Context: an optimization exercise on an open-source flow, tuned for small area, a short achievable clock period and few clock cycles per item. The choices shown serve that exercise and are no tape-out recipe. Where RTL was checked, it was by simulation tests only, not by an equivalence proof against the original. Some runs may be left out. An edit can pass the tests and still lose a function that they never use. For runs 3 to 6 and 16 to 18, only the layout was checked, not whether the RTL still works.

[flow/design.v]
module demosaic(clk, reset, in_en, data_in, wr_r, addr_r, wdata_r, rdata_r, wr_g, addr_g, wdata_g, rdata_g, wr_b, addr_b, wdata_b, rdata_b, done);
input clk;
input reset;
input in_en;
input [7:0] data_in;
output reg wr_r;
output reg [13:0] addr_r;
output reg [7:0] wdata_r;
input [7:0] rdata_r;
output reg wr_g;
output reg [13:0] addr_g;
output reg [7:0] wdata_g;
input [7:0] rdata_g;
output reg wr_b;
output reg [13:0] addr_b;
output reg [7:0] wdata_b;
input [7:0] rdata_b;
output reg done;
localparam INIT = 0;
localparam READ_DATA = 1;
localparam Bilinear = 2;
localparam type_a = 3;
localparam type_b = 4;
localparam type_c = 5;
localparam type_d = 6;
localparam dobeter = 7;
localparam FINISH = 8;
reg [3:0] state, nextState;
reg [13:0] center;  
reg [2:0] counter; 
reg [9:0] r_Sum, g_Sum, b_Sum;  
wire [6:0] x_add1,x_minus1,y_add1,y_minus1;
wire [13:0] center_delay;
assign center_delay = center - 14'd1;
assign x_add1 = center_delay[13:7] + 7'd1;
assign x_minus1 = center_delay[13:7] - 7'd1;
assign y_add1 = center_delay[6:0] + 7'd1 ;
assign y_minus1 = center_delay[6:0] - 7'd1;
always @(posedge clk or posedge reset) begin
	if(reset) state <= INIT;
	else state <= nextState;
end
always @(*) begin
	case (state)
		INIT: nextState = (in_en)? READ_DATA : INIT;
		READ_DATA: nextState = (center == 14'd16383)? Bilinear : READ_DATA;
		Bilinear:begin
			if ( center==14'd16383 ) begin 
				nextState = FINISH;
			end
			else if ( center[13:7]==7'd0 || center[13:7]==7'd127 || center[6:0]==7'd0 || center[6:0]==7'd127 ) begin 
				nextState = Bilinear;
			end
			else if ( center[7]==1'd1 && center[0]==1'd0 ) begin 
				nextState = type_b;
			end
			else if ( center[7]==1'd0 && center[0]==1'd0 ) begin 
				nextState = type_d;
			end
			else if ( center[7]==1'd1 && center[0]==1'd1 ) begin 
				nextState = type_a;
			end
			else if ( center[7]==1'd0 && center[0]==1'd1 ) begin 
				nextState = type_c;
			end
			else begin
				nextState = Bilinear;
			end
		end
		type_b: nextState = (counter == 3'd5)? Bilinear : type_b;
		type_d: nextState = (counter == 3'd3)? Bilinear : type_d;
		type_a: nextState = (counter == 3'd3)? Bilinear : type_a;
		type_c: nextState = (counter == 3'd5)? Bilinear : type_c;
		FINISH: nextState = FINISH;
		default: nextState = INIT;
	endcase
end
always @(posedge clk or posedge reset) begin
	if (reset) begin
		done <= 1'd0;
		wr_r <= 1'd0;
		wr_g <= 1'd0;
		wr_b <= 1'd0;
		addr_r <= 14'd0;
		addr_g <= 14'd0;
		addr_b <= 14'd0;
		wdata_r <= 8'd0;
		wdata_g <= 8'd0;
		wdata_b <= 8'd0;
		center <= {7'd0 , 7'd0};
		counter <= 3'd0;
		r_Sum <= 9'd0; 
		g_Sum <= 9'd0; 
		b_Sum <= 9'd0; 
	end
	else begin
		case (state)
			INIT:begin
				if (in_en) begin
					done <= 1'd0;
				end
				wr_g <= 1'd1;
				addr_g <= 14'd0;
				wdata_g <= data_in;
			end
			READ_DATA:begin
				wr_r <= 1'd0;
				wr_g <= 1'd0;
				wr_b <= 1'd0;
				addr_r <= 14'd0;
				addr_g <= 14'd0;
				addr_b <= 14'd0;
				wdata_r <= 8'd0;
				wdata_g <= 8'd0;
				wdata_b <= 8'd0;
				if (center==14'd0) begin
					center <= 14'd2;
					wr_r <= 1'd1;
					addr_r <= 14'd1;
					wdata_r <= data_in;
				end
				else begin
					if ( (center[7]==1'd0 && center[0]==1'd0) || (center[7]==1'd1 && center[0]==1'd1) ) begin
						wr_g <= 1'd1;
						addr_g <= center;
						wdata_g <= data_in;
					end
					else if ( center[7]==1'd1 ) begin
						wr_b <= 1'd1;
						addr_b <= center;
						wdata_b <= data_in;
					end
					else begin
						wr_r <= 1'd1;
						addr_r <= center;
						wdata_r <= data_in;
					end
					center <= center + 14'd1;
				end
			end
			Bilinear: begin
				wr_r <= 1'd0;
				wr_g <= 1'd0;
				wr_b <= 1'd0;
				counter <= 3'd0;
				center <= center + 14'd1;
				r_Sum <= 10'd0;
				g_Sum <= 10'd0;
				b_Sum <= 10'd0;
			end
			type_b: begin
				wr_r <= 1'd0;
				wr_g <= 1'd0;
				wr_b <= 1'd0;
				addr_r <= 14'd0;
				addr_g <= 14'd0;
				addr_b <= 14'd0;
				wdata_r <= 8'd0;
				wdata_g <= 8'd0;
				wdata_b <= 8'd0;
				if ( counter==3'd0 ) begin
					r_Sum <= 1'd0;
					g_Sum <= 1'd0;
					addr_r <= {x_minus1, y_minus1};
					addr_g <= {x_minus1, center_delay[6:0]};
				end
				else if ( counter==3'd1 ) begin
					r_Sum <= rdata_r;
					g_Sum <= rdata_g;
					addr_r <= {x_add1, y_minus1};
					addr_g <= {x_add1, center_delay[6:0]};
				end
				else if ( counter==3'd2 ) begin
					r_Sum <= r_Sum + rdata_r;
					g_Sum <= g_Sum + rdata_g;
					addr_r <= {x_minus1, y_add1};
					addr_g <= {center_delay[13:7], y_minus1};
				end
				else if ( counter==3'd3 ) begin
					r_Sum <= r_Sum + rdata_r;
					g_Sum <= g_Sum + rdata_g;
					addr_r <= {x_add1, y_add1};
					addr_g <= {center_delay[13:7], y_add1};
				end
				else if ( counter==3'd4 ) begin
					wr_r <= 1'd1;
					addr_r <= center_delay;
					wdata_r <= (r_Sum + rdata_r)>>2;
					wr_g <= 1'd1;
					addr_g <= center_delay;
					wdata_g <= (g_Sum + rdata_g)>>2;
				end
				counter <= counter + 3'd1;
			end
			type_d: begin
				wr_r <= 1'd0;
				wr_g <= 1'd0;
				wr_b <= 1'd0;
				addr_r <= 14'd0;
				addr_g <= 14'd0;
				addr_b <= 14'd0;
				wdata_r <= 8'd0;
				wdata_g <= 8'd0;
				wdata_b <= 8'd0;
				if ( counter==3'd0 ) begin
					r_Sum <= 1'd0;
					b_Sum <= 1'd0;
					addr_r <= {center_delay[13:7], y_minus1};
					addr_b <= {x_minus1, center_delay[6:0]};
				end
				else if ( counter==3'd1 ) begin
					r_Sum <= rdata_r;
					b_Sum <= rdata_b;
					addr_r <= {center_delay[13:7], y_add1};
					addr_b <= {x_add1, center_delay[6:0]};
				end
				else if ( counter==3'd2 ) begin
					wr_r <= 1'd1;
					addr_r <= center_delay;
					wdata_r <= (r_Sum + rdata_r)>>1;
					wr_b <= 1'd1;
					addr_b <= center_delay;
					wdata_b <= (b_Sum + rdata_b)>>1;
				end
				counter <= counter + 3'd1;
			end
			type_a: begin
				wr_r <= 1'd0;
				wr_g <= 1'd0;
				wr_b <= 1'd0;
				addr_r <= 14'd0;
				addr_g <= 14'd0;
				addr_b <= 14'd0;
				wdata_r <= 8'd0;
				wdata_g <= 8'd0;
				wdata_b <= 8'd0;
				if ( counter==3'd0 ) begin
					r_Sum <= 1'd0;
					b_Sum <= 1'd0;
					addr_r <= {x_minus1, center_delay[6:0]};
					addr_b <= {center_delay[13:7], y_minus1};
				end
				else if ( counter==3'd1 ) begin
					r_Sum <= rdata_r;
					b_Sum <= rdata_b;
					addr_r <= {x_add1, center_delay[6:0]};
					addr_b <= {center_delay[13:7], y_add1};
				end
				else if ( counter==3'd2 ) begin
					wr_r <= 1'd1;
					addr_r <= center_delay;
					wdata_r <= (r_Sum + rdata_r)>>1;
					wr_b <= 1'd1;
					addr_b <= center_delay;
					wdata_b <= (b_Sum + rdata_b)>>1;
				end
				counter <= counter + 3'd1;
			end
			type_c: begin
				wr_r <= 1'd0;
				wr_g <= 1'd0;
				wr_b <= 1'd0;
				addr_r <= 14'd0;
				addr_g <= 14'd0;
				addr_b <= 14'd0;
				wdata_r <= 8'd0;
				wdata_g <= 8'd0;
				wdata_b <= 8'd0;
				if ( counter==3'd0 ) begin
					g_Sum <= 1'd0;
					b_Sum <= 1'd0;
					addr_g <= {x_minus1, center_delay[6:0]};
					addr_b <= {x_minus1, y_minus1};
				end
				else if ( counter==3'd1 ) begin
					g_Sum <= rdata_g;
					b_Sum <= rdata_b;
					addr_g <= {x_add1, center_delay[6:0]};
					addr_b <= {x_add1, y_minus1};
				end
				else if ( counter==3'd2 ) begin
					g_Sum <= g_Sum + rdata_g;
					b_Sum <= b_Sum + rdata_b;
					addr_g <= {center_delay[13:7], y_minus1};
					addr_b <= {x_minus1, y_add1};
				end
				else if ( counter==3'd3 ) begin
					g_Sum <= g_Sum + rdata_g;
					b_Sum <= b_Sum + rdata_b;
					addr_g <= {center_delay[13:7], y_add1};
					addr_b <= {x_add1, y_add1};
				end
				else if ( counter==3'd4 ) begin
					wr_g <= 1'd1;
					addr_g <= center_delay;
					wdata_g <= (g_Sum + rdata_g)>>2;
					wr_b <= 1'd1;
					addr_b <= center_delay;
					wdata_b <= (b_Sum + rdata_b)>>2;
				end
				counter <= counter + 3'd1;
			end
			FINISH: begin
				done <= 1'd1;
			end
		endcase
	end
end
endmodule
[flow/run.sh]
#!/bin/bash
# synth_recipe.tcl (not shown) runs the flow's synth.tcl, then flattens the netlist and writes it again
# the make line also repeats each setting of config.mk as NAME=value (left out here)
make -C /OpenROAD-flow-scripts/flow DESIGN_CONFIG=/design/flow/config.mk WORK_HOME=/design/flow/orfs CLKGATE_MAP_FILE= SYNTH_SCRIPT=/design/flow/synth_recipe.tcl finish
[flow/config.mk]
export PLATFORM = sky130hd
export DESIGN_NAME = demosaic
export DESIGN_NICKNAME = demosaic
export VERILOG_FILES = /design/flow/design.v
export SDC_FILE = /design/flow/constraint.sdc
export NUM_CORES = 4
export LEC_CHECK = 0
export CAP_MARGIN = 20
export CORE_MARGIN = 2
export CORE_UTILIZATION = 40
export SLEW_MARGIN = 20
[flow/constraint.sdc]
create_clock -name core_clock -period 5.0 [get_ports {clk}]
set_input_delay 1.0000 -clock core_clock [delete_from_list [all_inputs] [get_ports {clk}]]
set_output_delay 1.0000 -clock core_clock [all_outputs]
set_load 0.01 [all_outputs]
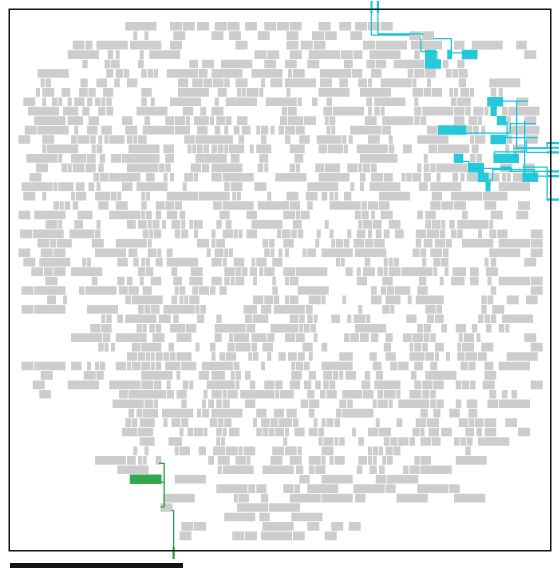
Run 1: I/O nets highlighted
The bar under the picture is 50 um long.
rdata_r -> cyan  # bits 8, direction input, edge 6 right, 2 top, end cells 17, buffers 8, wire 271 um
wr_b -> green  # bits 1, direction output, edge bottom, end cells 1, buffers 1, wire 27.3 um
port buffer count: 104
top-level I/O count: 105

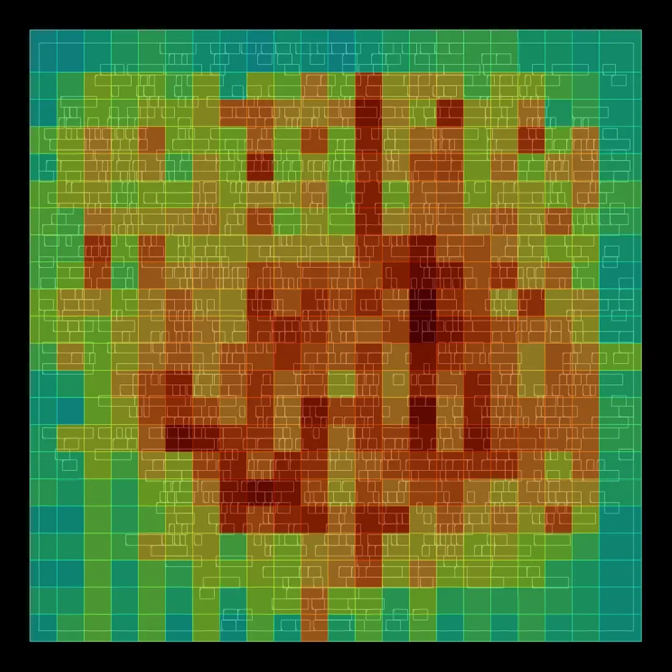
Run 1: track usage over the die
GRT met3 Usage: 6.86%
Tot GR Track Use: 29.3%
busiest grt layer: met2
met1 Use GR: 39.5%

==> results_dict.tcl, run 1 <==
set metrics [dict create \
    multi_input_area_um2 5740 \
    rr_endpoint "addr_r[11]" \
    cp_num_buf_inv 2 \
    synth_compound_area_share_pct 28.8 \
    timing.final.crit_period_ps 4400 \
    status "complete, no violations" \
    cap_violations 0 \
    synthToLayoutAreaGrowth_pct 21.0 \
    arrival_ps 4720 \
    hold_depth 2 \
    critPathSlowestCell "dfrtp_1" \
    skew_ps 8.55 \
    ys_top_cells_by_area "dfrtp_1 (33%), ha_1 (5.4%), a21oi_1 (4.8%)" \
    hold_viol 0 \
    fin_area_um2 11100 \
    nFillCells 2176 \
    die_h_um 156 \
    rsz0062_at_grt "no" \
    largestClassByArea "multi-input combinational cells" \
    finalSetupViolations 0 \
    start_util_pct 40.6 \
    antenna_found_initial 0 \
    die_w_um 156 \
    fp.dieArea_um2 24200 \
    design.seq.count 121 \
    syn-num-nets 1186 \
    buffers 129 \
    reg2reg_depth 13 \
    setup_tns_ps 0 \
    yosysSeqAreaShare_pct 32.9 \
    drive_gt1_share_pct 6.90 \
]
Testbench counts for the RTL of run 1, summed over its fixed seeds: cycles 897,200, images 8.
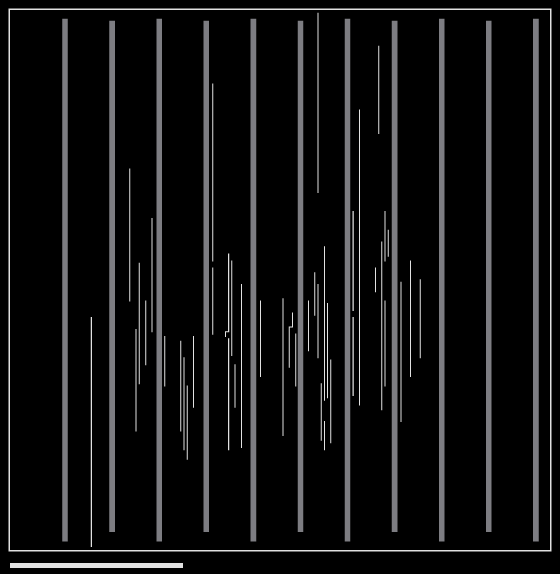
Run 1: met4 routing
The bar under the picture is 50 um long. Supply wires on this layer in grey.
main direction = vertical
share of all routed wire = 3.4%
nets with wire on the layer = 33
Via Count: 9630
WL final: 35.7 mm

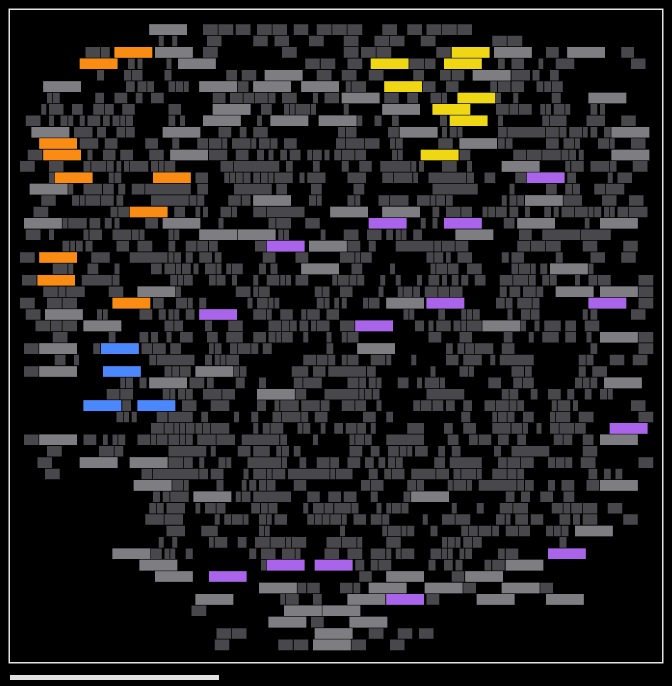
Run 1: register map, names as in the netlist
The bar under the picture is 50 um long. Other sequential cells in the stronger grey, the rest of the logic in the fainter grey.
state -> blue  # flops 4, where left middle
g_Sum -> orange  # flops 10
addr_r -> purple  # flops 14
wdata_r -> yellow  # flops 8
not coloured = 85
Seq/total area: 27.2%
final core utilization: 49.2%
Seq. cell area: 3030 um^2

--- run 2 (diff from run 1) ---
==> flow/design.v (replaced) <==
module demosaic(clk, reset, in_en, data_in, wr_r, addr_r, wdata_r, rdata_r, wr_g, addr_g, wdata_g, rdata_g, wr_b, addr_b, wdata_b, rdata_b, done);
input clk;
input reset;
input in_en;
input [7:0] data_in;
output reg wr_r;
output reg [13:0] addr_r;
output reg [7:0] wdata_r;
input [7:0] rdata_r;
output reg wr_g;
output reg [13:0] addr_g;
output reg [7:0] wdata_g;
input [7:0] rdata_g;
output reg wr_b;
output reg [13:0] addr_b;
output reg [7:0] wdata_b;
input [7:0] rdata_b;
output reg done;
localparam IDLE = 2'd0, P1 = 2'd1, P2 = 2'd2, FIN = 2'd3;
reg [1:0] state;
reg [6:0] row, col;      
reg [1:0] mid_sel;       
reg [8:0] s_old, s_new;
reg [7:0] m_old, m_new;
wire [7:0] mid_v = (mid_sel == 2'd0) ? rdata_r : (mid_sel == 2'd1) ? rdata_g : rdata_b;
wire [7:0] tb_a  = (mid_sel == 2'd0) ? rdata_g : rdata_r;
wire [7:0] tb_b  = (mid_sel == 2'd2) ? rdata_g : rdata_b;
wire [8:0] s_in  = tb_a + tb_b;
wire [8:0] horiz_s = m_old + mid_v;
wire [9:0] gsum_s  = s_new + m_old + mid_v;
wire [9:0] diag_s  = s_old + tb_a + tb_b;
wire [7:0] horiz = horiz_s[8:1];
wire [7:0] vert  = s_new[8:1];
wire [7:0] gsum  = gsum_s[9:2];
wire [7:0] diag  = diag_s[9:2];
wire r0 = row[0];
wire c0 = col[0];
wire own_g = (r0 == c0);
wire own_r = ~r0 & c0;
wire own_b = r0 & ~c0;
wire [13:0] a_own = {row, col};
wire [6:0] col2 = col - 7'd2;
wire [6:0] vrow = row - ((col == 7'd0) ? 7'd2 : (col == 7'd1) ? 7'd1 : 7'd0);
wire [13:0] a_v = {vrow, col2};
wire [13:0] a_t = {vrow + 7'd1, col2};
wire c126 = (col == 7'd126);
wire c127 = (col == 7'd127);
wire [13:0] a_k = {row, col};
wire [13:0] a_pr = c126 ? {row, 7'd0} : {row + 7'd1, col};
wire pr_r = own_r;
wire pr_g = own_g;
wire pr_b = c127 | own_b;
wire [13:0] a_c1_hi = {row + 7'd1, 7'd1};
wire [13:0] a_c1_lo = {row, 7'd1};
wire [1:0] mid_next = c126 ? 2'd0 :
                      c127 ? (r0 ? 2'd0 : 2'd1) :
                      (r0 == c0) ? (r0 ? 2'd0 : 2'd2) : 2'd1;
wire last_pix = (row == 7'd127) && (col == 7'd127);
wire last_step = (row == 7'd126) && c127;
always @(posedge clk or posedge reset) begin
	if (reset) begin
		state <= IDLE;
		done <= 1'b0;
		wr_r <= 1'b0;
		wr_g <= 1'b0;
		wr_b <= 1'b0;
	end else begin
		case (state)
			IDLE, P1: begin
				if (in_en) begin
					wr_r <= ~((col == 7'd1) & r0);
					wr_g <= ~((col == 7'd1) & ~r0);
					wr_b <= 1'b1;
					state <= last_pix ? P2 : P1;
				end else begin
					wr_r <= 1'b0;
					wr_g <= 1'b0;
					wr_b <= 1'b0;
				end
			end
			P2: begin
				if (last_step) begin
					wr_r <= 1'b0;
					wr_g <= 1'b0;
					wr_b <= 1'b0;
					done <= 1'b1;
					state <= FIN;
				end else begin
					wr_r <= ~own_r & ~c127;
					wr_g <= ~own_g & ~c127;
					wr_b <= ~own_b & ~c127;
				end
			end
			default: begin
				wr_r <= 1'b0;
				wr_g <= 1'b0;
				wr_b <= 1'b0;
			end
		endcase
	end
end
always @(posedge clk) begin
	s_old <= s_new;
	m_old <= m_new;
	s_new <= s_in;
	m_new <= mid_v;
	case (state)
		IDLE, P1: begin
			if (state == IDLE) begin
				row <= 7'd0;
				col <= 7'd0;
			end
			if (in_en) begin
				addr_r <= own_r ? a_own : (~c0 ? a_t : a_v);
				addr_g <= own_g ? a_own : a_v;
				addr_b <= own_b ? a_own : (((~r0 & ~c0) | (col == 7'd1)) ? a_v : a_t);
				wdata_r <= data_in;
				wdata_g <= data_in;
				wdata_b <= data_in;
				if (state == IDLE) begin
					col <= 7'd1;
				end else if (last_pix) begin
					row <= 7'd0;
					col <= 7'd126;
				end else begin
					{row, col} <= {row, col} + 14'd1;
				end
			end
		end
		P2: begin
			addr_r <= c127 ? (r0 ? a_c1_hi : a_c1_lo) : pr_r ? a_pr : a_k;
			addr_g <= c127 ? (r0 ? a_c1_lo : a_c1_hi) : pr_g ? a_pr : a_k;
			addr_b <= pr_b ? a_pr : a_k;
			mid_sel <= mid_next;
			wdata_r <= (r0 == c0) ? (r0 ? vert : horiz) : diag;
			wdata_g <= gsum;
			wdata_b <= (r0 == c0) ? (r0 ? horiz : vert) : diag;
			{row, col} <= {row, col} + 14'd1;
		end
		default: ;
	endcase
end
endmodule
==> run 2 against run 1 <==
Still clean on timing, DRC and antenna. Count of clock-buffer cells in the layout rose by 2. Sequential cell count is 1 higher. Final area decreased by 9.5%. Register-to-register slack gained 230 ps. Via count down 32%. Routed wire length decreased by 41%. Cell count shrank 17%. Global-route usage is 9.2 points lower. Critical endpoint is now addr_r[13].
==> results_dict.tcl, run 2 <==
set metrics [dict create \
    status "complete, no violations" \
    vias_per_cell 5.35 \
    io_pins 105 \
    cp_num_buf_inv 1 \
    synth_compound_area_share_pct 18.7 \
    die_w_um 147 \
    rr_endpoint "addr_r[13]" \
    arrival_ps 4340 \
    rsz0062_at_grt "no" \
    nFillCells 1900 \
    sh_seq_area_pct 32.7 \
    r2r_slack_ps 840 \
    yosysSeqAreaShare_pct 40.1 \
    hold_path_end "m_old[0]" \
    multi_input_area_share_pct 43.8 \
    reg2reg_depth 12 \
    yosys_register_bits 122 \
    syn-num-nets 955 \
    finalSetupViolations 0 \
    buffers 119 \
    largestClassByArea "multi-input combinational cells" \
    first_global_vias 6522 \
    multi_input_area_um2 4410 \
    design.seq.count 122 \
    die_h_um 147 \
    numPortBuffers 104 \
    routed_wl_mm 21.1 \
    fin_area_um2 10100 \
    fp.dieArea_um2 21700 \
    ys_top_cells_by_area "edfxtp_1 (30%), dfxtp_1 (8.3%), ha_1 (7.0%)" \
    skew_ps 9.90 \
    timing.final.crit_period_ps 4160 \
    hold_depth 0 \
    placed_cells 1197 \
    busiest_layer "met2" \
    cap_violations 0 \
    setup_tns_ps 0 \
    cp_cell_sequence "nor4_4 -> nand3_1 -> nor2_1 -> ha_1 -> inv_1 -> fa_1 -> or4_4 -> o22ai_2 -> a22o_4 -> nand3_2 -> a21boi_1 -> or3_1" \
    synthArstFlopShare_pct 4.92 \
    seq_area_um2 3290 \
    synthToLayoutAreaGrowth_pct 22.8 \
    antenna_found_initial 0 \
    critPathSlowestCell "or4_4" \
]
Testbench counts for the RTL of run 2, summed over its fixed seeds: cycles 260,120, images 8.
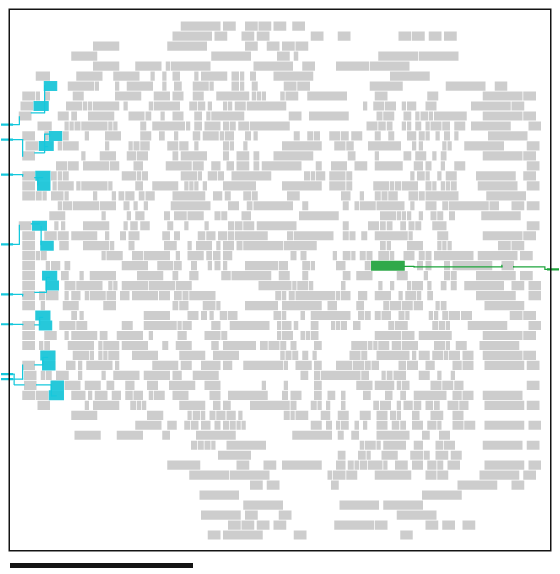
Run 2: I/O nets highlighted
The bar under the picture is 50 um long.
rdata_r -> cyan  # bits 8, direction input, edge left, end cells 16, buffers 8, wire 103 um
wr_b -> green  # bits 1, direction output, edge right, end cells 1, buffers 1, wire 37.6 um

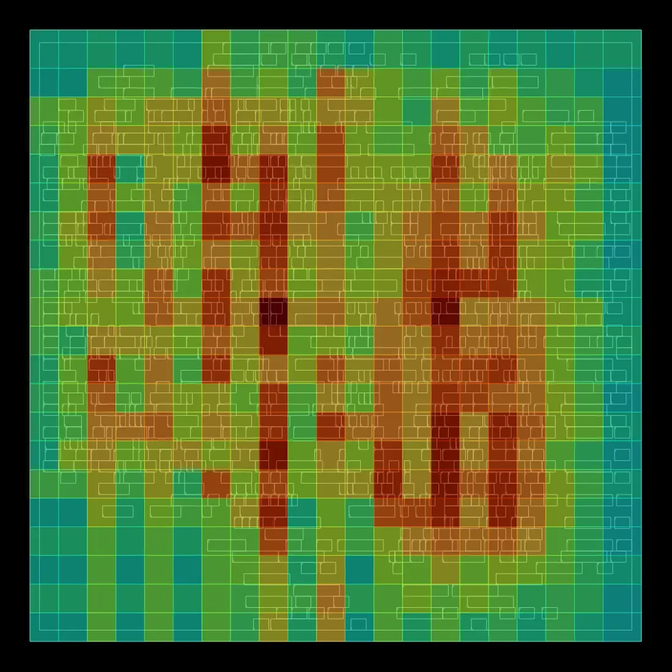
Run 2: track usage over the die
GRT met3 Usage: 4.01%
final core utilization: 49.9%
Tot GR Track Use: 20.1%

--- run 3 (diff from run 2) ---
==> flow/design.v (replaced) <==
module demosaic(clk, reset, in_en, data_in, wr_r, addr_r, wdata_r, rdata_r, wr_g, addr_g, wdata_g, rdata_g, wr_b, addr_b, wdata_b, rdata_b, done);
input clk;
input reset;
input in_en;
input [7:0] data_in;
output reg wr_r;
output reg [13:0] addr_r;
output reg [7:0] wdata_r;
input [7:0] rdata_r;
output reg wr_g;
output reg [13:0] addr_g;
output reg [7:0] wdata_g;
input [7:0] rdata_g;
output reg wr_b;
output reg [13:0] addr_b;
output reg [7:0] wdata_b;
input [7:0] rdata_b;
output reg done;
reg p1, p2;              
reg [6:0] row, col;      
reg f0, f1, f126, f127;  
reg [1:0] mid_sel;       
reg [8:0] s_old, s_new;
reg [7:0] m_old, m_new;
wire [7:0] mid_v = (mid_sel == 2'd0) ? rdata_r : (mid_sel == 2'd1) ? rdata_g : rdata_b;
wire [7:0] tb_a  = (mid_sel == 2'd0) ? rdata_g : rdata_r;
wire [7:0] tb_b  = (mid_sel == 2'd2) ? rdata_g : rdata_b;
wire [8:0] s_in  = tb_a + tb_b;
wire [8:0] horiz_s = m_old + mid_v;
wire [9:0] gsum_s  = s_new + m_old + mid_v;
wire [9:0] diag_s  = s_old + tb_a + tb_b;
wire [7:0] horiz = horiz_s[8:1];
wire [7:0] vert  = s_new[8:1];
wire [7:0] gsum  = gsum_s[9:2];
wire [7:0] diag  = diag_s[9:2];
wire r0 = row[0];
wire c0 = col[0];
wire own_g = (r0 == c0);
wire own_r = ~r0 & c0;
wire own_b = r0 & ~c0;
wire [6:0] rm2 = row - 7'd2;
wire [6:0] rm1 = row - 7'd1;
wire [6:0] rp1 = row + 7'd1;
wire [6:0] col2 = col - 7'd2;
wire [13:0] a_own = {row, col};
wire [6:0] vrow = f0 ? rm2 : f1 ? rm1 : row;
wire [6:0] trow = f0 ? rm1 : f1 ? row : rp1;
wire [13:0] a_v = {vrow, col2};
wire [13:0] a_t = {trow, col2};
wire [13:0] a_k = {row, col};
wire [13:0] a_pr = f126 ? {row, 7'd0} : {rp1, col};
wire [13:0] a_c1_hi = {rp1, 7'd1};
wire [13:0] a_c1_lo = {row, 7'd1};
wire [1:0] mid_next = f126 ? 2'd0 :
                      f127 ? (r0 ? 2'd0 : 2'd1) :
                      (r0 == c0) ? (r0 ? 2'd0 : 2'd2) : 2'd1;
wire last_pix = (row == 7'd127) & f127;
wire last_step = (row == 7'd126) & f127;
wire idle = ~p1 & ~p2 & ~done;
always @(posedge clk or posedge reset) begin
	if (reset) begin
		p1 <= 1'b0;
		p2 <= 1'b0;
		done <= 1'b0;
		wr_r <= 1'b0;
		wr_g <= 1'b0;
		wr_b <= 1'b0;
	end else begin
		if (p2) begin
			wr_r <= ~own_r & ~f127 & ~last_step;
			wr_g <= ~own_g & ~f127 & ~last_step;
			wr_b <= ~own_b & ~f127 & ~last_step;
			if (last_step) begin
				p2 <= 1'b0;
				done <= 1'b1;
			end
		end else if (in_en & ~done) begin
			wr_r <= ~(f1 & r0);
			wr_g <= ~(f1 & ~r0);
			wr_b <= 1'b1;
			p1 <= ~last_pix;
			p2 <= last_pix;
		end else begin
			wr_r <= 1'b0;
			wr_g <= 1'b0;
			wr_b <= 1'b0;
		end
	end
end
always @(posedge clk) begin
	s_old <= s_new;
	m_old <= m_new;
	s_new <= s_in;
	m_new <= mid_v;
	mid_sel <= mid_next;
	if (idle) begin
		row <= 7'd0;
		col <= {6'd0, in_en};
		f0 <= ~in_en;
		f1 <= in_en;
		f126 <= 1'b0;
		f127 <= 1'b0;
	end else if (p1 & last_pix) begin
		row <= 7'd0;
		col <= 7'd126;
		f0 <= 1'b0;
		f1 <= 1'b0;
		f126 <= 1'b1;
		f127 <= 1'b0;
	end else begin
		col <= col + 7'd1;
		if (f127)
			row <= rp1;
		f0 <= f127;
		f1 <= f0;
		f126 <= (col == 7'd125);
		f127 <= f126;
	end
	if (p2) begin
		addr_r <= f127 ? (r0 ? a_c1_hi : a_c1_lo) : own_r ? a_pr : a_k;
		addr_g <= f127 ? (r0 ? a_c1_lo : a_c1_hi) : own_g ? a_pr : a_k;
		addr_b <= (f127 | own_b) ? a_pr : a_k;
		wdata_r <= own_g ? (r0 ? vert : horiz) : diag;
		wdata_g <= gsum;
		wdata_b <= own_g ? (r0 ? horiz : vert) : diag;
	end else begin
		addr_r <= own_r ? a_own : (~c0 ? a_t : a_v);
		addr_g <= own_g ? a_own : a_v;
		addr_b <= own_b ? a_own : (((~r0 & ~c0) | f1) ? a_v : a_t);
		wdata_r <= data_in;
		wdata_g <= data_in;
		wdata_b <= data_in;
	end
end
endmodule
==> run 3 against run 2 <==
Setup slack improved by 310 ps. First-iteration DRC count down 15%. Utilization grew 1.5 points. Register-to-register slack improved by 310 ps. Largest cell class unchanged. Highest routed layer unchanged.
==> results_dict.tcl, run 3 <==
set metrics [dict create \
    critPathSlowestCell "ha_1" \
    sh_seq_area_pct 28.6 \
    max_freq_ghz 0.260 \
    synthArstFlopShare_pct 4.76 \
    cp_cell_sequence "buf_4 -> clkinv_1 -> ha_1 -> clkinv_1 -> a21oi_1 -> a21o_1 -> nand2_1 -> o21ai_0" \
    numPortBuffers 104 \
    first_global_vias 5837 \
    yosysSeqAreaShare_pct 35.9 \
    design.seq.count 126 \
    timing.final.crit_period_ps 3850 \
    finalSetupViolations 0 \
    ys_top_cells_by_area "dfxtp_1 (34%), ha_1 (8.1%), o21ai_0 (6.2%)" \
    rr_endpoint "addr_g[1]" \
    nFillCells 1676 \
    placed_cells 1131 \
    fp.dieArea_um2 18800 \
    rsz0062_at_grt "no" \
    hold_depth 0 \
    track_usage_pct 20.7 \
    multi_input_area_um2 4120 \
    arrival_ps 4190 \
    cap_violations 0 \
    cp_num_buf_inv 3 \
    multi_input_area_share_pct 46.2 \
    die_w_um 137 \
    r2r_slack_ps 1150 \
    grtUsageMet1_pct 26.0 \
    vias_per_cell 5.32 \
    synth.top_cells.by_count "dfxtp_1 (120), nand2_1 (93), o21ai_0 (88)" \
    buffers 111 \
    start_util_pct 40.9 \
    fin_util_pct 51.4 \
    antenna_found_initial 0 \
    busiest_layer "met2" \
    hold_viol 0 \
    die_h_um 137 \
    hold_path_end "m_old[0]" \
    grtUsageMet3_pct 3.46 \
    largestClassByArea "multi-input combinational cells" \
    synthToLayoutAreaGrowth_pct 25.7 \
    io_pins 105 \
    status "complete, no violations" \
    syn-num-nets 938 \
    setup_tns_ps 0 \
    drive_gt1_share_pct 6.40 \
    seq_area_um2 2550 \
    synth_compound_area_share_pct 19.2 \
]
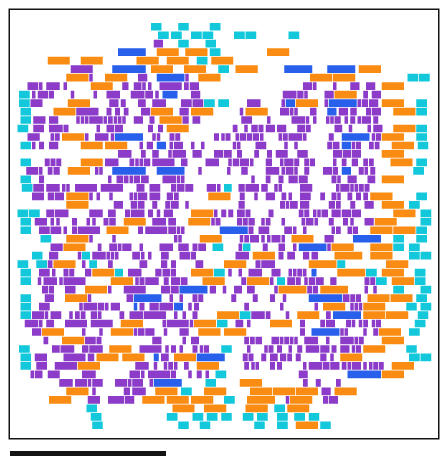
Run 3: placement by cell class
The bar under the picture is 50 um long.
remaining buffers and delay cells -> cyan  # cells 111
registers -> orange  # cells 126
clock drivers and dummy loads -> blue  # cells 31
remaining logic cells -> purple  # cells 669
FP Rows: 48
final instance area: 8930 um^2

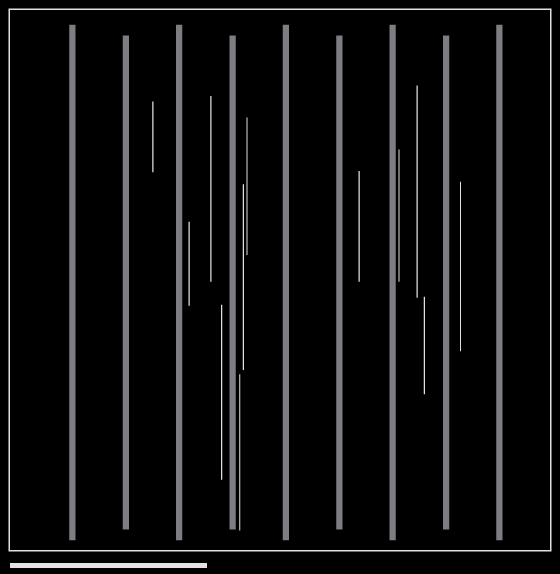
Run 3: met4 routing
The bar under the picture is 50 um long. Supply wires on this layer in grey.
wire length on this layer = 433 um
nets with wire on the layer = 8
share of all routed wire = 2.3%
Via Count: 6178
WL final: 18.5 mm

--- run 4 (diff from run 3) ---
--- a/flow/config.mk
+++ b/flow/config.mk
@@ -5,7 +5,9 @@
 export SDC_FILE = /design/flow/constraint.sdc
 export NUM_CORES = 4
 export LEC_CHECK = 0
+export ABC_CLOCK_PERIOD_IN_PS = 2000
 export CAP_MARGIN = 20
 export CORE_MARGIN = 2
 export CORE_UTILIZATION = 40
+export SETUP_SLACK_MARGIN = 2.6
 export SLEW_MARGIN = 20
==> run 4 against run 3 <==
First-iteration DRC count increased by 17%. Sequential cell count unchanged. Cell count increased by 4.0%. Area after synthesis unchanged. Critical endpoint is now wdata_r[2]. Register-to-register slack improved by 680 ps. Via count increased by 3.8%. Global-route usage increased by 1.5 points. Highest routed layer unchanged. Final area increased by 11%.
==> results_dict.tcl, run 4 <==
set metrics [dict create \
    status "complete, no violations" \
    syn-num-nets 938 \
    timing.final.crit_period_ps 3170 \
    rsz0062_at_grt "yes" \
    row_count 48 \
    grtUsageMet1_pct 26.7 \
    multi_input_area_share_pct 47.9 \
    antenna_found_initial 0 \
    numPortBuffers 104 \
    design.seq.count 126 \
    yosysSeqAreaShare_pct 35.9 \
    drive_gt1_share_pct 22.9 \
    finalSetupViolations 0 \
    placed_cells 1130 \
    synth_compound_area_share_pct 19.2 \
    track_usage_pct 22.2 \
    hold_depth 0 \
    multi_input_area_um2 4750 \
    routed_wl_mm 20.1 \
    nFillCells 1577 \
    cp_cell_sequence "buf_12 -> nor2_4 -> mux2_4 -> inv_2 -> fa_1 -> buf_4 -> inv_1 -> ha_4 -> a31oi_4 -> nor2b_4 -> a41o_4 -> nor2_4 -> xnor2_2 -> o22ai_2 -> a21oi_2" \
    io_pins 105 \
    reg2reg_depth 15 \
    r2r_slack_ps 1830 \
    buffers 156 \
    synthToLayoutAreaGrowth_pct 39.3 \
    yosys_register_bits 126 \
    arrival_ps 3520 \
    ys_top_cells_by_area "dfxtp_1 (34%), ha_1 (8.1%), o21ai_0 (6.2%)" \
    die_h_um 137 \
    busiest_layer "met2" \
    cp_num_buf_inv 4 \
    vias_per_cell 5.31 \
    hold_path_end "m_old[0]" \
    slew_headroom_pct 60.0 \
    max_freq_ghz 0.315 \
    fp.dieArea_um2 18800 \
    die_w_um 137 \
    start_util_pct 40.9 \
    first_global_vias 6249 \
    vias 6411 \
    hold_class "flop to flop" \
    hold_viol 0 \
    synthArstFlopShare_pct 4.76 \
    setup_tns_ps 0 \
    whs_ps 328 \
    cap_violations 0 \
]
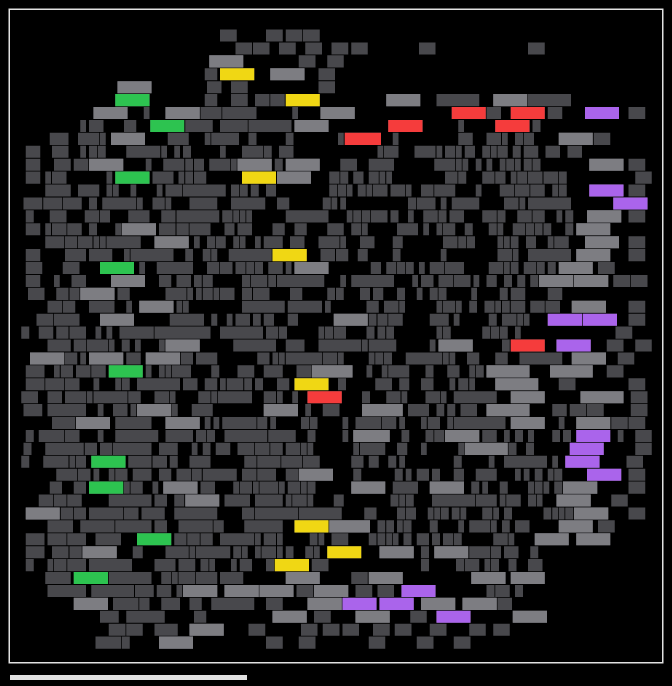
Run 4: register map, names as in the netlist
The bar under the picture is 50 um long. Other sequential cells in the stronger grey, the rest of the logic in the fainter grey.
wdata_r -> yellow  # flops 8
s_old -> green  # flops 9
row -> red  # flops 7
addr_r -> purple  # flops 14
not coloured = 88
Seq. cell area: 2570 um^2
final core utilization: 57.0%
Seq/total area: 25.9%

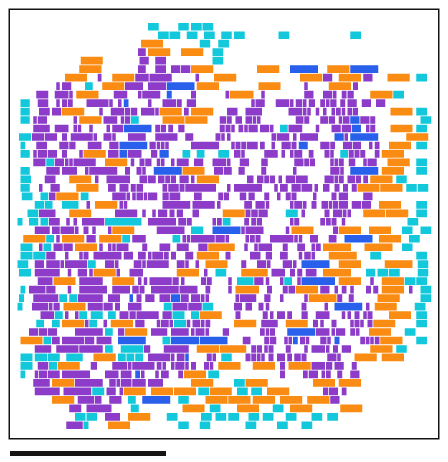
Run 4: placement by cell class
The bar under the picture is 50 um long.
remaining buffers and delay cells -> cyan  # cells 156
remaining logic cells -> purple  # cells 669
clock drivers and dummy loads -> blue  # cells 32
registers -> orange  # cells 126
final instance area: 9900 um^2
Core ar.: 17400 um^2

--- run 5 (diff from run 4) ---
--- a/flow/design.v
+++ b/flow/design.v
@@ -26,13 +26,13 @@
 wire [7:0] tb_a  = (mid_sel == 2'd0) ? rdata_g : rdata_r;
 wire [7:0] tb_b  = (mid_sel == 2'd2) ? rdata_g : rdata_b;
 wire [8:0] s_in  = tb_a + tb_b;
-wire [8:0] horiz_s = m_old + mid_v;
-wire [9:0] gsum_s  = s_new + m_old + mid_v;
-wire [9:0] diag_s  = s_old + tb_a + tb_b;
+wire [8:0] horiz_s = m_old + rdata_g;
+wire [9:0] diag_rg = s_old + rdata_r + rdata_g;
+wire [9:0] diag_gb = s_old + rdata_g + rdata_b;
+wire [9:0] sm      = s_new + m_old;
+wire [9:0] gsum_s  = sm + (row[0] ? rdata_r : rdata_b);
 wire [7:0] horiz = horiz_s[8:1];
 wire [7:0] vert  = s_new[8:1];
-wire [7:0] gsum  = gsum_s[9:2];
-wire [7:0] diag  = diag_s[9:2];
 wire r0 = row[0];
 wire c0 = col[0];
 wire own_g = (r0 == c0);
@@ -120,9 +120,9 @@
 		addr_r <= f127 ? (r0 ? a_c1_hi : a_c1_lo) : own_r ? a_pr : a_k;
 		addr_g <= f127 ? (r0 ? a_c1_lo : a_c1_hi) : own_g ? a_pr : a_k;
 		addr_b <= (f127 | own_b) ? a_pr : a_k;
-		wdata_r <= own_g ? (r0 ? vert : horiz) : diag;
-		wdata_g <= gsum;
-		wdata_b <= own_g ? (r0 ? horiz : vert) : diag;
+		wdata_r <= own_g ? (r0 ? vert : horiz) : diag_gb[9:2];
+		wdata_g <= gsum_s[9:2];
+		wdata_b <= own_g ? (r0 ? horiz : vert) : diag_rg[9:2];
 	end else begin
 		addr_r <= own_r ? a_own : (~c0 ? a_t : a_v);
 		addr_g <= own_g ? a_own : a_v;
--- a/flow/config.mk
+++ b/flow/config.mk
@@ -5,7 +5,6 @@
 export SDC_FILE = /design/flow/constraint.sdc
 export NUM_CORES = 4
 export LEC_CHECK = 0
-export ABC_CLOCK_PERIOD_IN_PS = 2000
 export CAP_MARGIN = 20
 export CORE_MARGIN = 2
 export CORE_UTILIZATION = 40
==> run 5 against run 4 <==
Setup slack better by 330 ps. Highest routed layer unchanged. Routed wire length rose by 14%. Area after synthesis is 8.1% higher. Still clean on timing, DRC and antenna. Critical endpoint is now wdata_g[5].
==> results_dict.tcl, run 5 <==
set metrics [dict create \
    io_pins 105 \
    whs_ps 324 \
    start_util_pct 40.9 \
    design.seq.count 126 \
    skew_ps 7.68 \
    buffers 147 \
    largestClassByArea "multi-input combinational cells" \
    r2r_slack_ps 2290 \
    arrival_ps 3170 \
    multi_input_area_um2 5460 \
    first_global_vias 6649 \
    routed_wl_mm 23.0 \
    critPathSlowestCell "fa_2" \
    max_freq_ghz 0.352 \
    synthArstFlopShare_pct 4.76 \
    numPortBuffers 104 \
    row_count 50 \
    synth_compound_area_share_pct 19.5 \
    status "complete, no violations" \
    setup_tns_ps 0 \
    yosys_register_bits 126 \
    drive_gt1_share_pct 22.0 \
    hold_viol 0 \
    die_w_um 143 \
    antenna_found_initial 0 \
    hold_path_end "m_old[4]" \
    finalSetupViolations 0 \
    cap_violations 0 \
    cp_cell_sequence "buf_8 -> mux2_4 -> fa_2 -> inv_2 -> fa_2 -> nor2b_2 -> o21ai_2 -> a21boi_2 -> o31ai_2 -> a31o_2" \
    die_h_um 143 \
    hold_class "flop to flop" \
    vias_per_cell 5.60 \
    yosysSeqAreaShare_pct 33.2 \
    core_um2 18800 \
    fp.dieArea_um2 20300 \
    vias 7080 \
    timing.final.crit_period_ps 2840 \
    hold_depth 0 \
    multi_input_area_share_pct 51.9 \
    rsz0062_at_grt "yes" \
    synthToLayoutAreaGrowth_pct 36.8 \
]
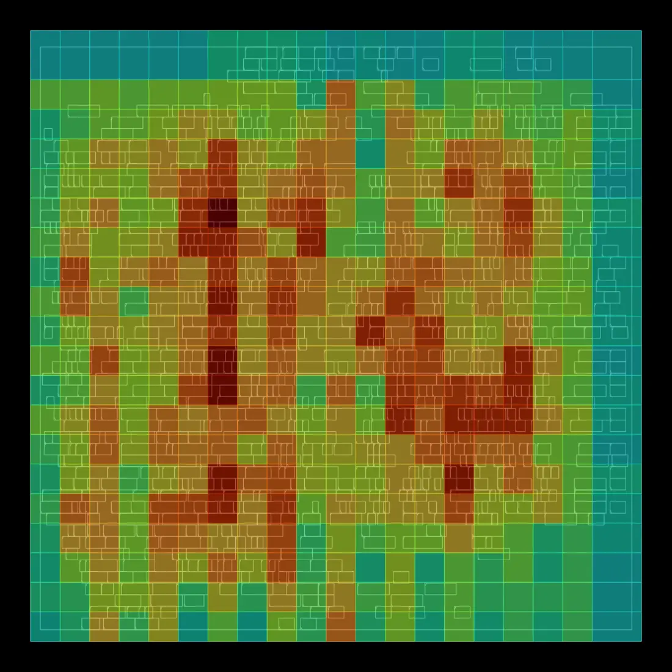
Run 5: track usage over the die
GRT met3 Usage: 3.57%
met1 Use GR: 28.4%
final core utilization: 56.0%
met2 Use GR: 38.8%
Routed wire per std cell: 18.2 um

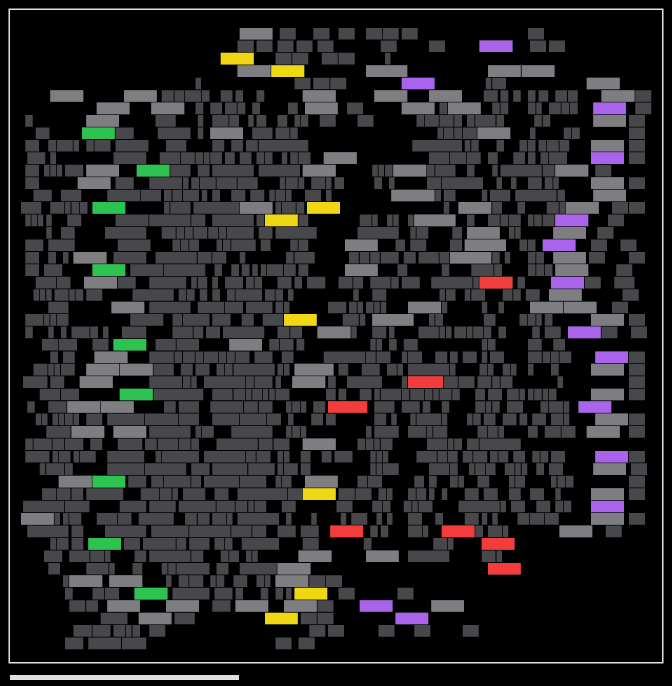
Run 5: register map, names as in the netlist
The bar under the picture is 50 um long. Other sequential cells in the stronger grey, the rest of the logic in the fainter grey.
row -> red  # flops 7
s_old -> green  # flops 9
wdata_r -> yellow  # flops 8
addr_r -> purple  # flops 14
not coloured = 88
Seq. cell area: 2560 um^2
Seq/total area: 24.4%

--- run 6 (diff from run 5) ---
==> flow/flow/run.sh (new file) <==
#!/bin/bash
# Standard layout, with a small buffer on each port instead of the default one.
set -euo pipefail
echo 'export BUFFER_PORTS_ARGS = -buffer_cell sky130_fd_sc_hd__buf_1' >> config.mk
bash standard.sh > flow.log 2>&1
==> flow/standard.sh (new file) <==
#!/bin/bash
# synth_recipe.tcl (not shown) runs the flow's synth.tcl, then flattens the netlist and writes it again
# the make line also repeats each setting of config.mk as NAME=value (left out here)
make -C /OpenROAD-flow-scripts/flow DESIGN_CONFIG=/design/flow/config.mk WORK_HOME=/design/flow/orfs CLKGATE_MAP_FILE= SYNTH_SCRIPT=/design/flow/synth_recipe.tcl "${@:-finish}"
--- a/flow/config.mk
+++ b/flow/config.mk
@@ -10,3 +10,4 @@
 export CORE_UTILIZATION = 40
 export SETUP_SLACK_MARGIN = 2.6
 export SLEW_MARGIN = 20
+export BUFFER_PORTS_ARGS = -buffer_cell sky130_fd_sc_hd__buf_1
removed: flow/run.sh
==> run 6 against run 5 <==
Via count decreased by 0.95%. Sequential cell count unchanged. Final area decreased by 6.6%. Critical path type unchanged.
==> results_dict.tcl, run 6 <==
set metrics [dict create \
    status "complete, no violations" \
    max_freq_ghz 0.346 \
    skew_ps 9.40 \
    die_w_um 143 \
    cp_num_buf_inv 3 \
    yosys_register_bits 126 \
    cap_violations 0 \
    setup_tns_ps 0 \
    synthArstFlopShare_pct 4.76 \
    buffers 149 \
    cp_cell_sequence "buf_8 -> mux2_4 -> fa_2 -> inv_2 -> fa_2 -> nor2b_1 -> o21ai_2 -> a21boi_4 -> buf_4 -> nor2_2 -> a21o_1" \
    hold_path_end "m_old[5]" \
    timing.final.crit_period_ps 2890 \
    whs_ps 326 \
    grtUsageMet2_pct 37.8 \
    ys_top_cells_by_area "dfxtp_1 (31%), ha_1 (8.8%), fa_1 (6.8%)" \
    slew_headroom_pct 33.4 \
    track_usage_pct 22.3 \
    synth.top_cells.by_count "dfxtp_1 (120), nand2_1 (95), o21ai_0 (87)" \
    die_h_um 143 \
    hold_class "flop to flop" \
    routed_wl_mm 22.9 \
    vias_per_cell 5.54 \
    synth_compound_area_share_pct 19.5 \
    finalSetupViolations 0 \
    rr_endpoint "wdata_g[6]" \
    row_count 50 \
    hold_viol 0 \
    r2r_slack_ps 2290 \
    antenna_found_initial 0 \
    fin_area_um2 9810 \
    busiest_layer "met2" \
]
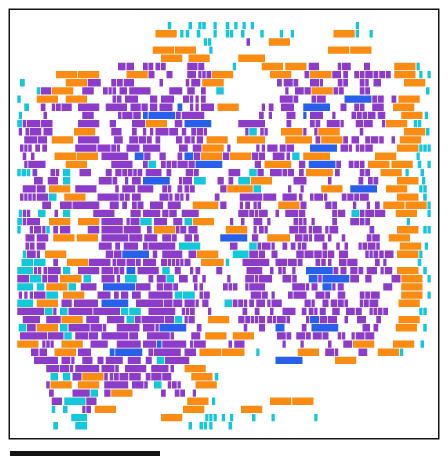
Run 6: placement by cell class
The bar under the picture is 50 um long.
registers -> orange  # cells 126
clock drivers and dummy loads -> blue  # cells 31
remaining buffers and delay cells -> cyan  # cells 149
remaining logic cells -> purple  # cells 726
final core utilization: 52.3%
Seq/total area: 26.1%

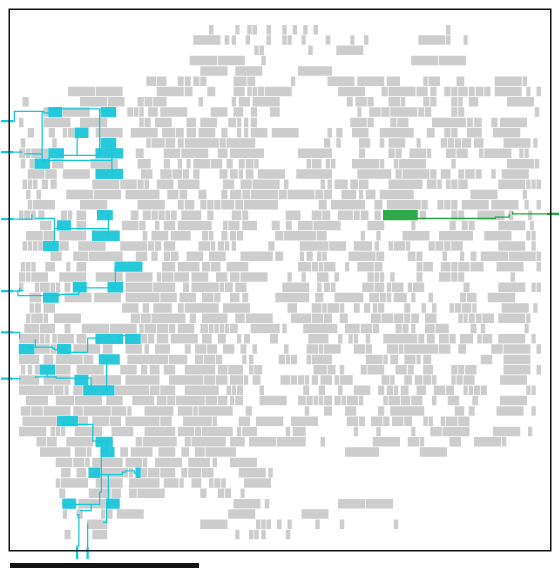
Run 6: I/O nets highlighted
The bar under the picture is 50 um long.
wr_b -> green  # bits 1, direction output, edge right, end cells 1, buffers 1, wire 35.3 um
rdata_r -> cyan  # bits 8, direction input, edge 6 left, 2 bottom, end cells 31, buffers 8, wire 349 um

--- run 7 (diff from run 6) ---
--- a/flow/design.v
+++ b/flow/design.v
@@ -38,22 +38,17 @@
 wire own_g = (r0 == c0);
 wire own_r = ~r0 & c0;
 wire own_b = r0 & ~c0;
-wire [6:0] rm2 = row - 7'd2;
-wire [6:0] rm1 = row - 7'd1;
+wire lo = f0 | f1;       
 wire [6:0] rp1 = row + 7'd1;
 wire [6:0] col2 = col - 7'd2;
 wire [13:0] a_own = {row, col};
-wire [6:0] vrow = f0 ? rm2 : f1 ? rm1 : row;
-wire [6:0] trow = f0 ? rm1 : f1 ? row : rp1;
-wire [13:0] a_v = {vrow, col2};
-wire [13:0] a_t = {trow, col2};
+wire [13:0] a_v = {lo ? row - 7'd2 : row, col2};
+wire [13:0] a_t = {lo ? row - 7'd1 : rp1, col2};
+wire hi = f126 | f127;   
 wire [13:0] a_k = {row, col};
-wire [13:0] a_pr = f126 ? {row, 7'd0} : {rp1, col};
-wire [13:0] a_c1_hi = {rp1, 7'd1};
-wire [13:0] a_c1_lo = {row, 7'd1};
-wire [1:0] mid_next = f126 ? 2'd0 :
-                      f127 ? (r0 ? 2'd0 : 2'd1) :
-                      (r0 == c0) ? (r0 ? 2'd0 : 2'd2) : 2'd1;
+wire [13:0] a_pr = hi ? {row, 6'd0, f127} : {rp1, col};
+wire [1:0] mid_next = hi ? {f127, 1'b0} :
+                      own_g ? (r0 ? 2'd0 : 2'd2) : 2'd1;
 wire last_pix = (row == 7'd127) & f127;
 wire last_step = (row == 7'd126) & f127;
 wire idle = ~p1 & ~p2 & ~done;
@@ -75,8 +70,8 @@
 				done <= 1'b1;
 			end
 		end else if (in_en & ~done) begin
-			wr_r <= ~(f1 & r0);
-			wr_g <= ~(f1 & ~r0);
+			wr_r <= 1'b1;
+			wr_g <= 1'b1;
 			wr_b <= 1'b1;
 			p1 <= ~last_pix;
 			p2 <= last_pix;
@@ -117,16 +112,16 @@
 		f127 <= f126;
 	end
 	if (p2) begin
-		addr_r <= f127 ? (r0 ? a_c1_hi : a_c1_lo) : own_r ? a_pr : a_k;
-		addr_g <= f127 ? (r0 ? a_c1_lo : a_c1_hi) : own_g ? a_pr : a_k;
-		addr_b <= (f127 | own_b) ? a_pr : a_k;
+		addr_r <= own_r ? a_pr : a_k;
+		addr_g <= own_g ? a_pr : a_k;
+		addr_b <= own_b ? a_pr : a_k;
 		wdata_r <= own_g ? (r0 ? vert : horiz) : diag_gb[9:2];
 		wdata_g <= gsum_s[9:2];
 		wdata_b <= own_g ? (r0 ? horiz : vert) : diag_rg[9:2];
 	end else begin
-		addr_r <= own_r ? a_own : (~c0 ? a_t : a_v);
+		addr_r <= own_r ? a_own : (c0 ? a_v : a_t);
 		addr_g <= own_g ? a_own : a_v;
-		addr_b <= own_b ? a_own : (((~r0 & ~c0) | f1) ? a_v : a_t);
+		addr_b <= own_b ? a_own : (own_g & ~r0 ? a_v : a_t);
 		wdata_r <= data_in;
 		wdata_g <= data_in;
 		wdata_b <= data_in;
--- a/flow/config.mk
+++ b/flow/config.mk
@@ -8,6 +8,6 @@
 export CAP_MARGIN = 20
 export CORE_MARGIN = 2
 export CORE_UTILIZATION = 40
-export SETUP_SLACK_MARGIN = 2.6
+export SETUP_SLACK_MARGIN = 3.2
 export SLEW_MARGIN = 20
 export BUFFER_PORTS_ARGS = -buffer_cell sky130_fd_sc_hd__buf_1
==> run 7 against run 6 <==
Routed wire length grew 0.79%. Critical endpoint is now wdata_r[5]. Register-to-register slack gained 20 ps. Critical path depth is the same. First-iteration DRC count grew 17%. Setup slack gained 15 ps. Die area grew 0.60%. Area after synthesis grew 0.62%. Still clean on timing, DRC and antenna. Global-route usage shrank 0.098 points. Count of clock-buffer cells in the layout shrank 2. Hold slack gained 1.3 ps.
==> results_dict.tcl, run 7 <==
set metrics [dict create \
    design.seq.count 126 \
    drive_gt1_share_pct 37.9 \
    hold_class "flop to flop" \
    skew_ps 9.09 \
    setup_tns_ps 0 \
    grtUsageMet3_pct 4.36 \
    synthArstFlopShare_pct 4.76 \
    multi_input_area_um2 5500 \
    die_w_um 143 \
    vias 7033 \
    io_pins 105 \
    cap_violations 0 \
    max_freq_ghz 0.348 \
    status "complete, no violations" \
    rsz0062_at_grt "yes" \
    finalSetupViolations 0 \
    multi_input_area_share_pct 51.5 \
    numPortBuffers 104 \
    cp_cell_sequence "buf_12 -> inv_12 -> fa_1 -> or2_4 -> fa_2 -> nand2b_4 -> a21oi_4 -> o21ai_2 -> mux2_2 -> a21o_1 -> a22oi_2" \
    whs_ps 327 \
    start_util_pct 41.0 \
    cp_num_buf_inv 2 \
    buffers 185 \
    placed_cells 1191 \
    synth_compound_area_share_pct 19.7 \
    track_usage_pct 22.2 \
    fin_area_um2 10700 \
    die_h_um 143 \
    first_global_vias 6618 \
    antenna_found_initial 0 \
    synth.top_cells.by_count "dfxtp_1 (120), nand2_1 (102), nor2_1 (66)" \
    routed_wl_mm 23.1 \
    slew_headroom_pct 45.0 \
    hold_viol 0 \
]
Testbench counts for the RTL of run 7, summed over its fixed seeds: cycles 260,120, images 8.
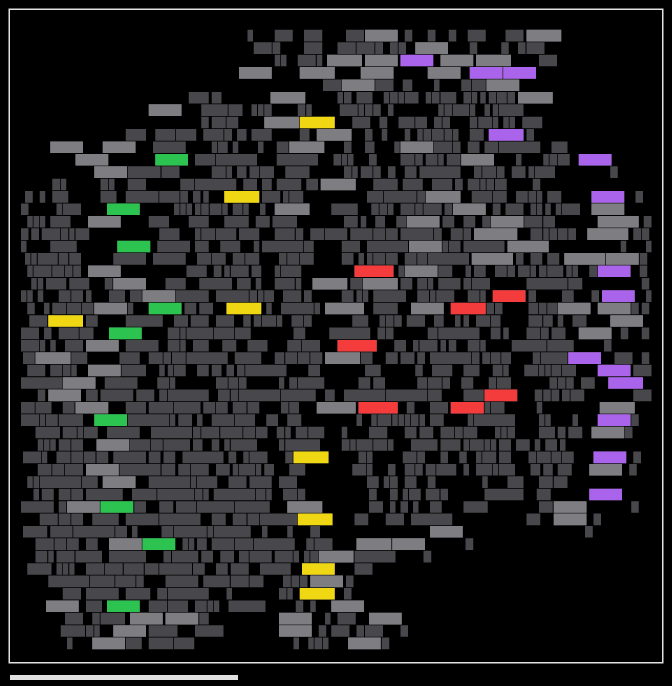
Run 7: register map, names as in the netlist
The bar under the picture is 50 um long. Other sequential cells in the stronger grey, the rest of the logic in the fainter grey.
s_old -> green  # flops 9
addr_r -> purple  # flops 14
row -> red  # flops 7
wdata_r -> yellow  # flops 8
final core utilization: 56.8%
Seq/total area: 24.4%
Seq. cell area: 2610 um^2

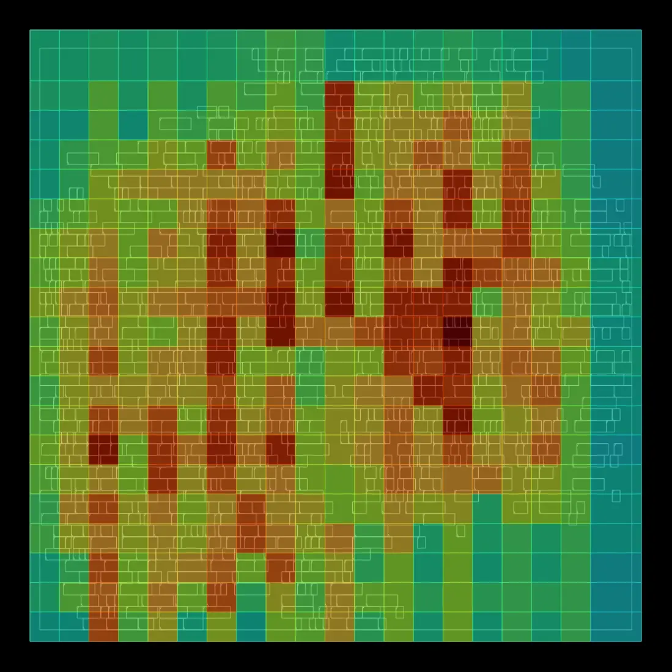
Run 7: track usage over the die
met2 Use GR: 36.8%
Routed wire per std cell: 17.7 um
met1 Use GR: 28.7%

--- run 8 (diff from run 7) ---
--- a/flow/config.mk
+++ b/flow/config.mk
@@ -8,6 +8,6 @@
 export CAP_MARGIN = 20
 export CORE_MARGIN = 2
 export CORE_UTILIZATION = 40
-export SETUP_SLACK_MARGIN = 3.2
+export SETUP_SLACK_MARGIN = 2.6
 export SLEW_MARGIN = 20
 export BUFFER_PORTS_ARGS = -buffer_cell sky130_fd_sc_hd__buf_1
==> run 8 against run 7 <==
Still clean on timing, DRC and antenna. Die area is the same. First-iteration DRC count decreased by 13%. Via count shrank 5.1%. Critical path type unchanged. Critical endpoint is now wdata_g[5]. Largest cell class unchanged. Highest routed layer unchanged.
==> results_dict.tcl, run 8 <==
set metrics [dict create \
    synth_most_common_cell "dfxtp_1" \
    cp_cell_sequence "buf_2 -> mux2_4 -> fa_1 -> ha_4 -> nor2b_4 -> o21a_1 -> o21ai_4 -> nand2b_1 -> a211oi_2 -> o31ai_2" \
    design.seq.count 126 \
    synthToLayoutAreaGrowth_pct 24.5 \
    grtUsageMet3_pct 4.02 \
    io_pins 105 \
    syn-num-nets 992 \
    placed_cells 1194 \
    ys_top_cells_by_area "dfxtp_1 (31%), ha_1 (8.4%), fa_1 (6.7%)" \
    core_um2 18800 \
    wl_per_cell_um 16.8 \
    grtUsageMet1_pct 27.3 \
    cap_violations 0 \
    multi_input_area_share_pct 54.2 \
    cp_top_family "adder cells" \
    largestClassByArea "multi-input combinational cells" \
    hold_depth 0 \
    routed_wl_mm 21.0 \
    hold_path_end "m_old[1]" \
    globalplace.congestion 0.848 \
    buffers 140 \
    die_h_um 143 \
    cp_num_buf_inv 1 \
    slew_headroom_pct 31.3 \
    track_usage_pct 21.1 \
    r2r_slack_ps 2270 \
    hold_class "flop to flop" \
    start_util_pct 41.0 \
    critPathSlowestCell "fa_1" \
    fp.dieArea_um2 20400 \
    synth_compound_area_share_pct 19.7 \
    grtUsageMet2_pct 34.6 \
    vias_per_cell 5.32 \
    reg2reg_depth 9 \
    yosysSeqAreaShare_pct 33.0 \
    setup_tns_ps 0 \
    synthArstFlopShare_pct 4.76 \
    ctsHoldBuffers 0 \
    antenna_found_initial 0 \
    hold_viol 0 \
    die_w_um 143 \
    whs_ps 325 \
    skew_ps 10.4 \
    yosys_register_bits 126 \
    drive_gt1_share_pct 20.8 \
    grt_pass1_wl_mm 33.4 \
    rsz0062_at_grt "yes" \
    status "complete, no violations" \
    vias 6673 \
    synth.top_cells.by_count "dfxtp_1 (120), nand2_1 (102), nor2_1 (66)" \
]
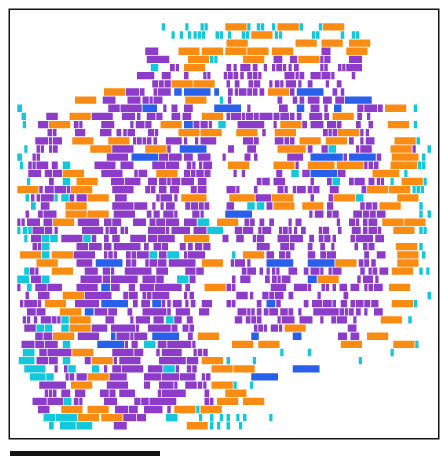
Run 8: placement by cell class
The bar under the picture is 50 um long.
registers -> orange  # cells 126
remaining buffers and delay cells -> cyan  # cells 140
remaining logic cells -> purple  # cells 696
clock drivers and dummy loads -> blue  # cells 32
FP Rows: 50
final core utilization: 51.1%
final instance area: 9620 um^2
Seq/total area: 26.7%

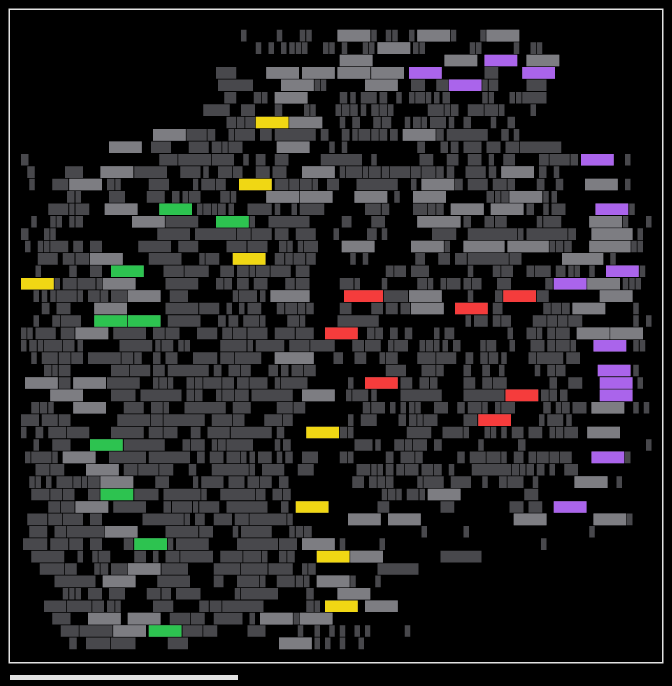
Run 8: register map, names as in the netlist
The bar under the picture is 50 um long. Other sequential cells in the stronger grey, the rest of the logic in the fainter grey.
addr_r -> purple  # flops 14
s_old -> green  # flops 9
row -> red  # flops 7
wdata_r -> yellow  # flops 8
not coloured = 88
Seq. cell area: 2560 um^2

--- run 9 (diff from run 8) ---
==> flow/run.sh (new file) <==
#!/bin/bash
# synth_recipe.tcl (not shown) runs the flow's synth.tcl, then flattens the netlist and writes it again
# the make line also repeats each setting of config.mk as NAME=value (left out here)
make -C /OpenROAD-flow-scripts/flow DESIGN_CONFIG=/design/flow/config.mk WORK_HOME=/design/flow/orfs CLKGATE_MAP_FILE= SYNTH_SCRIPT=/design/flow/synth_recipe.tcl finish
--- a/flow/config.mk
+++ b/flow/config.mk
@@ -10,4 +10,3 @@
 export CORE_UTILIZATION = 40
 export SETUP_SLACK_MARGIN = 2.6
 export SLEW_MARGIN = 20
-export BUFFER_PORTS_ARGS = -buffer_cell sky130_fd_sc_hd__buf_1
removed: flow/flow/run.sh
removed: flow/standard.sh
==> run 9 against run 8 <==
Clock skew fell by 2.2 ps. First-iteration DRC count shrank 1.2%. Sequential share of layout area shrank 2.1 points. Setup slack worse by 74 ps. Critical path type unchanged. Global-route usage is 0.58 points higher. Critical path depth increased by 2. Critical endpoint is now wdata_g[7]. Largest cell class unchanged. Synthesized cell count did not move. Still clean on timing, DRC and antenna. Via count is 1.3% higher.
==> results_dict.tcl, run 9 <==
set metrics [dict create \
    status "complete, no violations" \
    arrival_ps 3280 \
    fp.dieArea_um2 20400 \
    slew_headroom_pct 32.1 \
    finalSetupViolations 0 \
    design.seq.count 126 \
    placed_cells 1193 \
    sh_seq_area_pct 24.6 \
    fin_area_um2 10400 \
    synth.top_cells.by_count "dfxtp_1 (120), nand2_1 (102), nor2_1 (66)" \
    core_um2 18800 \
    yosysSeqAreaShare_pct 33.0 \
    syn-num-nets 992 \
    reg2reg_depth 12 \
    die_w_um 143 \
    max_freq_ghz 0.341 \
    io_pins 105 \
    synthArstFlopShare_pct 4.76 \
    row_count 50 \
    hold_path_end "m_old[3]" \
    nFillCells 1721 \
    buffers 149 \
    grt_pass1_wl_mm 34.5 \
    cap_violations 0 \
    whs_ps 323 \
    largestClassByArea "multi-input combinational cells" \
    grtUsageMet2_pct 37.3 \
    die_h_um 143 \
    skew_ps 8.14 \
    setup_tns_ps 0 \
    rsz0062_at_grt "yes" \
    ctsHoldBuffers 0 \
    numPortBuffers 104 \
    seq_area_um2 2570 \
    multi_input_area_um2 5350 \
    cp_cell_sequence "buf_8 -> mux2_4 -> fa_2 -> buf_6 -> inv_2 -> fa_2 -> nor2b_4 -> o21a_1 -> o21ai_4 -> a21oi_2 -> o21ai_1 -> a31oi_1" \
    cp_num_buf_inv 3 \
    timing.final.crit_period_ps 2930 \
    drive_gt1_share_pct 23.7 \
    busiest_layer "met2" \
    antenna_found_initial 0 \
    critPathSlowestCell "fa_2" \
    vias_per_cell 5.36 \
    hold_depth 0 \
]
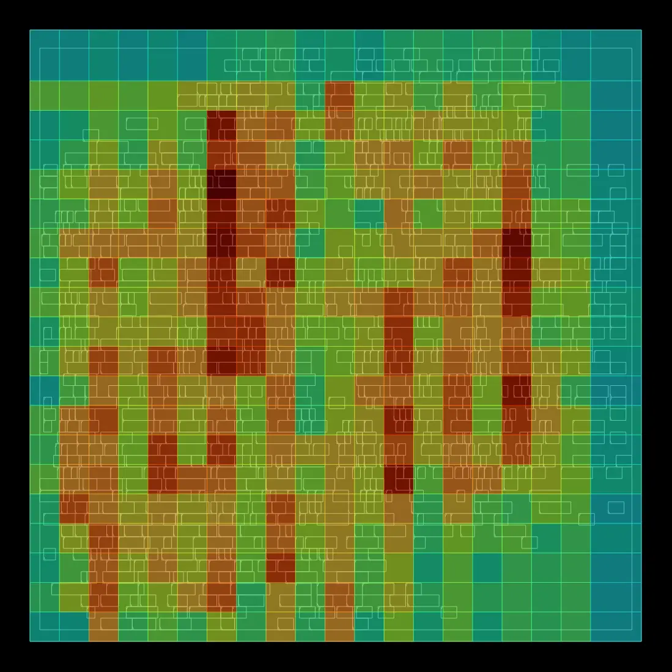
Run 9: track usage over the die
final core utilization: 55.4%
met1 Use GR: 27.6%
Tot GR Track Use: 21.7%
Routed wire per std cell: 17.4 um
GRT met3 Usage: 3.92%

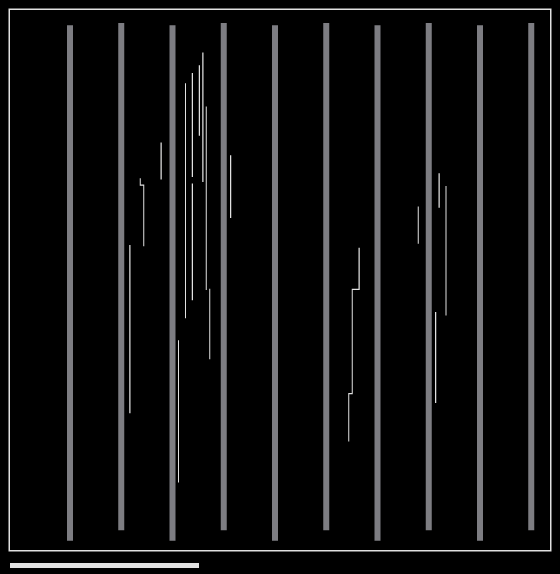
Run 9: met4 routing
The bar under the picture is 50 um long. Supply wires on this layer in grey.
main direction = vertical
nets with wire on the layer = 12
WL final: 22.0 mm
Via Count: 6761

--- run 10 (changed files replaced; the others as in run 9) ---
removed: flow/run.sh
==> flow/design.v <==
module demosaic(clk, reset, in_en, data_in, wr_r, addr_r, wdata_r, rdata_r, wr_g, addr_g, wdata_g, rdata_g, wr_b, addr_b, wdata_b, rdata_b, done);
input clk;
input reset;
input in_en;
input [7:0] data_in;
output reg wr_r;
output reg [13:0] addr_r;
output reg [7:0] wdata_r;
input [7:0] rdata_r;
output reg wr_g;
output reg [13:0] addr_g;
output reg [7:0] wdata_g;
input [7:0] rdata_g;
output reg wr_b;
output reg [13:0] addr_b;
output reg [7:0] wdata_b;
input [7:0] rdata_b;
output reg done;
reg p1, p2;              
reg [6:0] row, col;      
reg bub;                 
reg f0, f126, f127;      
reg [1:0] mid_sel;       
reg [8:0] s0, s1, s2;
reg [7:0] m0, m1;
wire [7:0] mid_v = (mid_sel == 2'd0) ? rdata_r : (mid_sel == 2'd1) ? rdata_g : rdata_b;
wire [7:0] tb_a  = (mid_sel == 2'd0) ? rdata_g : rdata_r;
wire [7:0] tb_b  = (mid_sel == 2'd2) ? rdata_g : rdata_b;
wire [8:0] s_in  = tb_a + tb_b;
wire [8:0] horiz_s = m0 + (row[0] ? rdata_r : rdata_b);
wire [9:0] sm      = s1 + m0;
wire [9:0] gsum_s  = sm + rdata_g;
wire [9:0] diag_s  = s0 + s2;
wire [7:0] horiz = horiz_s[8:1];
wire [7:0] vert  = s1[8:1];
wire [7:0] gsum  = gsum_s[9:2];
wire [7:0] diag  = diag_s[9:2];
wire r0 = row[0];
wire c0 = col[0];
wire own_g = (r0 == c0);
wire own_r = ~r0 & c0;
wire own_b = r0 & ~c0;
wire [6:0] rp1 = row + 7'd1;
wire [6:0] rp2 = row + 7'd2;
wire [6:0] rm1 = row - 7'd1;
wire [13:0] a_own = {row, col};
wire [13:0] a_x = f0 ? {row, 7'd126} : {rp1, col - 7'd3};
wire [13:0] a_y = own_g ? {rm1, col - 7'd3} : {row, col - 7'd2};
wire x_wr = (row != 7'd127);
wire gen = ~f126 & ~f127;
wire [13:0] a_k   = {row, col};
wire [13:0] a_rc1 = {rp1, col + 7'd1};
wire [13:0] a_rc2 = {row, col + 7'd2};
wire [13:0] p2_r = gen ? (own_r ? a_rc1 : a_k) :
                   f126 ? a_k :
                   ~bub ? (r0 ? {rp1, 7'd126} : {row, 7'd1}) :
                          (r0 ? {rp1, 7'd1} : {rp1, 7'd127});
wire [13:0] p2_g = gen ? (own_g ? a_rc2 : a_k) :
                   f126 ? (r0 ? a_k : {rp2, 7'd0}) :
                   ~bub ? (r0 ? {row, 7'd1} : {rp1, 7'd126}) :
                          (r0 ? {rp1, 7'd127} : {rp1, 7'd1});
wire [13:0] p2_b = gen ? (own_b ? a_rc1 : a_k) :
                   f126 ? (r0 ? {rp2, 7'd0} : a_k) :
                   ~bub ? (r0 ? {rp1, 7'd126} : {rp2, 7'd127}) :
                          (r0 ? {rp2, 7'd2} : {rp1, 7'd127});
wire [1:0] mid_next = gen ? (own_g ? 2'd1 : own_r ? 2'd2 : 2'd0) :
                      f126 ? (r0 ? 2'd1 : 2'd2) :
                      (r0 ? 2'd0 : 2'd1);
wire last_pix = (row == 7'd127) & f127;
wire last_step = (row == 7'd126) & f127 & ~bub;
wire idle = ~p1 & ~p2 & ~done;
always @(posedge clk or posedge reset) begin
	if (reset) begin
		p1 <= 1'b0;
		p2 <= 1'b0;
		done <= 1'b0;
		wr_r <= 1'b0;
		wr_g <= 1'b0;
		wr_b <= 1'b0;
	end else begin
		if (p2) begin
			wr_r <= ~own_r & ~f127 & ~last_step;
			wr_g <= ~own_g & ~f127 & ~last_step;
			wr_b <= ~own_b & ~f127 & ~last_step;
			if (last_step) begin
				p2 <= 1'b0;
				done <= 1'b1;
			end
		end else if (in_en & ~done) begin
			wr_r <= ~own_g | x_wr;
			wr_g <= own_g | x_wr;
			wr_b <= 1'b1;
			p1 <= ~last_pix;
			p2 <= last_pix;
		end else begin
			wr_r <= 1'b0;
			wr_g <= 1'b0;
			wr_b <= 1'b0;
		end
	end
end
always @(posedge clk) begin
	s0 <= s1;
	s1 <= s2;
	s2 <= s_in;
	m0 <= m1;
	m1 <= mid_v;
	mid_sel <= mid_next;
	if (idle) begin
		row <= 7'd0;
		col <= {6'd0, in_en};
		bub <= 1'b0;
		f0 <= ~in_en;
		f126 <= 1'b0;
		f127 <= 1'b0;
	end else if (p1 & last_pix) begin
		row <= 7'd0;
		col <= 7'd126;
		bub <= 1'b0;
		f0 <= 1'b0;
		f126 <= 1'b1;
		f127 <= 1'b0;
	end else if (p2 & f127 & ~bub) begin
		bub <= 1'b1;
	end else begin
		col <= col + 7'd1;
		if (f127)
			row <= rp1;
		bub <= 1'b0;
		f0 <= f127;
		f126 <= (col == 7'd125);
		f127 <= f126;
	end
	if (p2) begin
		addr_r <= p2_r;
		addr_g <= p2_g;
		addr_b <= p2_b;
		wdata_r <= own_g ? (r0 ? vert : horiz) : diag;
		wdata_g <= gsum;
		wdata_b <= own_g ? (r0 ? horiz : vert) : diag;
	end else begin
		addr_r <= own_r ? a_own : own_g ? a_x : a_y;
		addr_g <= own_g ? a_own : a_x;
		addr_b <= own_b ? a_own : a_y;
		wdata_r <= data_in;
		wdata_g <= data_in;
		wdata_b <= data_in;
	end
end
endmodule
==> flow/flow/run.sh <==
#!/bin/bash
# Standard layout, with a small buffer on each port instead of the default one.
set -euo pipefail
echo 'export BUFFER_PORTS_ARGS = -buffer_cell sky130_fd_sc_hd__buf_1' >> config.mk
bash standard.sh > flow.log 2>&1
==> flow/standard.sh <==
#!/bin/bash
# synth_recipe.tcl (not shown) runs the flow's synth.tcl, then flattens the netlist and writes it again
# the make line also repeats each setting of config.mk as NAME=value (left out here)
make -C /OpenROAD-flow-scripts/flow DESIGN_CONFIG=/design/flow/config.mk WORK_HOME=/design/flow/orfs CLKGATE_MAP_FILE= SYNTH_SCRIPT=/design/flow/synth_recipe.tcl "${@:-finish}"
==> flow/config.mk <==
export PLATFORM = sky130hd
export DESIGN_NAME = demosaic
export DESIGN_NICKNAME = demosaic
export VERILOG_FILES = /design/flow/design.v
export SDC_FILE = /design/flow/constraint.sdc
export NUM_CORES = 4
export LEC_CHECK = 0
export CAP_MARGIN = 20
export CORE_MARGIN = 2
export CORE_UTILIZATION = 40
export SETUP_SLACK_MARGIN = 2.6
export SLEW_MARGIN = 20
export BUFFER_PORTS_ARGS = -buffer_cell sky130_fd_sc_hd__buf_1
==> run 10 against run 9 <==
Synthesized cell count grew 8.4%. Sequential cell count grew 9. Setup slack gained 150 ps. Clock skew grew 2.6 ps. Cell count grew 4.8%. Non-clock buffer count shrank 13. Fmax grew 5.4%. Die area grew 2.7%. Register-to-register slack gained 320 ps. Critical path type unchanged.
==> results_dict.tcl, run 10 <==
set metrics [dict create \
    setup_tns_ps 0 \
    largestClassByArea "multi-input combinational cells" \
    cp_top_family "adder cells" \
    busiest_layer "met2" \
    multi_input_area_um2 5170 \
    yosys_register_bits 135 \
    antenna_found_initial 0 \
    whs_ps 324 \
    syn-num-nets 1052 \
    multi_input_area_share_pct 53.1 \
    rr_endpoint "s2[8]" \
    status "complete, no violations" \
    seq_area_um2 2770 \
    nFillCells 1847 \
    synthToLayoutAreaGrowth_pct 22.7 \
    grtUsageMet2_pct 37.9 \
    buffers 136 \
    slew_headroom_pct 35.7 \
    drive_gt1_share_pct 15.5 \
    max_freq_ghz 0.360 \
    cp_cell_sequence "buf_8 -> inv_8 -> fa_1 -> or2_4 -> fa_2 -> nor2b_2 -> o21ai_2 -> a21boi_2 -> o31a_1 -> a211oi_2 -> a21o_1" \
    hold_class "flop to flop" \
    r2r_slack_ps 2410 \
    fp.dieArea_um2 21000 \
    timing.final.crit_period_ps 2780 \
    grtUsageMet3_pct 4.41 \
    first_global_vias 6984 \
    start_util_pct 40.8 \
    numPortBuffers 104 \
    ys_top_cells_by_area "dfxtp_1 (32%), ha_1 (8.5%), a21oi_1 (4.8%)" \
    die_w_um 145 \
    synthArstFlopShare_pct 4.44 \
]
Testbench counts for the RTL of run 10, summed over its fixed seeds: cycles 261,128, images 8.
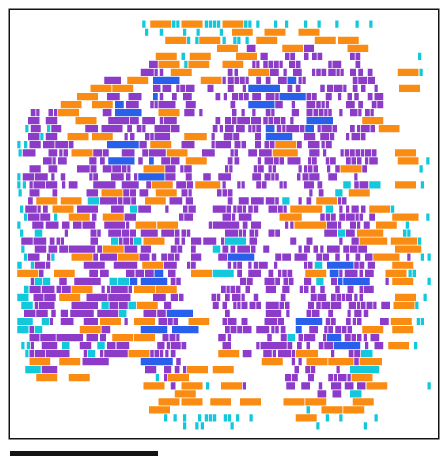
Run 10: placement by cell class
The bar under the picture is 50 um long.
remaining buffers and delay cells -> cyan  # cells 136
clock drivers and dummy loads -> blue  # cells 32
registers -> orange  # cells 135
remaining logic cells -> purple  # cells 754
final core utilization: 50.1%
Core ar.: 19500 um^2
final instance area: 9750 um^2
FP Rows: 51
Seq/total area: 28.4%

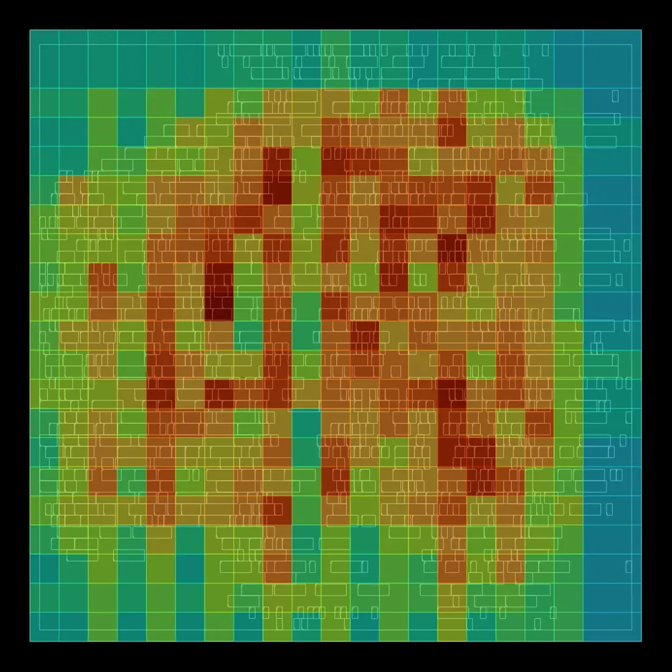
Run 10: track usage over the die
Tot GR Track Use: 23.1%
Routed wire per std cell: 18.2 um

--- run 11 (diff from run 10) ---
--- a/flow/config.mk
+++ b/flow/config.mk
@@ -8,6 +8,6 @@
 export CAP_MARGIN = 20
 export CORE_MARGIN = 2
 export CORE_UTILIZATION = 40
-export SETUP_SLACK_MARGIN = 2.6
+export SETUP_SLACK_MARGIN = 3.0
 export SLEW_MARGIN = 20
 export BUFFER_PORTS_ARGS = -buffer_cell sky130_fd_sc_hd__buf_1
==> run 11 against run 10 <==
Count of clock-buffer cells in the layout increased by 2. Cell count rose by 7.4%. Highest routed layer unchanged.
==> results_dict.tcl, run 11 <==
set metrics [dict create \
    fin_area_um2 11500 \
    drive_gt1_share_pct 31.3 \
    reg2reg_depth 10 \
    yosysSeqAreaShare_pct 34.7 \
    grtUsageMet3_pct 5.50 \
    vias_per_cell 5.77 \
    synthToLayoutAreaGrowth_pct 44.9 \
    globalplace.congestion 0.875 \
    setup_tns_ps 0 \
    wl_per_cell_um 19.3 \
    cp_cell_sequence "buf_8 -> inv_8 -> fa_1 -> or2_4 -> fa_2 -> nor2b_4 -> o21ai_2 -> a21boi_2 -> o31a_1 -> a211oi_1 -> a21o_1" \
    row_count 51 \
    ctsHoldBuffers 0 \
    cp_num_buf_inv 2 \
    rsz0062_at_grt "yes" \
    io_pins 105 \
    synthArstFlopShare_pct 4.44 \
    multi_input_area_um2 5760 \
    hold_viol 0 \
    whs_ps 327 \
    arrival_ps 3030 \
    busiest_layer "met2" \
    die_w_um 145 \
    syn-num-nets 1052 \
    fp.dieArea_um2 21000 \
    synth_most_common_cell "dfxtp_1" \
    rr_endpoint "wdata_g[5]" \
    largestClassByArea "multi-input combinational cells" \
    buffers 234 \
    synth.top_cells.by_count "dfxtp_1 (127), nor2_1 (90), nand2_1 (82)" \
    multi_input_area_share_pct 50.1 \
    grt_pass1_wl_mm 41.0 \
    hold_class "flop to flop" \
    numPortBuffers 104 \
    core_um2 19500 \
    cp_top_family "adder cells" \
    critPathSlowestCell "fa_1" \
    status "complete, no violations" \
    sh_seq_area_pct 24.2 \
    placed_cells 1263 \
    yosys_register_bits 135 \
    finalSetupViolations 0 \
]
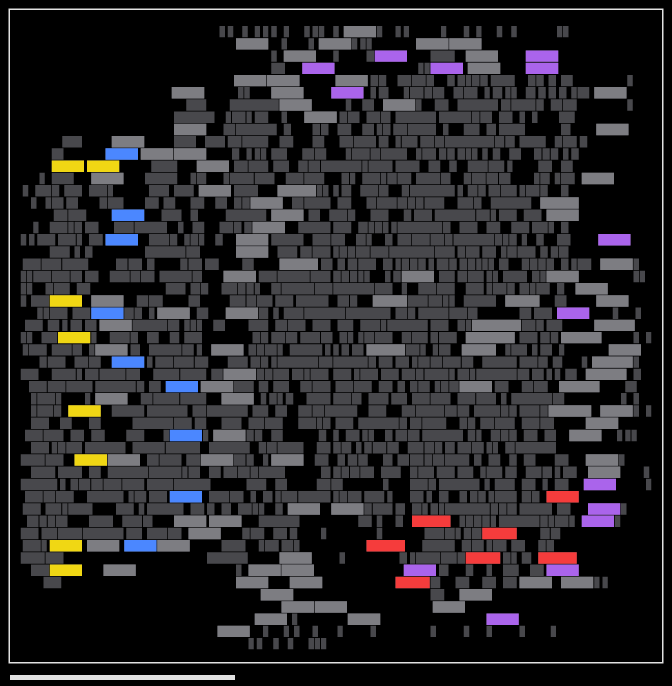
Run 11: register map, names as in the netlist
The bar under the picture is 50 um long. Other sequential cells in the stronger grey, the rest of the logic in the fainter grey.
addr_r -> purple  # flops 14
s2 -> blue  # flops 9
row -> red  # flops 7, where bottom right
m1 -> yellow  # flops 8
final core utilization: 59.1%
Seq. cell area: 2790 um^2

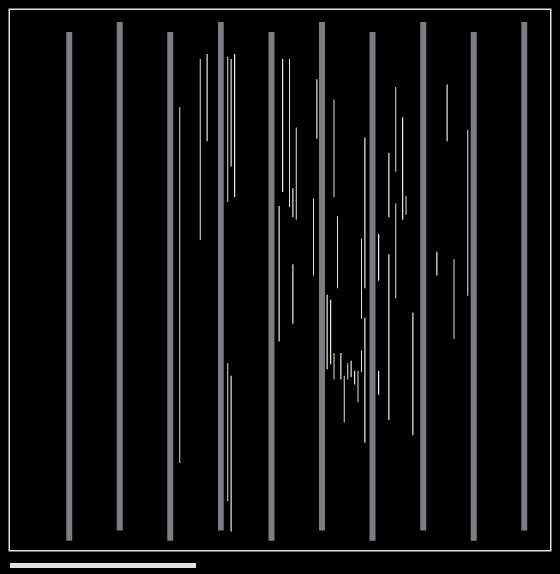
Run 11: met4 routing
The bar under the picture is 50 um long. Supply wires on this layer in grey.
nets with wire on the layer = 38
wire length on this layer = 1050 um
WL final: 27.4 mm
Via Count: 8192

--- run 12 (diff from run 11) ---
--- a/flow/config.mk
+++ b/flow/config.mk
@@ -8,6 +8,6 @@
 export CAP_MARGIN = 20
 export CORE_MARGIN = 2
 export CORE_UTILIZATION = 40
-export SETUP_SLACK_MARGIN = 3.0
+export SETUP_SLACK_MARGIN = 2.0
 export SLEW_MARGIN = 20
 export BUFFER_PORTS_ARGS = -buffer_cell sky130_fd_sc_hd__buf_1
==> run 12 against run 11 <==
Final area decreased by 21%. First-iteration DRC count decreased by 20%. Register-to-register slack got worse by 300 ps. Sequential share of layout area increased by 6.3 points. Utilization decreased by 13 points. Via count decreased by 10%. Non-clock buffer count decreased by 123. Count of clock-buffer cells in the layout decreased by 1. Critical path depth decreased by 2. Fmax decreased by 5.3%. Area after synthesis unchanged. Highest routed layer unchanged.
==> results_dict.tcl, run 12 <==
set metrics [dict create \
    vias_per_cell 5.67 \
    grtUsageMet1_pct 29.9 \
    timing.final.crit_period_ps 2850 \
    reg2reg_depth 8 \
    wl_per_cell_um 18.0 \
    multi_input_area_share_pct 53.6 \
    vias 7354 \
    rr_endpoint "addr_r[4]" \
    globalplace.congestion 0.922 \
    cap_violations 0 \
    fp.dieArea_um2 21000 \
    cp_cell_sequence "buf_1 -> fa_1 -> ha_1 -> nand2_1 -> o31ai_2 -> nor4_1 -> o41ai_1 -> xnor2_1 -> o21ai_1" \
    cp_num_buf_inv 1 \
    hold_class "flop to flop" \
    multi_input_area_um2 4850 \
    buffers 111 \
    die_w_um 145 \
    first_global_vias 6827 \
    synth_compound_area_share_pct 23.1 \
    arrival_ps 3150 \
    syn-num-nets 1052 \
    routed_wl_mm 23.4 \
    hold_depth 0 \
    status "complete, no violations" \
    placed_cells 1265 \
    setup_tns_ps 0 \
    synth_most_common_cell "dfxtp_1" \
    die_h_um 145 \
    largestClassByArea "multi-input combinational cells" \
    skew_ps 8.80 \
    cp_top_family "compound AO/OA/AOI/OAI gates" \
    design.seq.count 135 \
    grtUsageMet2_pct 37.3 \
    busiest_layer "met2" \
    finalSetupViolations 0 \
    core_um2 19500 \
    ctsHoldBuffers 0 \
    row_count 51 \
]
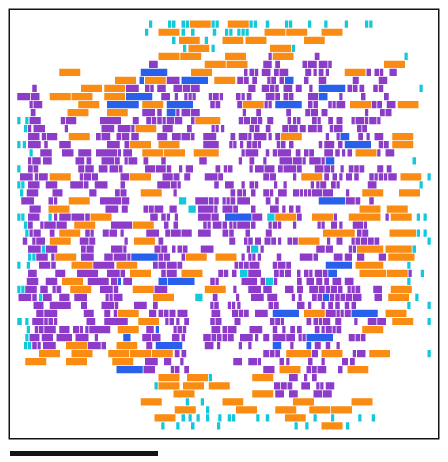
Run 12: placement by cell class
The bar under the picture is 50 um long.
remaining buffers and delay cells -> cyan  # cells 111
registers -> orange  # cells 135
clock drivers and dummy loads -> blue  # cells 32
remaining logic cells -> purple  # cells 754
final instance area: 9060 um^2
Seq/total area: 30.5%
final core utilization: 46.5%

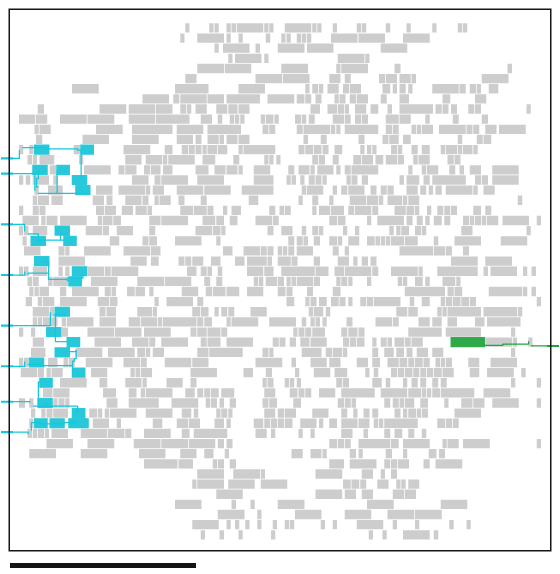
Run 12: I/O nets highlighted
The bar under the picture is 50 um long.
rdata_r -> cyan  # bits 8, direction input, edge left, end cells 24, buffers 8, wire 213 um
wr_b -> green  # bits 1, direction output, edge right, end cells 1, buffers 1, wire 17.6 um

--- run 13 (diff from run 12) ---
--- a/flow/config.mk
+++ b/flow/config.mk
@@ -8,6 +8,6 @@
 export CAP_MARGIN = 20
 export CORE_MARGIN = 2
 export CORE_UTILIZATION = 40
-export SETUP_SLACK_MARGIN = 2.0
+export SETUP_SLACK_MARGIN = 1.5
 export SLEW_MARGIN = 20
 export BUFFER_PORTS_ARGS = -buffer_cell sky130_fd_sc_hd__buf_1
==> run 13 against run 12 <==
Critical path depth unchanged. Critical path type is now flop to flop. Via count up 1.1%. Clock skew rose by 1.2 ps. Fmax down 8.8%. Non-clock buffer count up 3. Hold slack lost 2.6 ps. Synthesized cell count stayed put. Cell count grew 0.15%. Area after synthesis did not move.
==> results_dict.tcl, run 13 <==
set metrics [dict create \
    synthArstFlopShare_pct 4.44 \
    grtUsageMet2_pct 35.7 \
    multi_input_area_um2 4820 \
    cp_cell_sequence "buf_4 -> mux2_2 -> ha_1 -> nor2b_1 -> o31a_1 -> o31a_1 -> o21ai_1 -> nor3b_1 -> o41ai_1" \
    grtUsageMet1_pct 28.5 \
    grtUsageMet3_pct 4.48 \
    row_count 51 \
    ys_top_cells_by_area "dfxtp_1 (32%), ha_1 (8.5%), a21oi_1 (4.8%)" \
    synth_compound_area_share_pct 23.1 \
    die_w_um 145 \
    synth.top_cells.by_count "dfxtp_1 (127), nor2_1 (90), nand2_1 (82)" \
    cp_top_family "compound AO/OA/AOI/OAI gates" \
    fin_area_um2 9130 \
    ctsHoldBuffers 0 \
    io_pins 105 \
    busiest_layer "met2" \
    cap_violations 0 \
    cp_num_buf_inv 1 \
    rsz0062_at_grt "no" \
    reg2reg_depth 9 \
    status "complete, no violations" \
    synthToLayoutAreaGrowth_pct 15.0 \
    hold_path_end "m0[7]" \
    core_um2 19500 \
    vias_per_cell 5.73 \
    timing.final.crit_period_ps 3130 \
    wl_per_cell_um 17.6 \
    syn-num-nets 1052 \
    synth_most_common_cell "dfxtp_1" \
    multi_input_area_share_pct 52.8 \
]
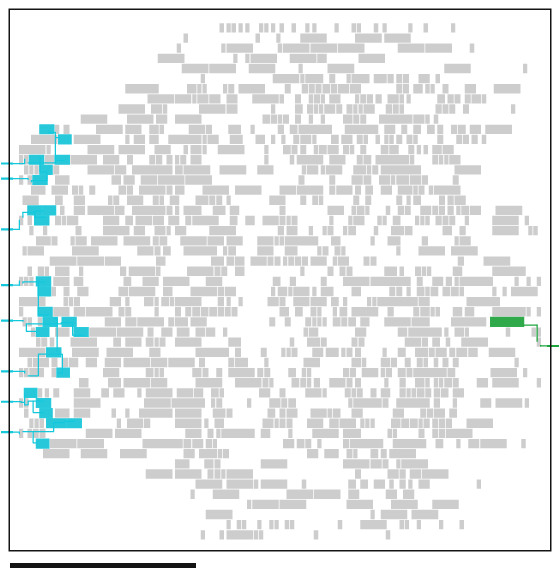
Run 13: I/O nets highlighted
The bar under the picture is 50 um long.
wr_b -> green  # bits 1, direction output, edge right, end cells 1, buffers 1, wire 10.4 um
rdata_r -> cyan  # bits 8, direction input, edge left, end cells 24, buffers 8, wire 185 um

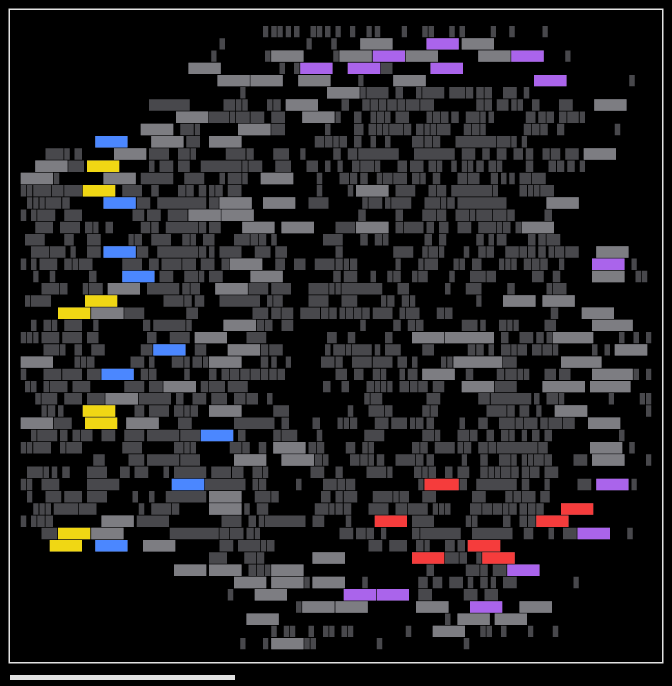
Run 13: register map, names as in the netlist
The bar under the picture is 50 um long. Other sequential cells in the stronger grey, the rest of the logic in the fainter grey.
addr_r -> purple  # flops 14
s2 -> blue  # flops 9
row -> red  # flops 7, where bottom right
m1 -> yellow  # flops 8
Seq. cell area: 2760 um^2
Seq/total area: 30.2%
final core utilization: 46.9%

--- run 14 (diff from run 13) ---
--- a/flow/config.mk
+++ b/flow/config.mk
@@ -8,6 +8,9 @@
 export CAP_MARGIN = 20
 export CORE_MARGIN = 2
 export CORE_UTILIZATION = 40
-export SETUP_SLACK_MARGIN = 1.5
+export CTS_BUF_LIST = sky130_fd_sc_hd__clkbuf_8
+export CTS_CLUSTER_DIAMETER = 80
+export CTS_CLUSTER_SIZE = 30
+export SETUP_SLACK_MARGIN = 2.0
 export SLEW_MARGIN = 20
 export BUFFER_PORTS_ARGS = -buffer_cell sky130_fd_sc_hd__buf_1
==> run 14 against run 13 <==
Still clean. Critical path depth is 2 higher. Global-route usage increased by 1.1 points. Utilization fell by 1.3 points. Setup slack gained 270 ps. Sequential cell count unchanged. Hold slack improved by 6.9 ps. Final area decreased by 2.8%. Die area did not move. Clock skew increased by 6.1 ps. Critical path type is now primary input to flop. Largest cell class unchanged.
==> results_dict.tcl, run 14 <==
set metrics [dict create \
    multi_input_area_um2 4850 \
    wl_per_cell_um 17.9 \
    cp_num_buf_inv 2 \
    drive_gt1_share_pct 7.45 \
    r2r_slack_ps 2140 \
    yosys_register_bits 135 \
    skew_ps 16.2 \
    first_global_vias 6851 \
    fin_area_um2 8870 \
    row_count 51 \
    cp_cell_sequence "buf_1 -> inv_1 -> fa_1 -> or2_2 -> fa_2 -> nor2b_1 -> o21ai_1 -> a21boi_2 -> o31a_1 -> a211oi_1 -> a21o_1" \
    hold_class "flop to flop" \
    finalSetupViolations 0 \
    ctsHoldBuffers 0 \
    die_w_um 145 \
    seq_area_um2 2760 \
    core_um2 19500 \
    multi_input_area_share_pct 54.6 \
    timing.final.crit_period_ps 2860 \
    fp.dieArea_um2 21000 \
    status "complete, no violations" \
    hold_viol 0 \
    grtUsageMet3_pct 4.15 \
    fin_util_pct 45.6 \
    synthArstFlopShare_pct 4.44 \
    cap_violations 0 \
    synthToLayoutAreaGrowth_pct 11.7 \
    largestClassByArea "multi-input combinational cells" \
    io_pins 105 \
    sh_seq_area_pct 31.2 \
    placed_cells 1265 \
    rr_endpoint "wdata_r[7]" \
    arrival_ps 3220 \
    rsz0062_at_grt "yes" \
    synth.top_cells.by_count "dfxtp_1 (127), nor2_1 (90), nand2_1 (82)" \
    synth_compound_area_share_pct 23.1 \
    busiest_layer "met2" \
    ys_top_cells_by_area "dfxtp_1 (32%), ha_1 (8.5%), a21oi_1 (4.8%)" \
    hold_path_end "m0[3]" \
    track_usage_pct 22.8 \
    numPortBuffers 104 \
    nFillCells 1965 \
    design.seq.count 135 \
    grt_pass1_wl_mm 36.8 \
    whs_ps 332 \
    max_freq_ghz 0.350 \
    slew_headroom_pct 30.6 \
    yosysSeqAreaShare_pct 34.7 \
    start_util_pct 40.8 \
    globalplace.congestion 0.922 \
]
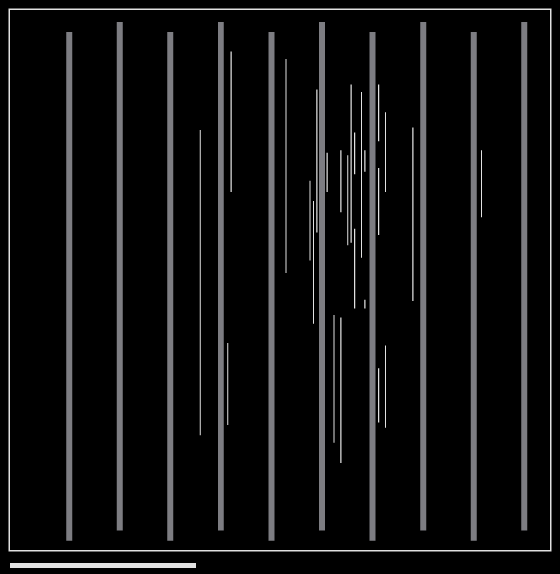
Run 14: met4 routing
The bar under the picture is 50 um long. Supply wires on this layer in grey.
main direction = vertical
longest straight run = 81.6 um
nets with wire on the layer = 22
WL final: 23.3 mm
Via Count: 7370

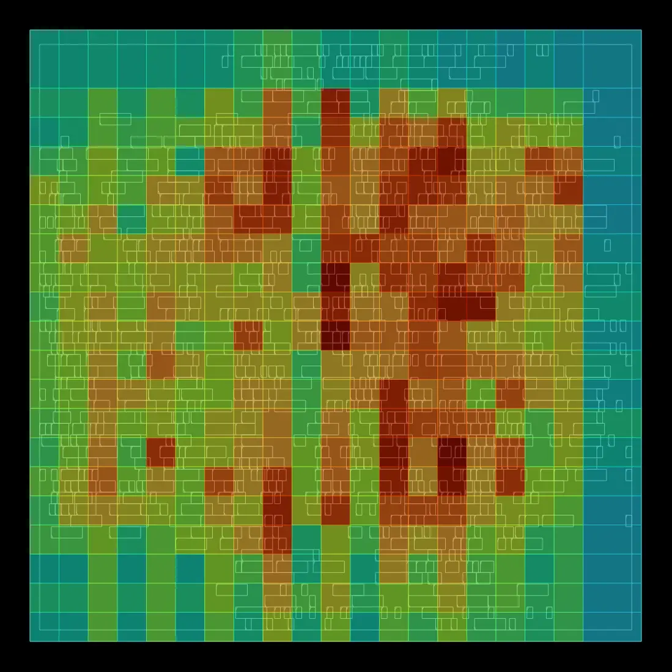
Run 14: track usage over the die
met2 Use GR: 37.2%
met1 Use GR: 29.8%

--- run 15 (diff from run 14) ---
--- a/flow/config.mk
+++ b/flow/config.mk
@@ -7,7 +7,7 @@
 export LEC_CHECK = 0
 export CAP_MARGIN = 20
 export CORE_MARGIN = 2
-export CORE_UTILIZATION = 40
+export CORE_UTILIZATION = 60
 export CTS_BUF_LIST = sky130_fd_sc_hd__clkbuf_8
 export CTS_CLUSTER_DIAMETER = 80
 export CTS_CLUSTER_SIZE = 30
==> run 15 against run 14 <==
First-iteration DRC count grew 11%. Register-to-register slack is essentially flat. Non-clock buffer count grew 1. Largest cell class unchanged. Fmax grew 0.44%. Setup slack gained 13 ps. Critical path depth is the same. Utilization grew 22 points. Global-route usage grew 7.4 points.
==> results_dict.tcl, run 15 <==
set metrics [dict create \
    status "complete, no violations" \
    buffers 113 \
    start_util_pct 60.7 \
    multi_input_area_share_pct 55.0 \
    routed_wl_mm 21.0 \
    synthToLayoutAreaGrowth_pct 11.0 \
    antenna_found_initial 0 \
    rr_endpoint "wdata_b[7]" \
    vias 7257 \
    yosysSeqAreaShare_pct 34.7 \
    rsz0062_at_grt "no" \
    multi_input_area_um2 4850 \
    first_global_vias 6768 \
    fin_area_um2 8820 \
    grtUsageMet1_pct 38.8 \
    synth.top_cells.by_count "dfxtp_1 (127), nor2_1 (90), nand2_1 (82)" \
    cp_top_family "adder cells" \
    r2r_slack_ps 2160 \
    critPathSlowestCell "fa_1" \
    synthArstFlopShare_pct 4.44 \
    hold_viol 0 \
    hold_path_end "m0[7]" \
    die_h_um 119 \
    design.seq.count 135 \
    synth_most_common_cell "dfxtp_1" \
    reg2reg_depth 9 \
    busiest_layer "met2" \
    grtUsageMet2_pct 50.7 \
    max_freq_ghz 0.352 \
    io_pins 105 \
    finalSetupViolations 0 \
    cp_num_buf_inv 2 \
    ctsHoldBuffers 0 \
    drive_gt1_share_pct 7.55 \
    grtUsageMet3_pct 5.60 \
    numPortBuffers 104 \
    hold_class "flop to flop" \
    hold_depth 0 \
    wl_per_cell_um 17.4 \
    cap_violations 0 \
]
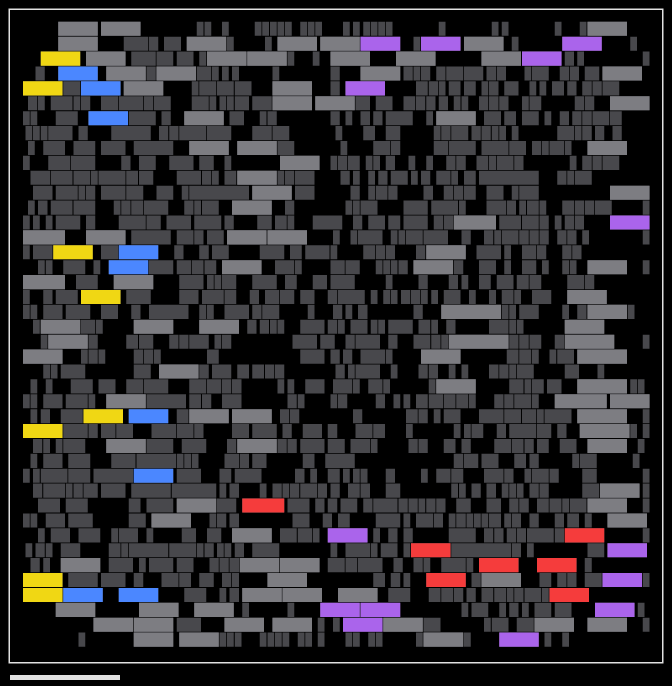
Run 15: register map, names as in the netlist
The bar under the picture is 20 um long. Other sequential cells in the stronger grey, the rest of the logic in the fainter grey.
addr_r -> purple  # flops 14
m1 -> yellow  # flops 8
row -> red  # flops 7
s2 -> blue  # flops 9
final core utilization: 67.4%
Seq/total area: 31.3%

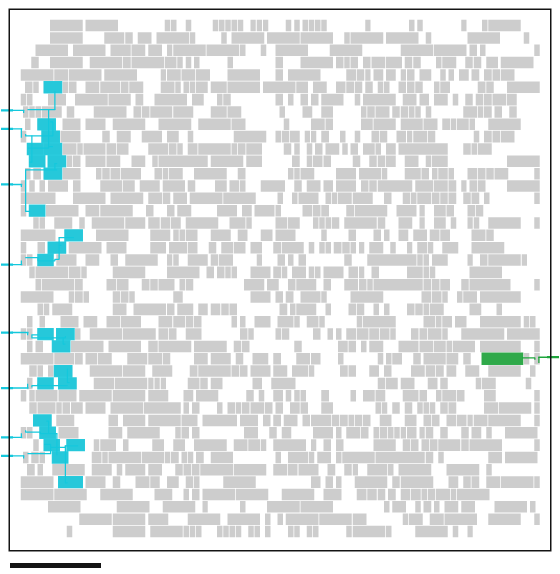
Run 15: I/O nets highlighted
The bar under the picture is 20 um long.
wr_b -> green  # bits 1, direction output, edge right, end cells 1, buffers 1, wire 6.30 um
rdata_r -> cyan  # bits 8, direction input, edge left, end cells 24, buffers 8, wire 165 um

--- run 16 (diff from run 15) ---
--- a/flow/design.v
+++ b/flow/design.v
@@ -21,17 +21,18 @@
 reg bub;                 
 reg f0, f126, f127;      
 reg [1:0] mid_sel;       
-reg [8:0] s0, s1, s2;
+reg [8:0] s0, s1;
+reg [7:0] t2, b2;
 reg [7:0] m0, m1;
+reg [9:0] sm;
 wire [7:0] mid_v = (mid_sel == 2'd0) ? rdata_r : (mid_sel == 2'd1) ? rdata_g : rdata_b;
 wire [7:0] tb_a  = (mid_sel == 2'd0) ? rdata_g : rdata_r;
 wire [7:0] tb_b  = (mid_sel == 2'd2) ? rdata_g : rdata_b;
-wire [8:0] s_in  = tb_a + tb_b;
-wire [8:0] horiz_s = m0 + (row[0] ? rdata_r : rdata_b);
-wire [9:0] sm      = s1 + m0;
+wire [8:0] s2    = t2 + b2;
+wire [8:0] horiz_b = m0 + rdata_b;
+wire [8:0] horiz_r = m0 + rdata_r;
 wire [9:0] gsum_s  = sm + rdata_g;
-wire [9:0] diag_s  = s0 + s2;
-wire [7:0] horiz = horiz_s[8:1];
+wire [9:0] diag_s  = s0 + t2 + b2;
 wire [7:0] vert  = s1[8:1];
 wire [7:0] gsum  = gsum_s[9:2];
 wire [7:0] diag  = diag_s[9:2];
@@ -102,9 +103,11 @@
 always @(posedge clk) begin
 	s0 <= s1;
 	s1 <= s2;
-	s2 <= s_in;
+	t2 <= tb_a;
+	b2 <= tb_b;
 	m0 <= m1;
 	m1 <= mid_v;
+	sm <= s2 + m1;
 	mid_sel <= mid_next;
 	if (idle) begin
 		row <= 7'd0;
@@ -135,9 +138,9 @@
 		addr_r <= p2_r;
 		addr_g <= p2_g;
 		addr_b <= p2_b;
-		wdata_r <= own_g ? (r0 ? vert : horiz) : diag;
+		wdata_r <= own_g ? (r0 ? vert : horiz_b[8:1]) : diag;
 		wdata_g <= gsum;
-		wdata_b <= own_g ? (r0 ? horiz : vert) : diag;
+		wdata_b <= own_g ? (r0 ? horiz_r[8:1] : vert) : diag;
 	end else begin
 		addr_r <= own_r ? a_own : own_g ? a_x : a_y;
 		addr_g <= own_g ? a_own : a_x;
==> flow/config.mk (replaced) <==
export PLATFORM = sky130hd
export DESIGN_NAME = demosaic
export DESIGN_NICKNAME = demosaic
export VERILOG_FILES = /design/flow/design.v
export SDC_FILE = /design/flow/constraint.sdc
export NUM_CORES = 4
export LEC_CHECK = 0
export CAP_MARGIN = 20
export CORE_MARGIN = 2
export CORE_UTILIZATION = 40
export SETUP_SLACK_MARGIN = 2.6
export SLEW_MARGIN = 20
export BUFFER_PORTS_ARGS = -buffer_cell sky130_fd_sc_hd__buf_1
==> run 16 against run 15 <==
Still clean on timing, DRC and antenna. Final area up 17%. Register-to-register slack improved by 280 ps. Global-route usage shrank 8.4 points. Hold slack worse by 1.8 ps. Die area increased by 63%. Non-clock buffer count rose by 10. Sequential share of layout area shrank 1.2 points. Routed wire length grew 22%. Sequential cell count increased by 17. Critical endpoint is now sm[6]. Highest routed layer unchanged.
==> results_dict.tcl, run 16 <==
set metrics [dict create \
    critPathSlowestCell "fa_2" \
    die_w_um 152 \
    nFillCells 2140 \
    synth_compound_area_share_pct 22.0 \
    vias 7816 \
    io_pins 105 \
    yosysSeqAreaShare_pct 35.3 \
    yosys_register_bits 152 \
    numPortBuffers 104 \
    fp.dieArea_um2 23100 \
    cp_cell_sequence "ha_4 -> fa_2 -> xor2_1 -> ha_1 -> a21o_1 -> a21oi_1 -> nor2b_1 -> o21ai_2 -> nor2b_1 -> xnor2_1" \
    hold_depth 0 \
    max_freq_ghz 0.391 \
    first_global_vias 7522 \
    setup_tns_ps 0 \
    design.seq.count 152 \
    ctsHoldBuffers 0 \
    finalSetupViolations 0 \
    ys_top_cells_by_area "dfxtp_1 (33%), ha_1 (9.7%), a21oi_1 (5.5%)" \
    vias_per_cell 5.65 \
    rsz0062_at_grt "yes" \
    routed_wl_mm 25.7 \
    fin_area_um2 10300 \
    timing.final.crit_period_ps 2560 \
    antenna_found_initial 0 \
    multi_input_area_share_pct 54.5 \
    arrival_ps 2910 \
    placed_cells 1338 \
    multi_input_area_um2 5640 \
    rr_endpoint "sm[6]" \
    synth_most_common_cell "dfxtp_1" \
    hold_class "flop to flop" \
    core_um2 21600 \
    hold_path_end "s0[0]" \
    status "complete, no violations" \
    globalplace.congestion 0.901 \
    largestClassByArea "multi-input combinational cells" \
]
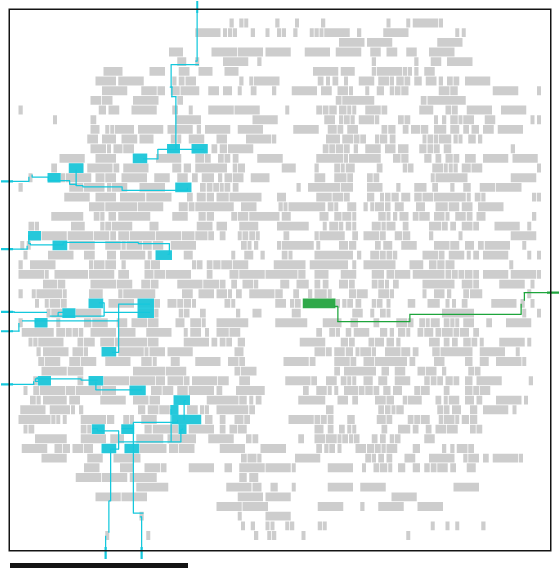
Run 16: I/O nets highlighted
The bar under the picture is 50 um long.
rdata_r -> cyan  # bits 8, direction input, edge 5 left, 2 bottom, 1 top, end cells 26, buffers 8, wire 456 um
wr_b -> green  # bits 1, direction output, edge right, end cells 1, buffers 1, wire 70.5 um

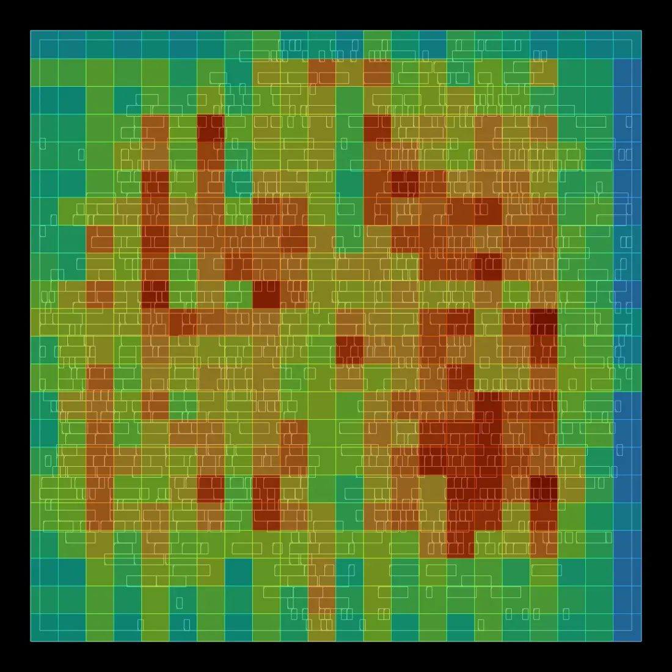
Run 16: track usage over the die
met1 Use GR: 28.9%
GRT met3 Usage: 3.91%
Tot GR Track Use: 21.8%
Routed wire per std cell: 18.5 um
met2 Use GR: 36.1%

--- run 17 (diff from run 16) ---
--- a/flow/config.mk
+++ b/flow/config.mk
@@ -8,6 +8,6 @@
 export CAP_MARGIN = 20
 export CORE_MARGIN = 2
 export CORE_UTILIZATION = 40
-export SETUP_SLACK_MARGIN = 2.6
+export SETUP_SLACK_MARGIN = 2.0
 export SLEW_MARGIN = 20
 export BUFFER_PORTS_ARGS = -buffer_cell sky130_fd_sc_hd__buf_1
==> run 17 against run 16 <==
Critical endpoint is now sm[9]. First-iteration DRC count is 3.6% lower. Critical path depth stayed put. Utilization is 2.1 points lower. Fmax is 11% lower. Clock skew is 3.4 ps lower. Highest routed layer unchanged. Die area stayed put. Hold slack better by 5.3 ps. Cell count is 0.87% lower.
==> results_dict.tcl, run 17 <==
set metrics [dict create \
    status "complete, no violations" \
    drive_gt1_share_pct 7.33 \
    slew_headroom_pct 33.8 \
    yosysSeqAreaShare_pct 35.3 \
    synth.top_cells.by_count "dfxtp_1 (144), a21oi_1 (96), o21ai_0 (90)" \
    fin_util_pct 45.7 \
    globalplace.congestion 0.875 \
    first_global_vias 7231 \
    io_pins 105 \
    vias_per_cell 5.69 \
    fp.dieArea_um2 23100 \
    multi_input_area_um2 5300 \
    design.seq.count 152 \
    seq_area_um2 3100 \
    yosys_register_bits 152 \
    cap_violations 0 \
    nFillCells 2173 \
    synth_compound_area_share_pct 22.0 \
    antenna_found_initial 0 \
    wl_per_cell_um 18.2 \
    hold_class "flop to flop" \
    cp_top_family "compound AO/OA/AOI/OAI gates" \
    ys_top_cells_by_area "dfxtp_1 (33%), ha_1 (9.7%), a21oi_1 (5.5%)" \
    cts_setup_buffers 0 \
    arrival_ps 3170 \
    cp_num_buf_inv 0 \
    rsz0062_at_grt "yes" \
    synth.distinct_cells 73 \
    syn-num-nets 1129 \
    buffers 113 \
    placed_cells 1340 \
    busiest_layer "met2" \
    multi_input_area_share_pct 53.6 \
    die_h_um 152 \
    r2r_slack_ps 2120 \
    grtUsageMet2_pct 34.4 \
    reg2reg_depth 10 \
    die_w_um 152 \
    grt_pass1_wl_mm 39.5 \
    yosys.area_share.simple_pct 14.7 \
    start_util_pct 40.5 \
    max_freq_ghz 0.348 \
    hold_path_end "s0[0]" \
    finalSetupViolations 0 \
    synth_most_common_cell "dfxtp_1" \
    routed_wl_mm 24.9 \
    critPathSlowestCell "a2111oi_1" \
    synthToLayoutAreaGrowth_pct 13.0 \
    fin_area_um2 9890 \
]
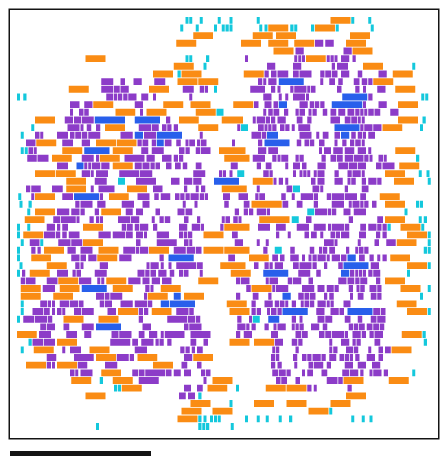
Run 17: placement by cell class
The bar under the picture is 50 um long.
clock drivers and dummy loads -> blue  # cells 31
remaining logic cells -> purple  # cells 796
registers -> orange  # cells 152
remaining buffers and delay cells -> cyan  # cells 113
Core ar.: 21600 um^2
Seq/total area: 31.3%

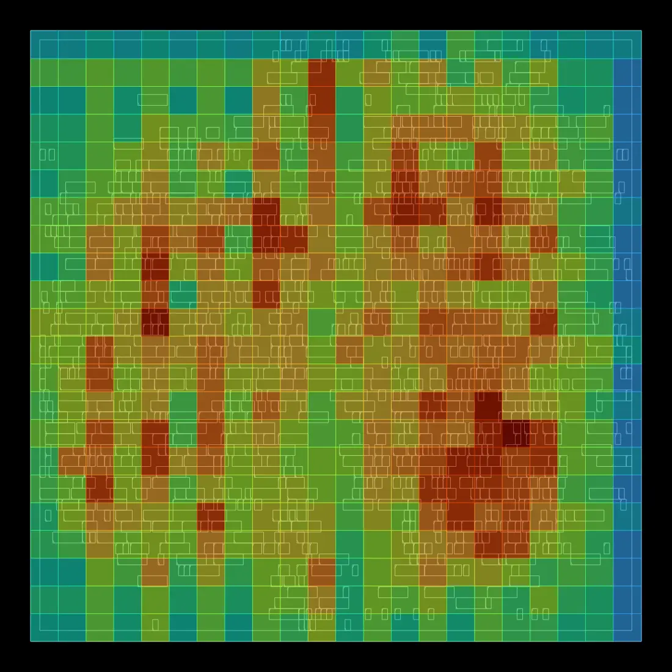
Run 17: track usage over the die
met1 Use GR: 29.0%
Tot GR Track Use: 21.4%

--- run 18 (diff from run 17) ---
==> flow/flow/run.sh (replaced) <==
#!/bin/bash
# Standard layout, with a small buffer on each port instead of the default
# one, and adders left to abc as plain gates (no full/half adder cells).
set -euo pipefail
cat >> config.mk <<'MK'
export BUFFER_PORTS_ARGS = -buffer_cell sky130_fd_sc_hd__buf_1
export DONT_USE_CELLS += sky130_fd_sc_hd__fa_1 sky130_fd_sc_hd__fa_2 sky130_fd_sc_hd__fa_4 sky130_fd_sc_hd__ha_1 sky130_fd_sc_hd__ha_2 sky130_fd_sc_hd__ha_4
MK
bash standard.sh > flow.log 2>&1
--- a/flow/config.mk
+++ b/flow/config.mk
@@ -11,3 +11,4 @@
 export SETUP_SLACK_MARGIN = 2.0
 export SLEW_MARGIN = 20
 export BUFFER_PORTS_ARGS = -buffer_cell sky130_fd_sc_hd__buf_1
+export DONT_USE_CELLS += sky130_fd_sc_hd__fa_1 sky130_fd_sc_hd__fa_2 sky130_fd_sc_hd__fa_4 sky130_fd_sc_hd__ha_1 sky130_fd_sc_hd__ha_2 sky130_fd_sc_hd__ha_4
==> run 18 against run 17 <==
Still clean on timing, DRC and antenna. Die area is 6.6% lower. Global-route usage is 2.0 points lower. Critical path depth is 1 lower. Hold slack better by 1.3 ps. Synthesized cell count is 4.8% lower. Routed wire length is 16% lower.
==> results_dict.tcl, run 18 <==
set metrics [dict create \
    status "complete, no violations" \
    io_pins 105 \
    reg2reg_depth 8 \
    largestClassByArea "multi-input combinational cells" \
    wl_per_cell_um 15.9 \
    rr_endpoint "addr_r[4]" \
    fin_area_um2 9290 \
    cts_setup_buffers 0 \
    syn-num-nets 1000 \
    first_global_vias 6528 \
    multi_input_area_um2 4720 \
    netlist_area_um2 8160 \
    grtUsageMet2_pct 33.5 \
    finalSetupViolations 0 \
    globalplace.congestion 0.851 \
    yosys.area_share.simple_pct 15.5 \
    hold_viol 0 \
    placed_cells 1274 \
    ys_top_cells_by_area "dfxtp_1 (35%), xnor2_1 (8.6%), nand2_1 (4.7%)" \
    drive_gt1_share_pct 8.78 \
    skew_ps 8.92 \
    ctsHoldBuffers 0 \
    grtUsageMet3_pct 3.14 \
    core_um2 20100 \
    vias_per_cell 5.32 \
    buffers 111 \
    layout_commonest_cell "dfxtp_1" \
    hold_path_end "s0[0]" \
    numPortBuffers 104 \
    synth_compound_area_share_pct 20.9 \
    synthArstFlopShare_pct 3.95 \
    slew_headroom_pct 44.8 \
    busiest_layer "met2" \
    r2r_slack_ps 2280 \
    cp_cell_sequence "buf_1 -> a31oi_1 -> o31ai_1 -> maj3_1 -> a211oi_2 -> o221ai_2 -> maj3_1 -> xnor2_1 -> a21oi_1" \
    yosys_register_bits 152 \
    cp_num_buf_inv 1 \
    yosysTopAreaCellShare_pct 35.3 \
    hold_depth 0 \
    setup_tns_ps 0 \
    synth.distinct_cells 81 \
    place_ws_ps 1640 \
    antenna_found_initial 0 \
    yosysSeqAreaShare_pct 37.9 \
    synth_most_common_cell "dfxtp_1" \
    arrival_ps 3050 \
    die_w_um 147 \
    nFillCells 2016 \
    cap_violations 0 \
    hold_class "flop to flop" \
    multi_input_area_share_pct 50.8 \
    cp_max_fo 5 \
]
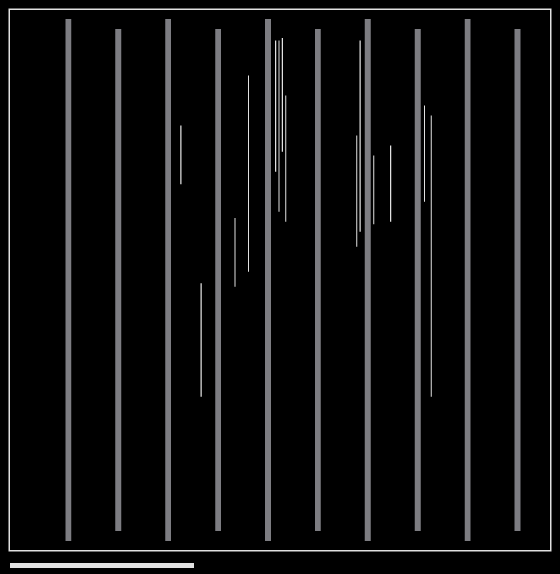
Run 18: met4 routing
The bar under the picture is 50 um long. Supply wires on this layer in grey.
nets with wire on the layer = 11
longest straight run = 76.2 um
WL final: 20.8 mm
Via Count: 6953

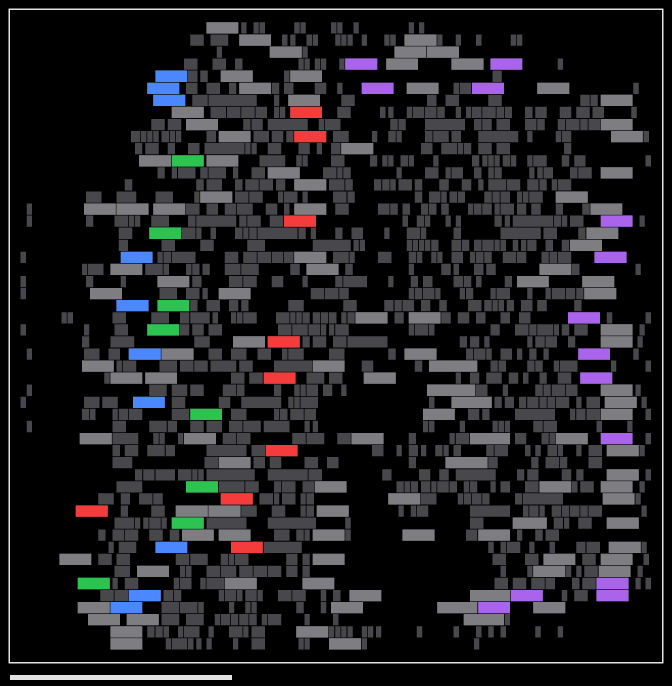
Run 18: register map, names as in the netlist
The bar under the picture is 50 um long. Other sequential cells in the stronger grey, the rest of the logic in the fainter grey.
sm -> blue  # flops 10
addr_r -> purple  # flops 14
s0 -> red  # flops 9
b2 -> green  # flops 8
not coloured = 111
final core utilization: 46.2%
Seq. cell area: 3100 um^2
Seq/total area: 33.3%

-- static timing again, ports no longer ideal --
The flow's constraints put no driver on any port. The routed layouts listed below were extracted and timed again, unchanged, in two steps.
Step 1, drivers: a clkbuf_16 drives clk and a buf_2 each remaining input, both assumed.
Step 2, shift: input delay + t, output delay - t, t = (earliest + latest rising clock arrival at the registers) / 2. This alone moves slack from input paths to output paths.
a / b / c = ideal / step 1 / step 2; a / b = the first two.
run	t (ns)	setup WS [ns]	hold slack, ns	worst setup path after step 2	worst data-port slew with drivers (ns)
run 1	0.484	0.602 / 0.602 / 0.602	0.486 / 0.486 / 0.486	register to register	0.04
run 2	0.472	0.836 / 0.836 / 0.484	0.326 / 0.326 / 0.326	input to register	0.04
run 3	0.461	1.147 / 1.147 / 0.805	0.326 / 0.326 / 0.326	input to register	0.04
run 4	0.468	1.829 / 1.829 / 1.436	0.328 / 0.328 / 0.328	input to register	0.05
run 5	0.471	2.156 / 2.159 / 1.688	0.324 / 0.324 / 0.324	input to register	0.06
run 6	0.473	2.112 / 2.119 / 1.646	0.326 / 0.326 / 0.326	input to register	0.07
run 7	0.474	2.127 / 2.102 / 1.628	0.327 / 0.327 / 0.327	input to register	0.07
run 8	0.472	2.145 / 2.169 / 1.697	0.325 / 0.325 / 0.325	input to register	0.07
run 9	0.467	2.071 / 2.075 / 1.608	0.323 / 0.323 / 0.323	input to register	0.06
run 10	0.473	2.222 / 2.217 / 1.745	0.324 / 0.324 / 0.324	input to register	0.05
run 11	0.474	2.297 / 2.287 / 1.813	0.327 / 0.327 / 0.327	input to register	0.05
run 12	0.473	2.146 / 2.171 / 1.698	0.328 / 0.328 / 0.328	input to register	0.03
run 13	0.465	1.871 / 1.871 / 1.527	0.325 / 0.325 / 0.325	input to register	0.04
run 14	0.505	2.145 / 2.150 / 1.658	0.332 / 0.332 / 0.332	input to register	0.03
run 15	0.490	2.158 / 2.158 / 1.676	0.331 / 0.331 / 0.331	input to register	0.03
run 16	0.472	2.441 / 2.441 / 2.145	0.329 / 0.329 / 0.329	input to register	0.04
run 17	0.478	2.125 / 2.125 / 1.786	0.334 / 0.334 / 0.334	input to register	0.04
run 18	0.473	2.236 / 2.258 / 1.785	0.336 / 0.336 / 0.336	input to register	0.04
After both steps setup and hold are still met in every run listed. For run 7, which loses most, drivers alone change the setup slack by -0.025 ns; drivers and shift together by -0.499 ns.
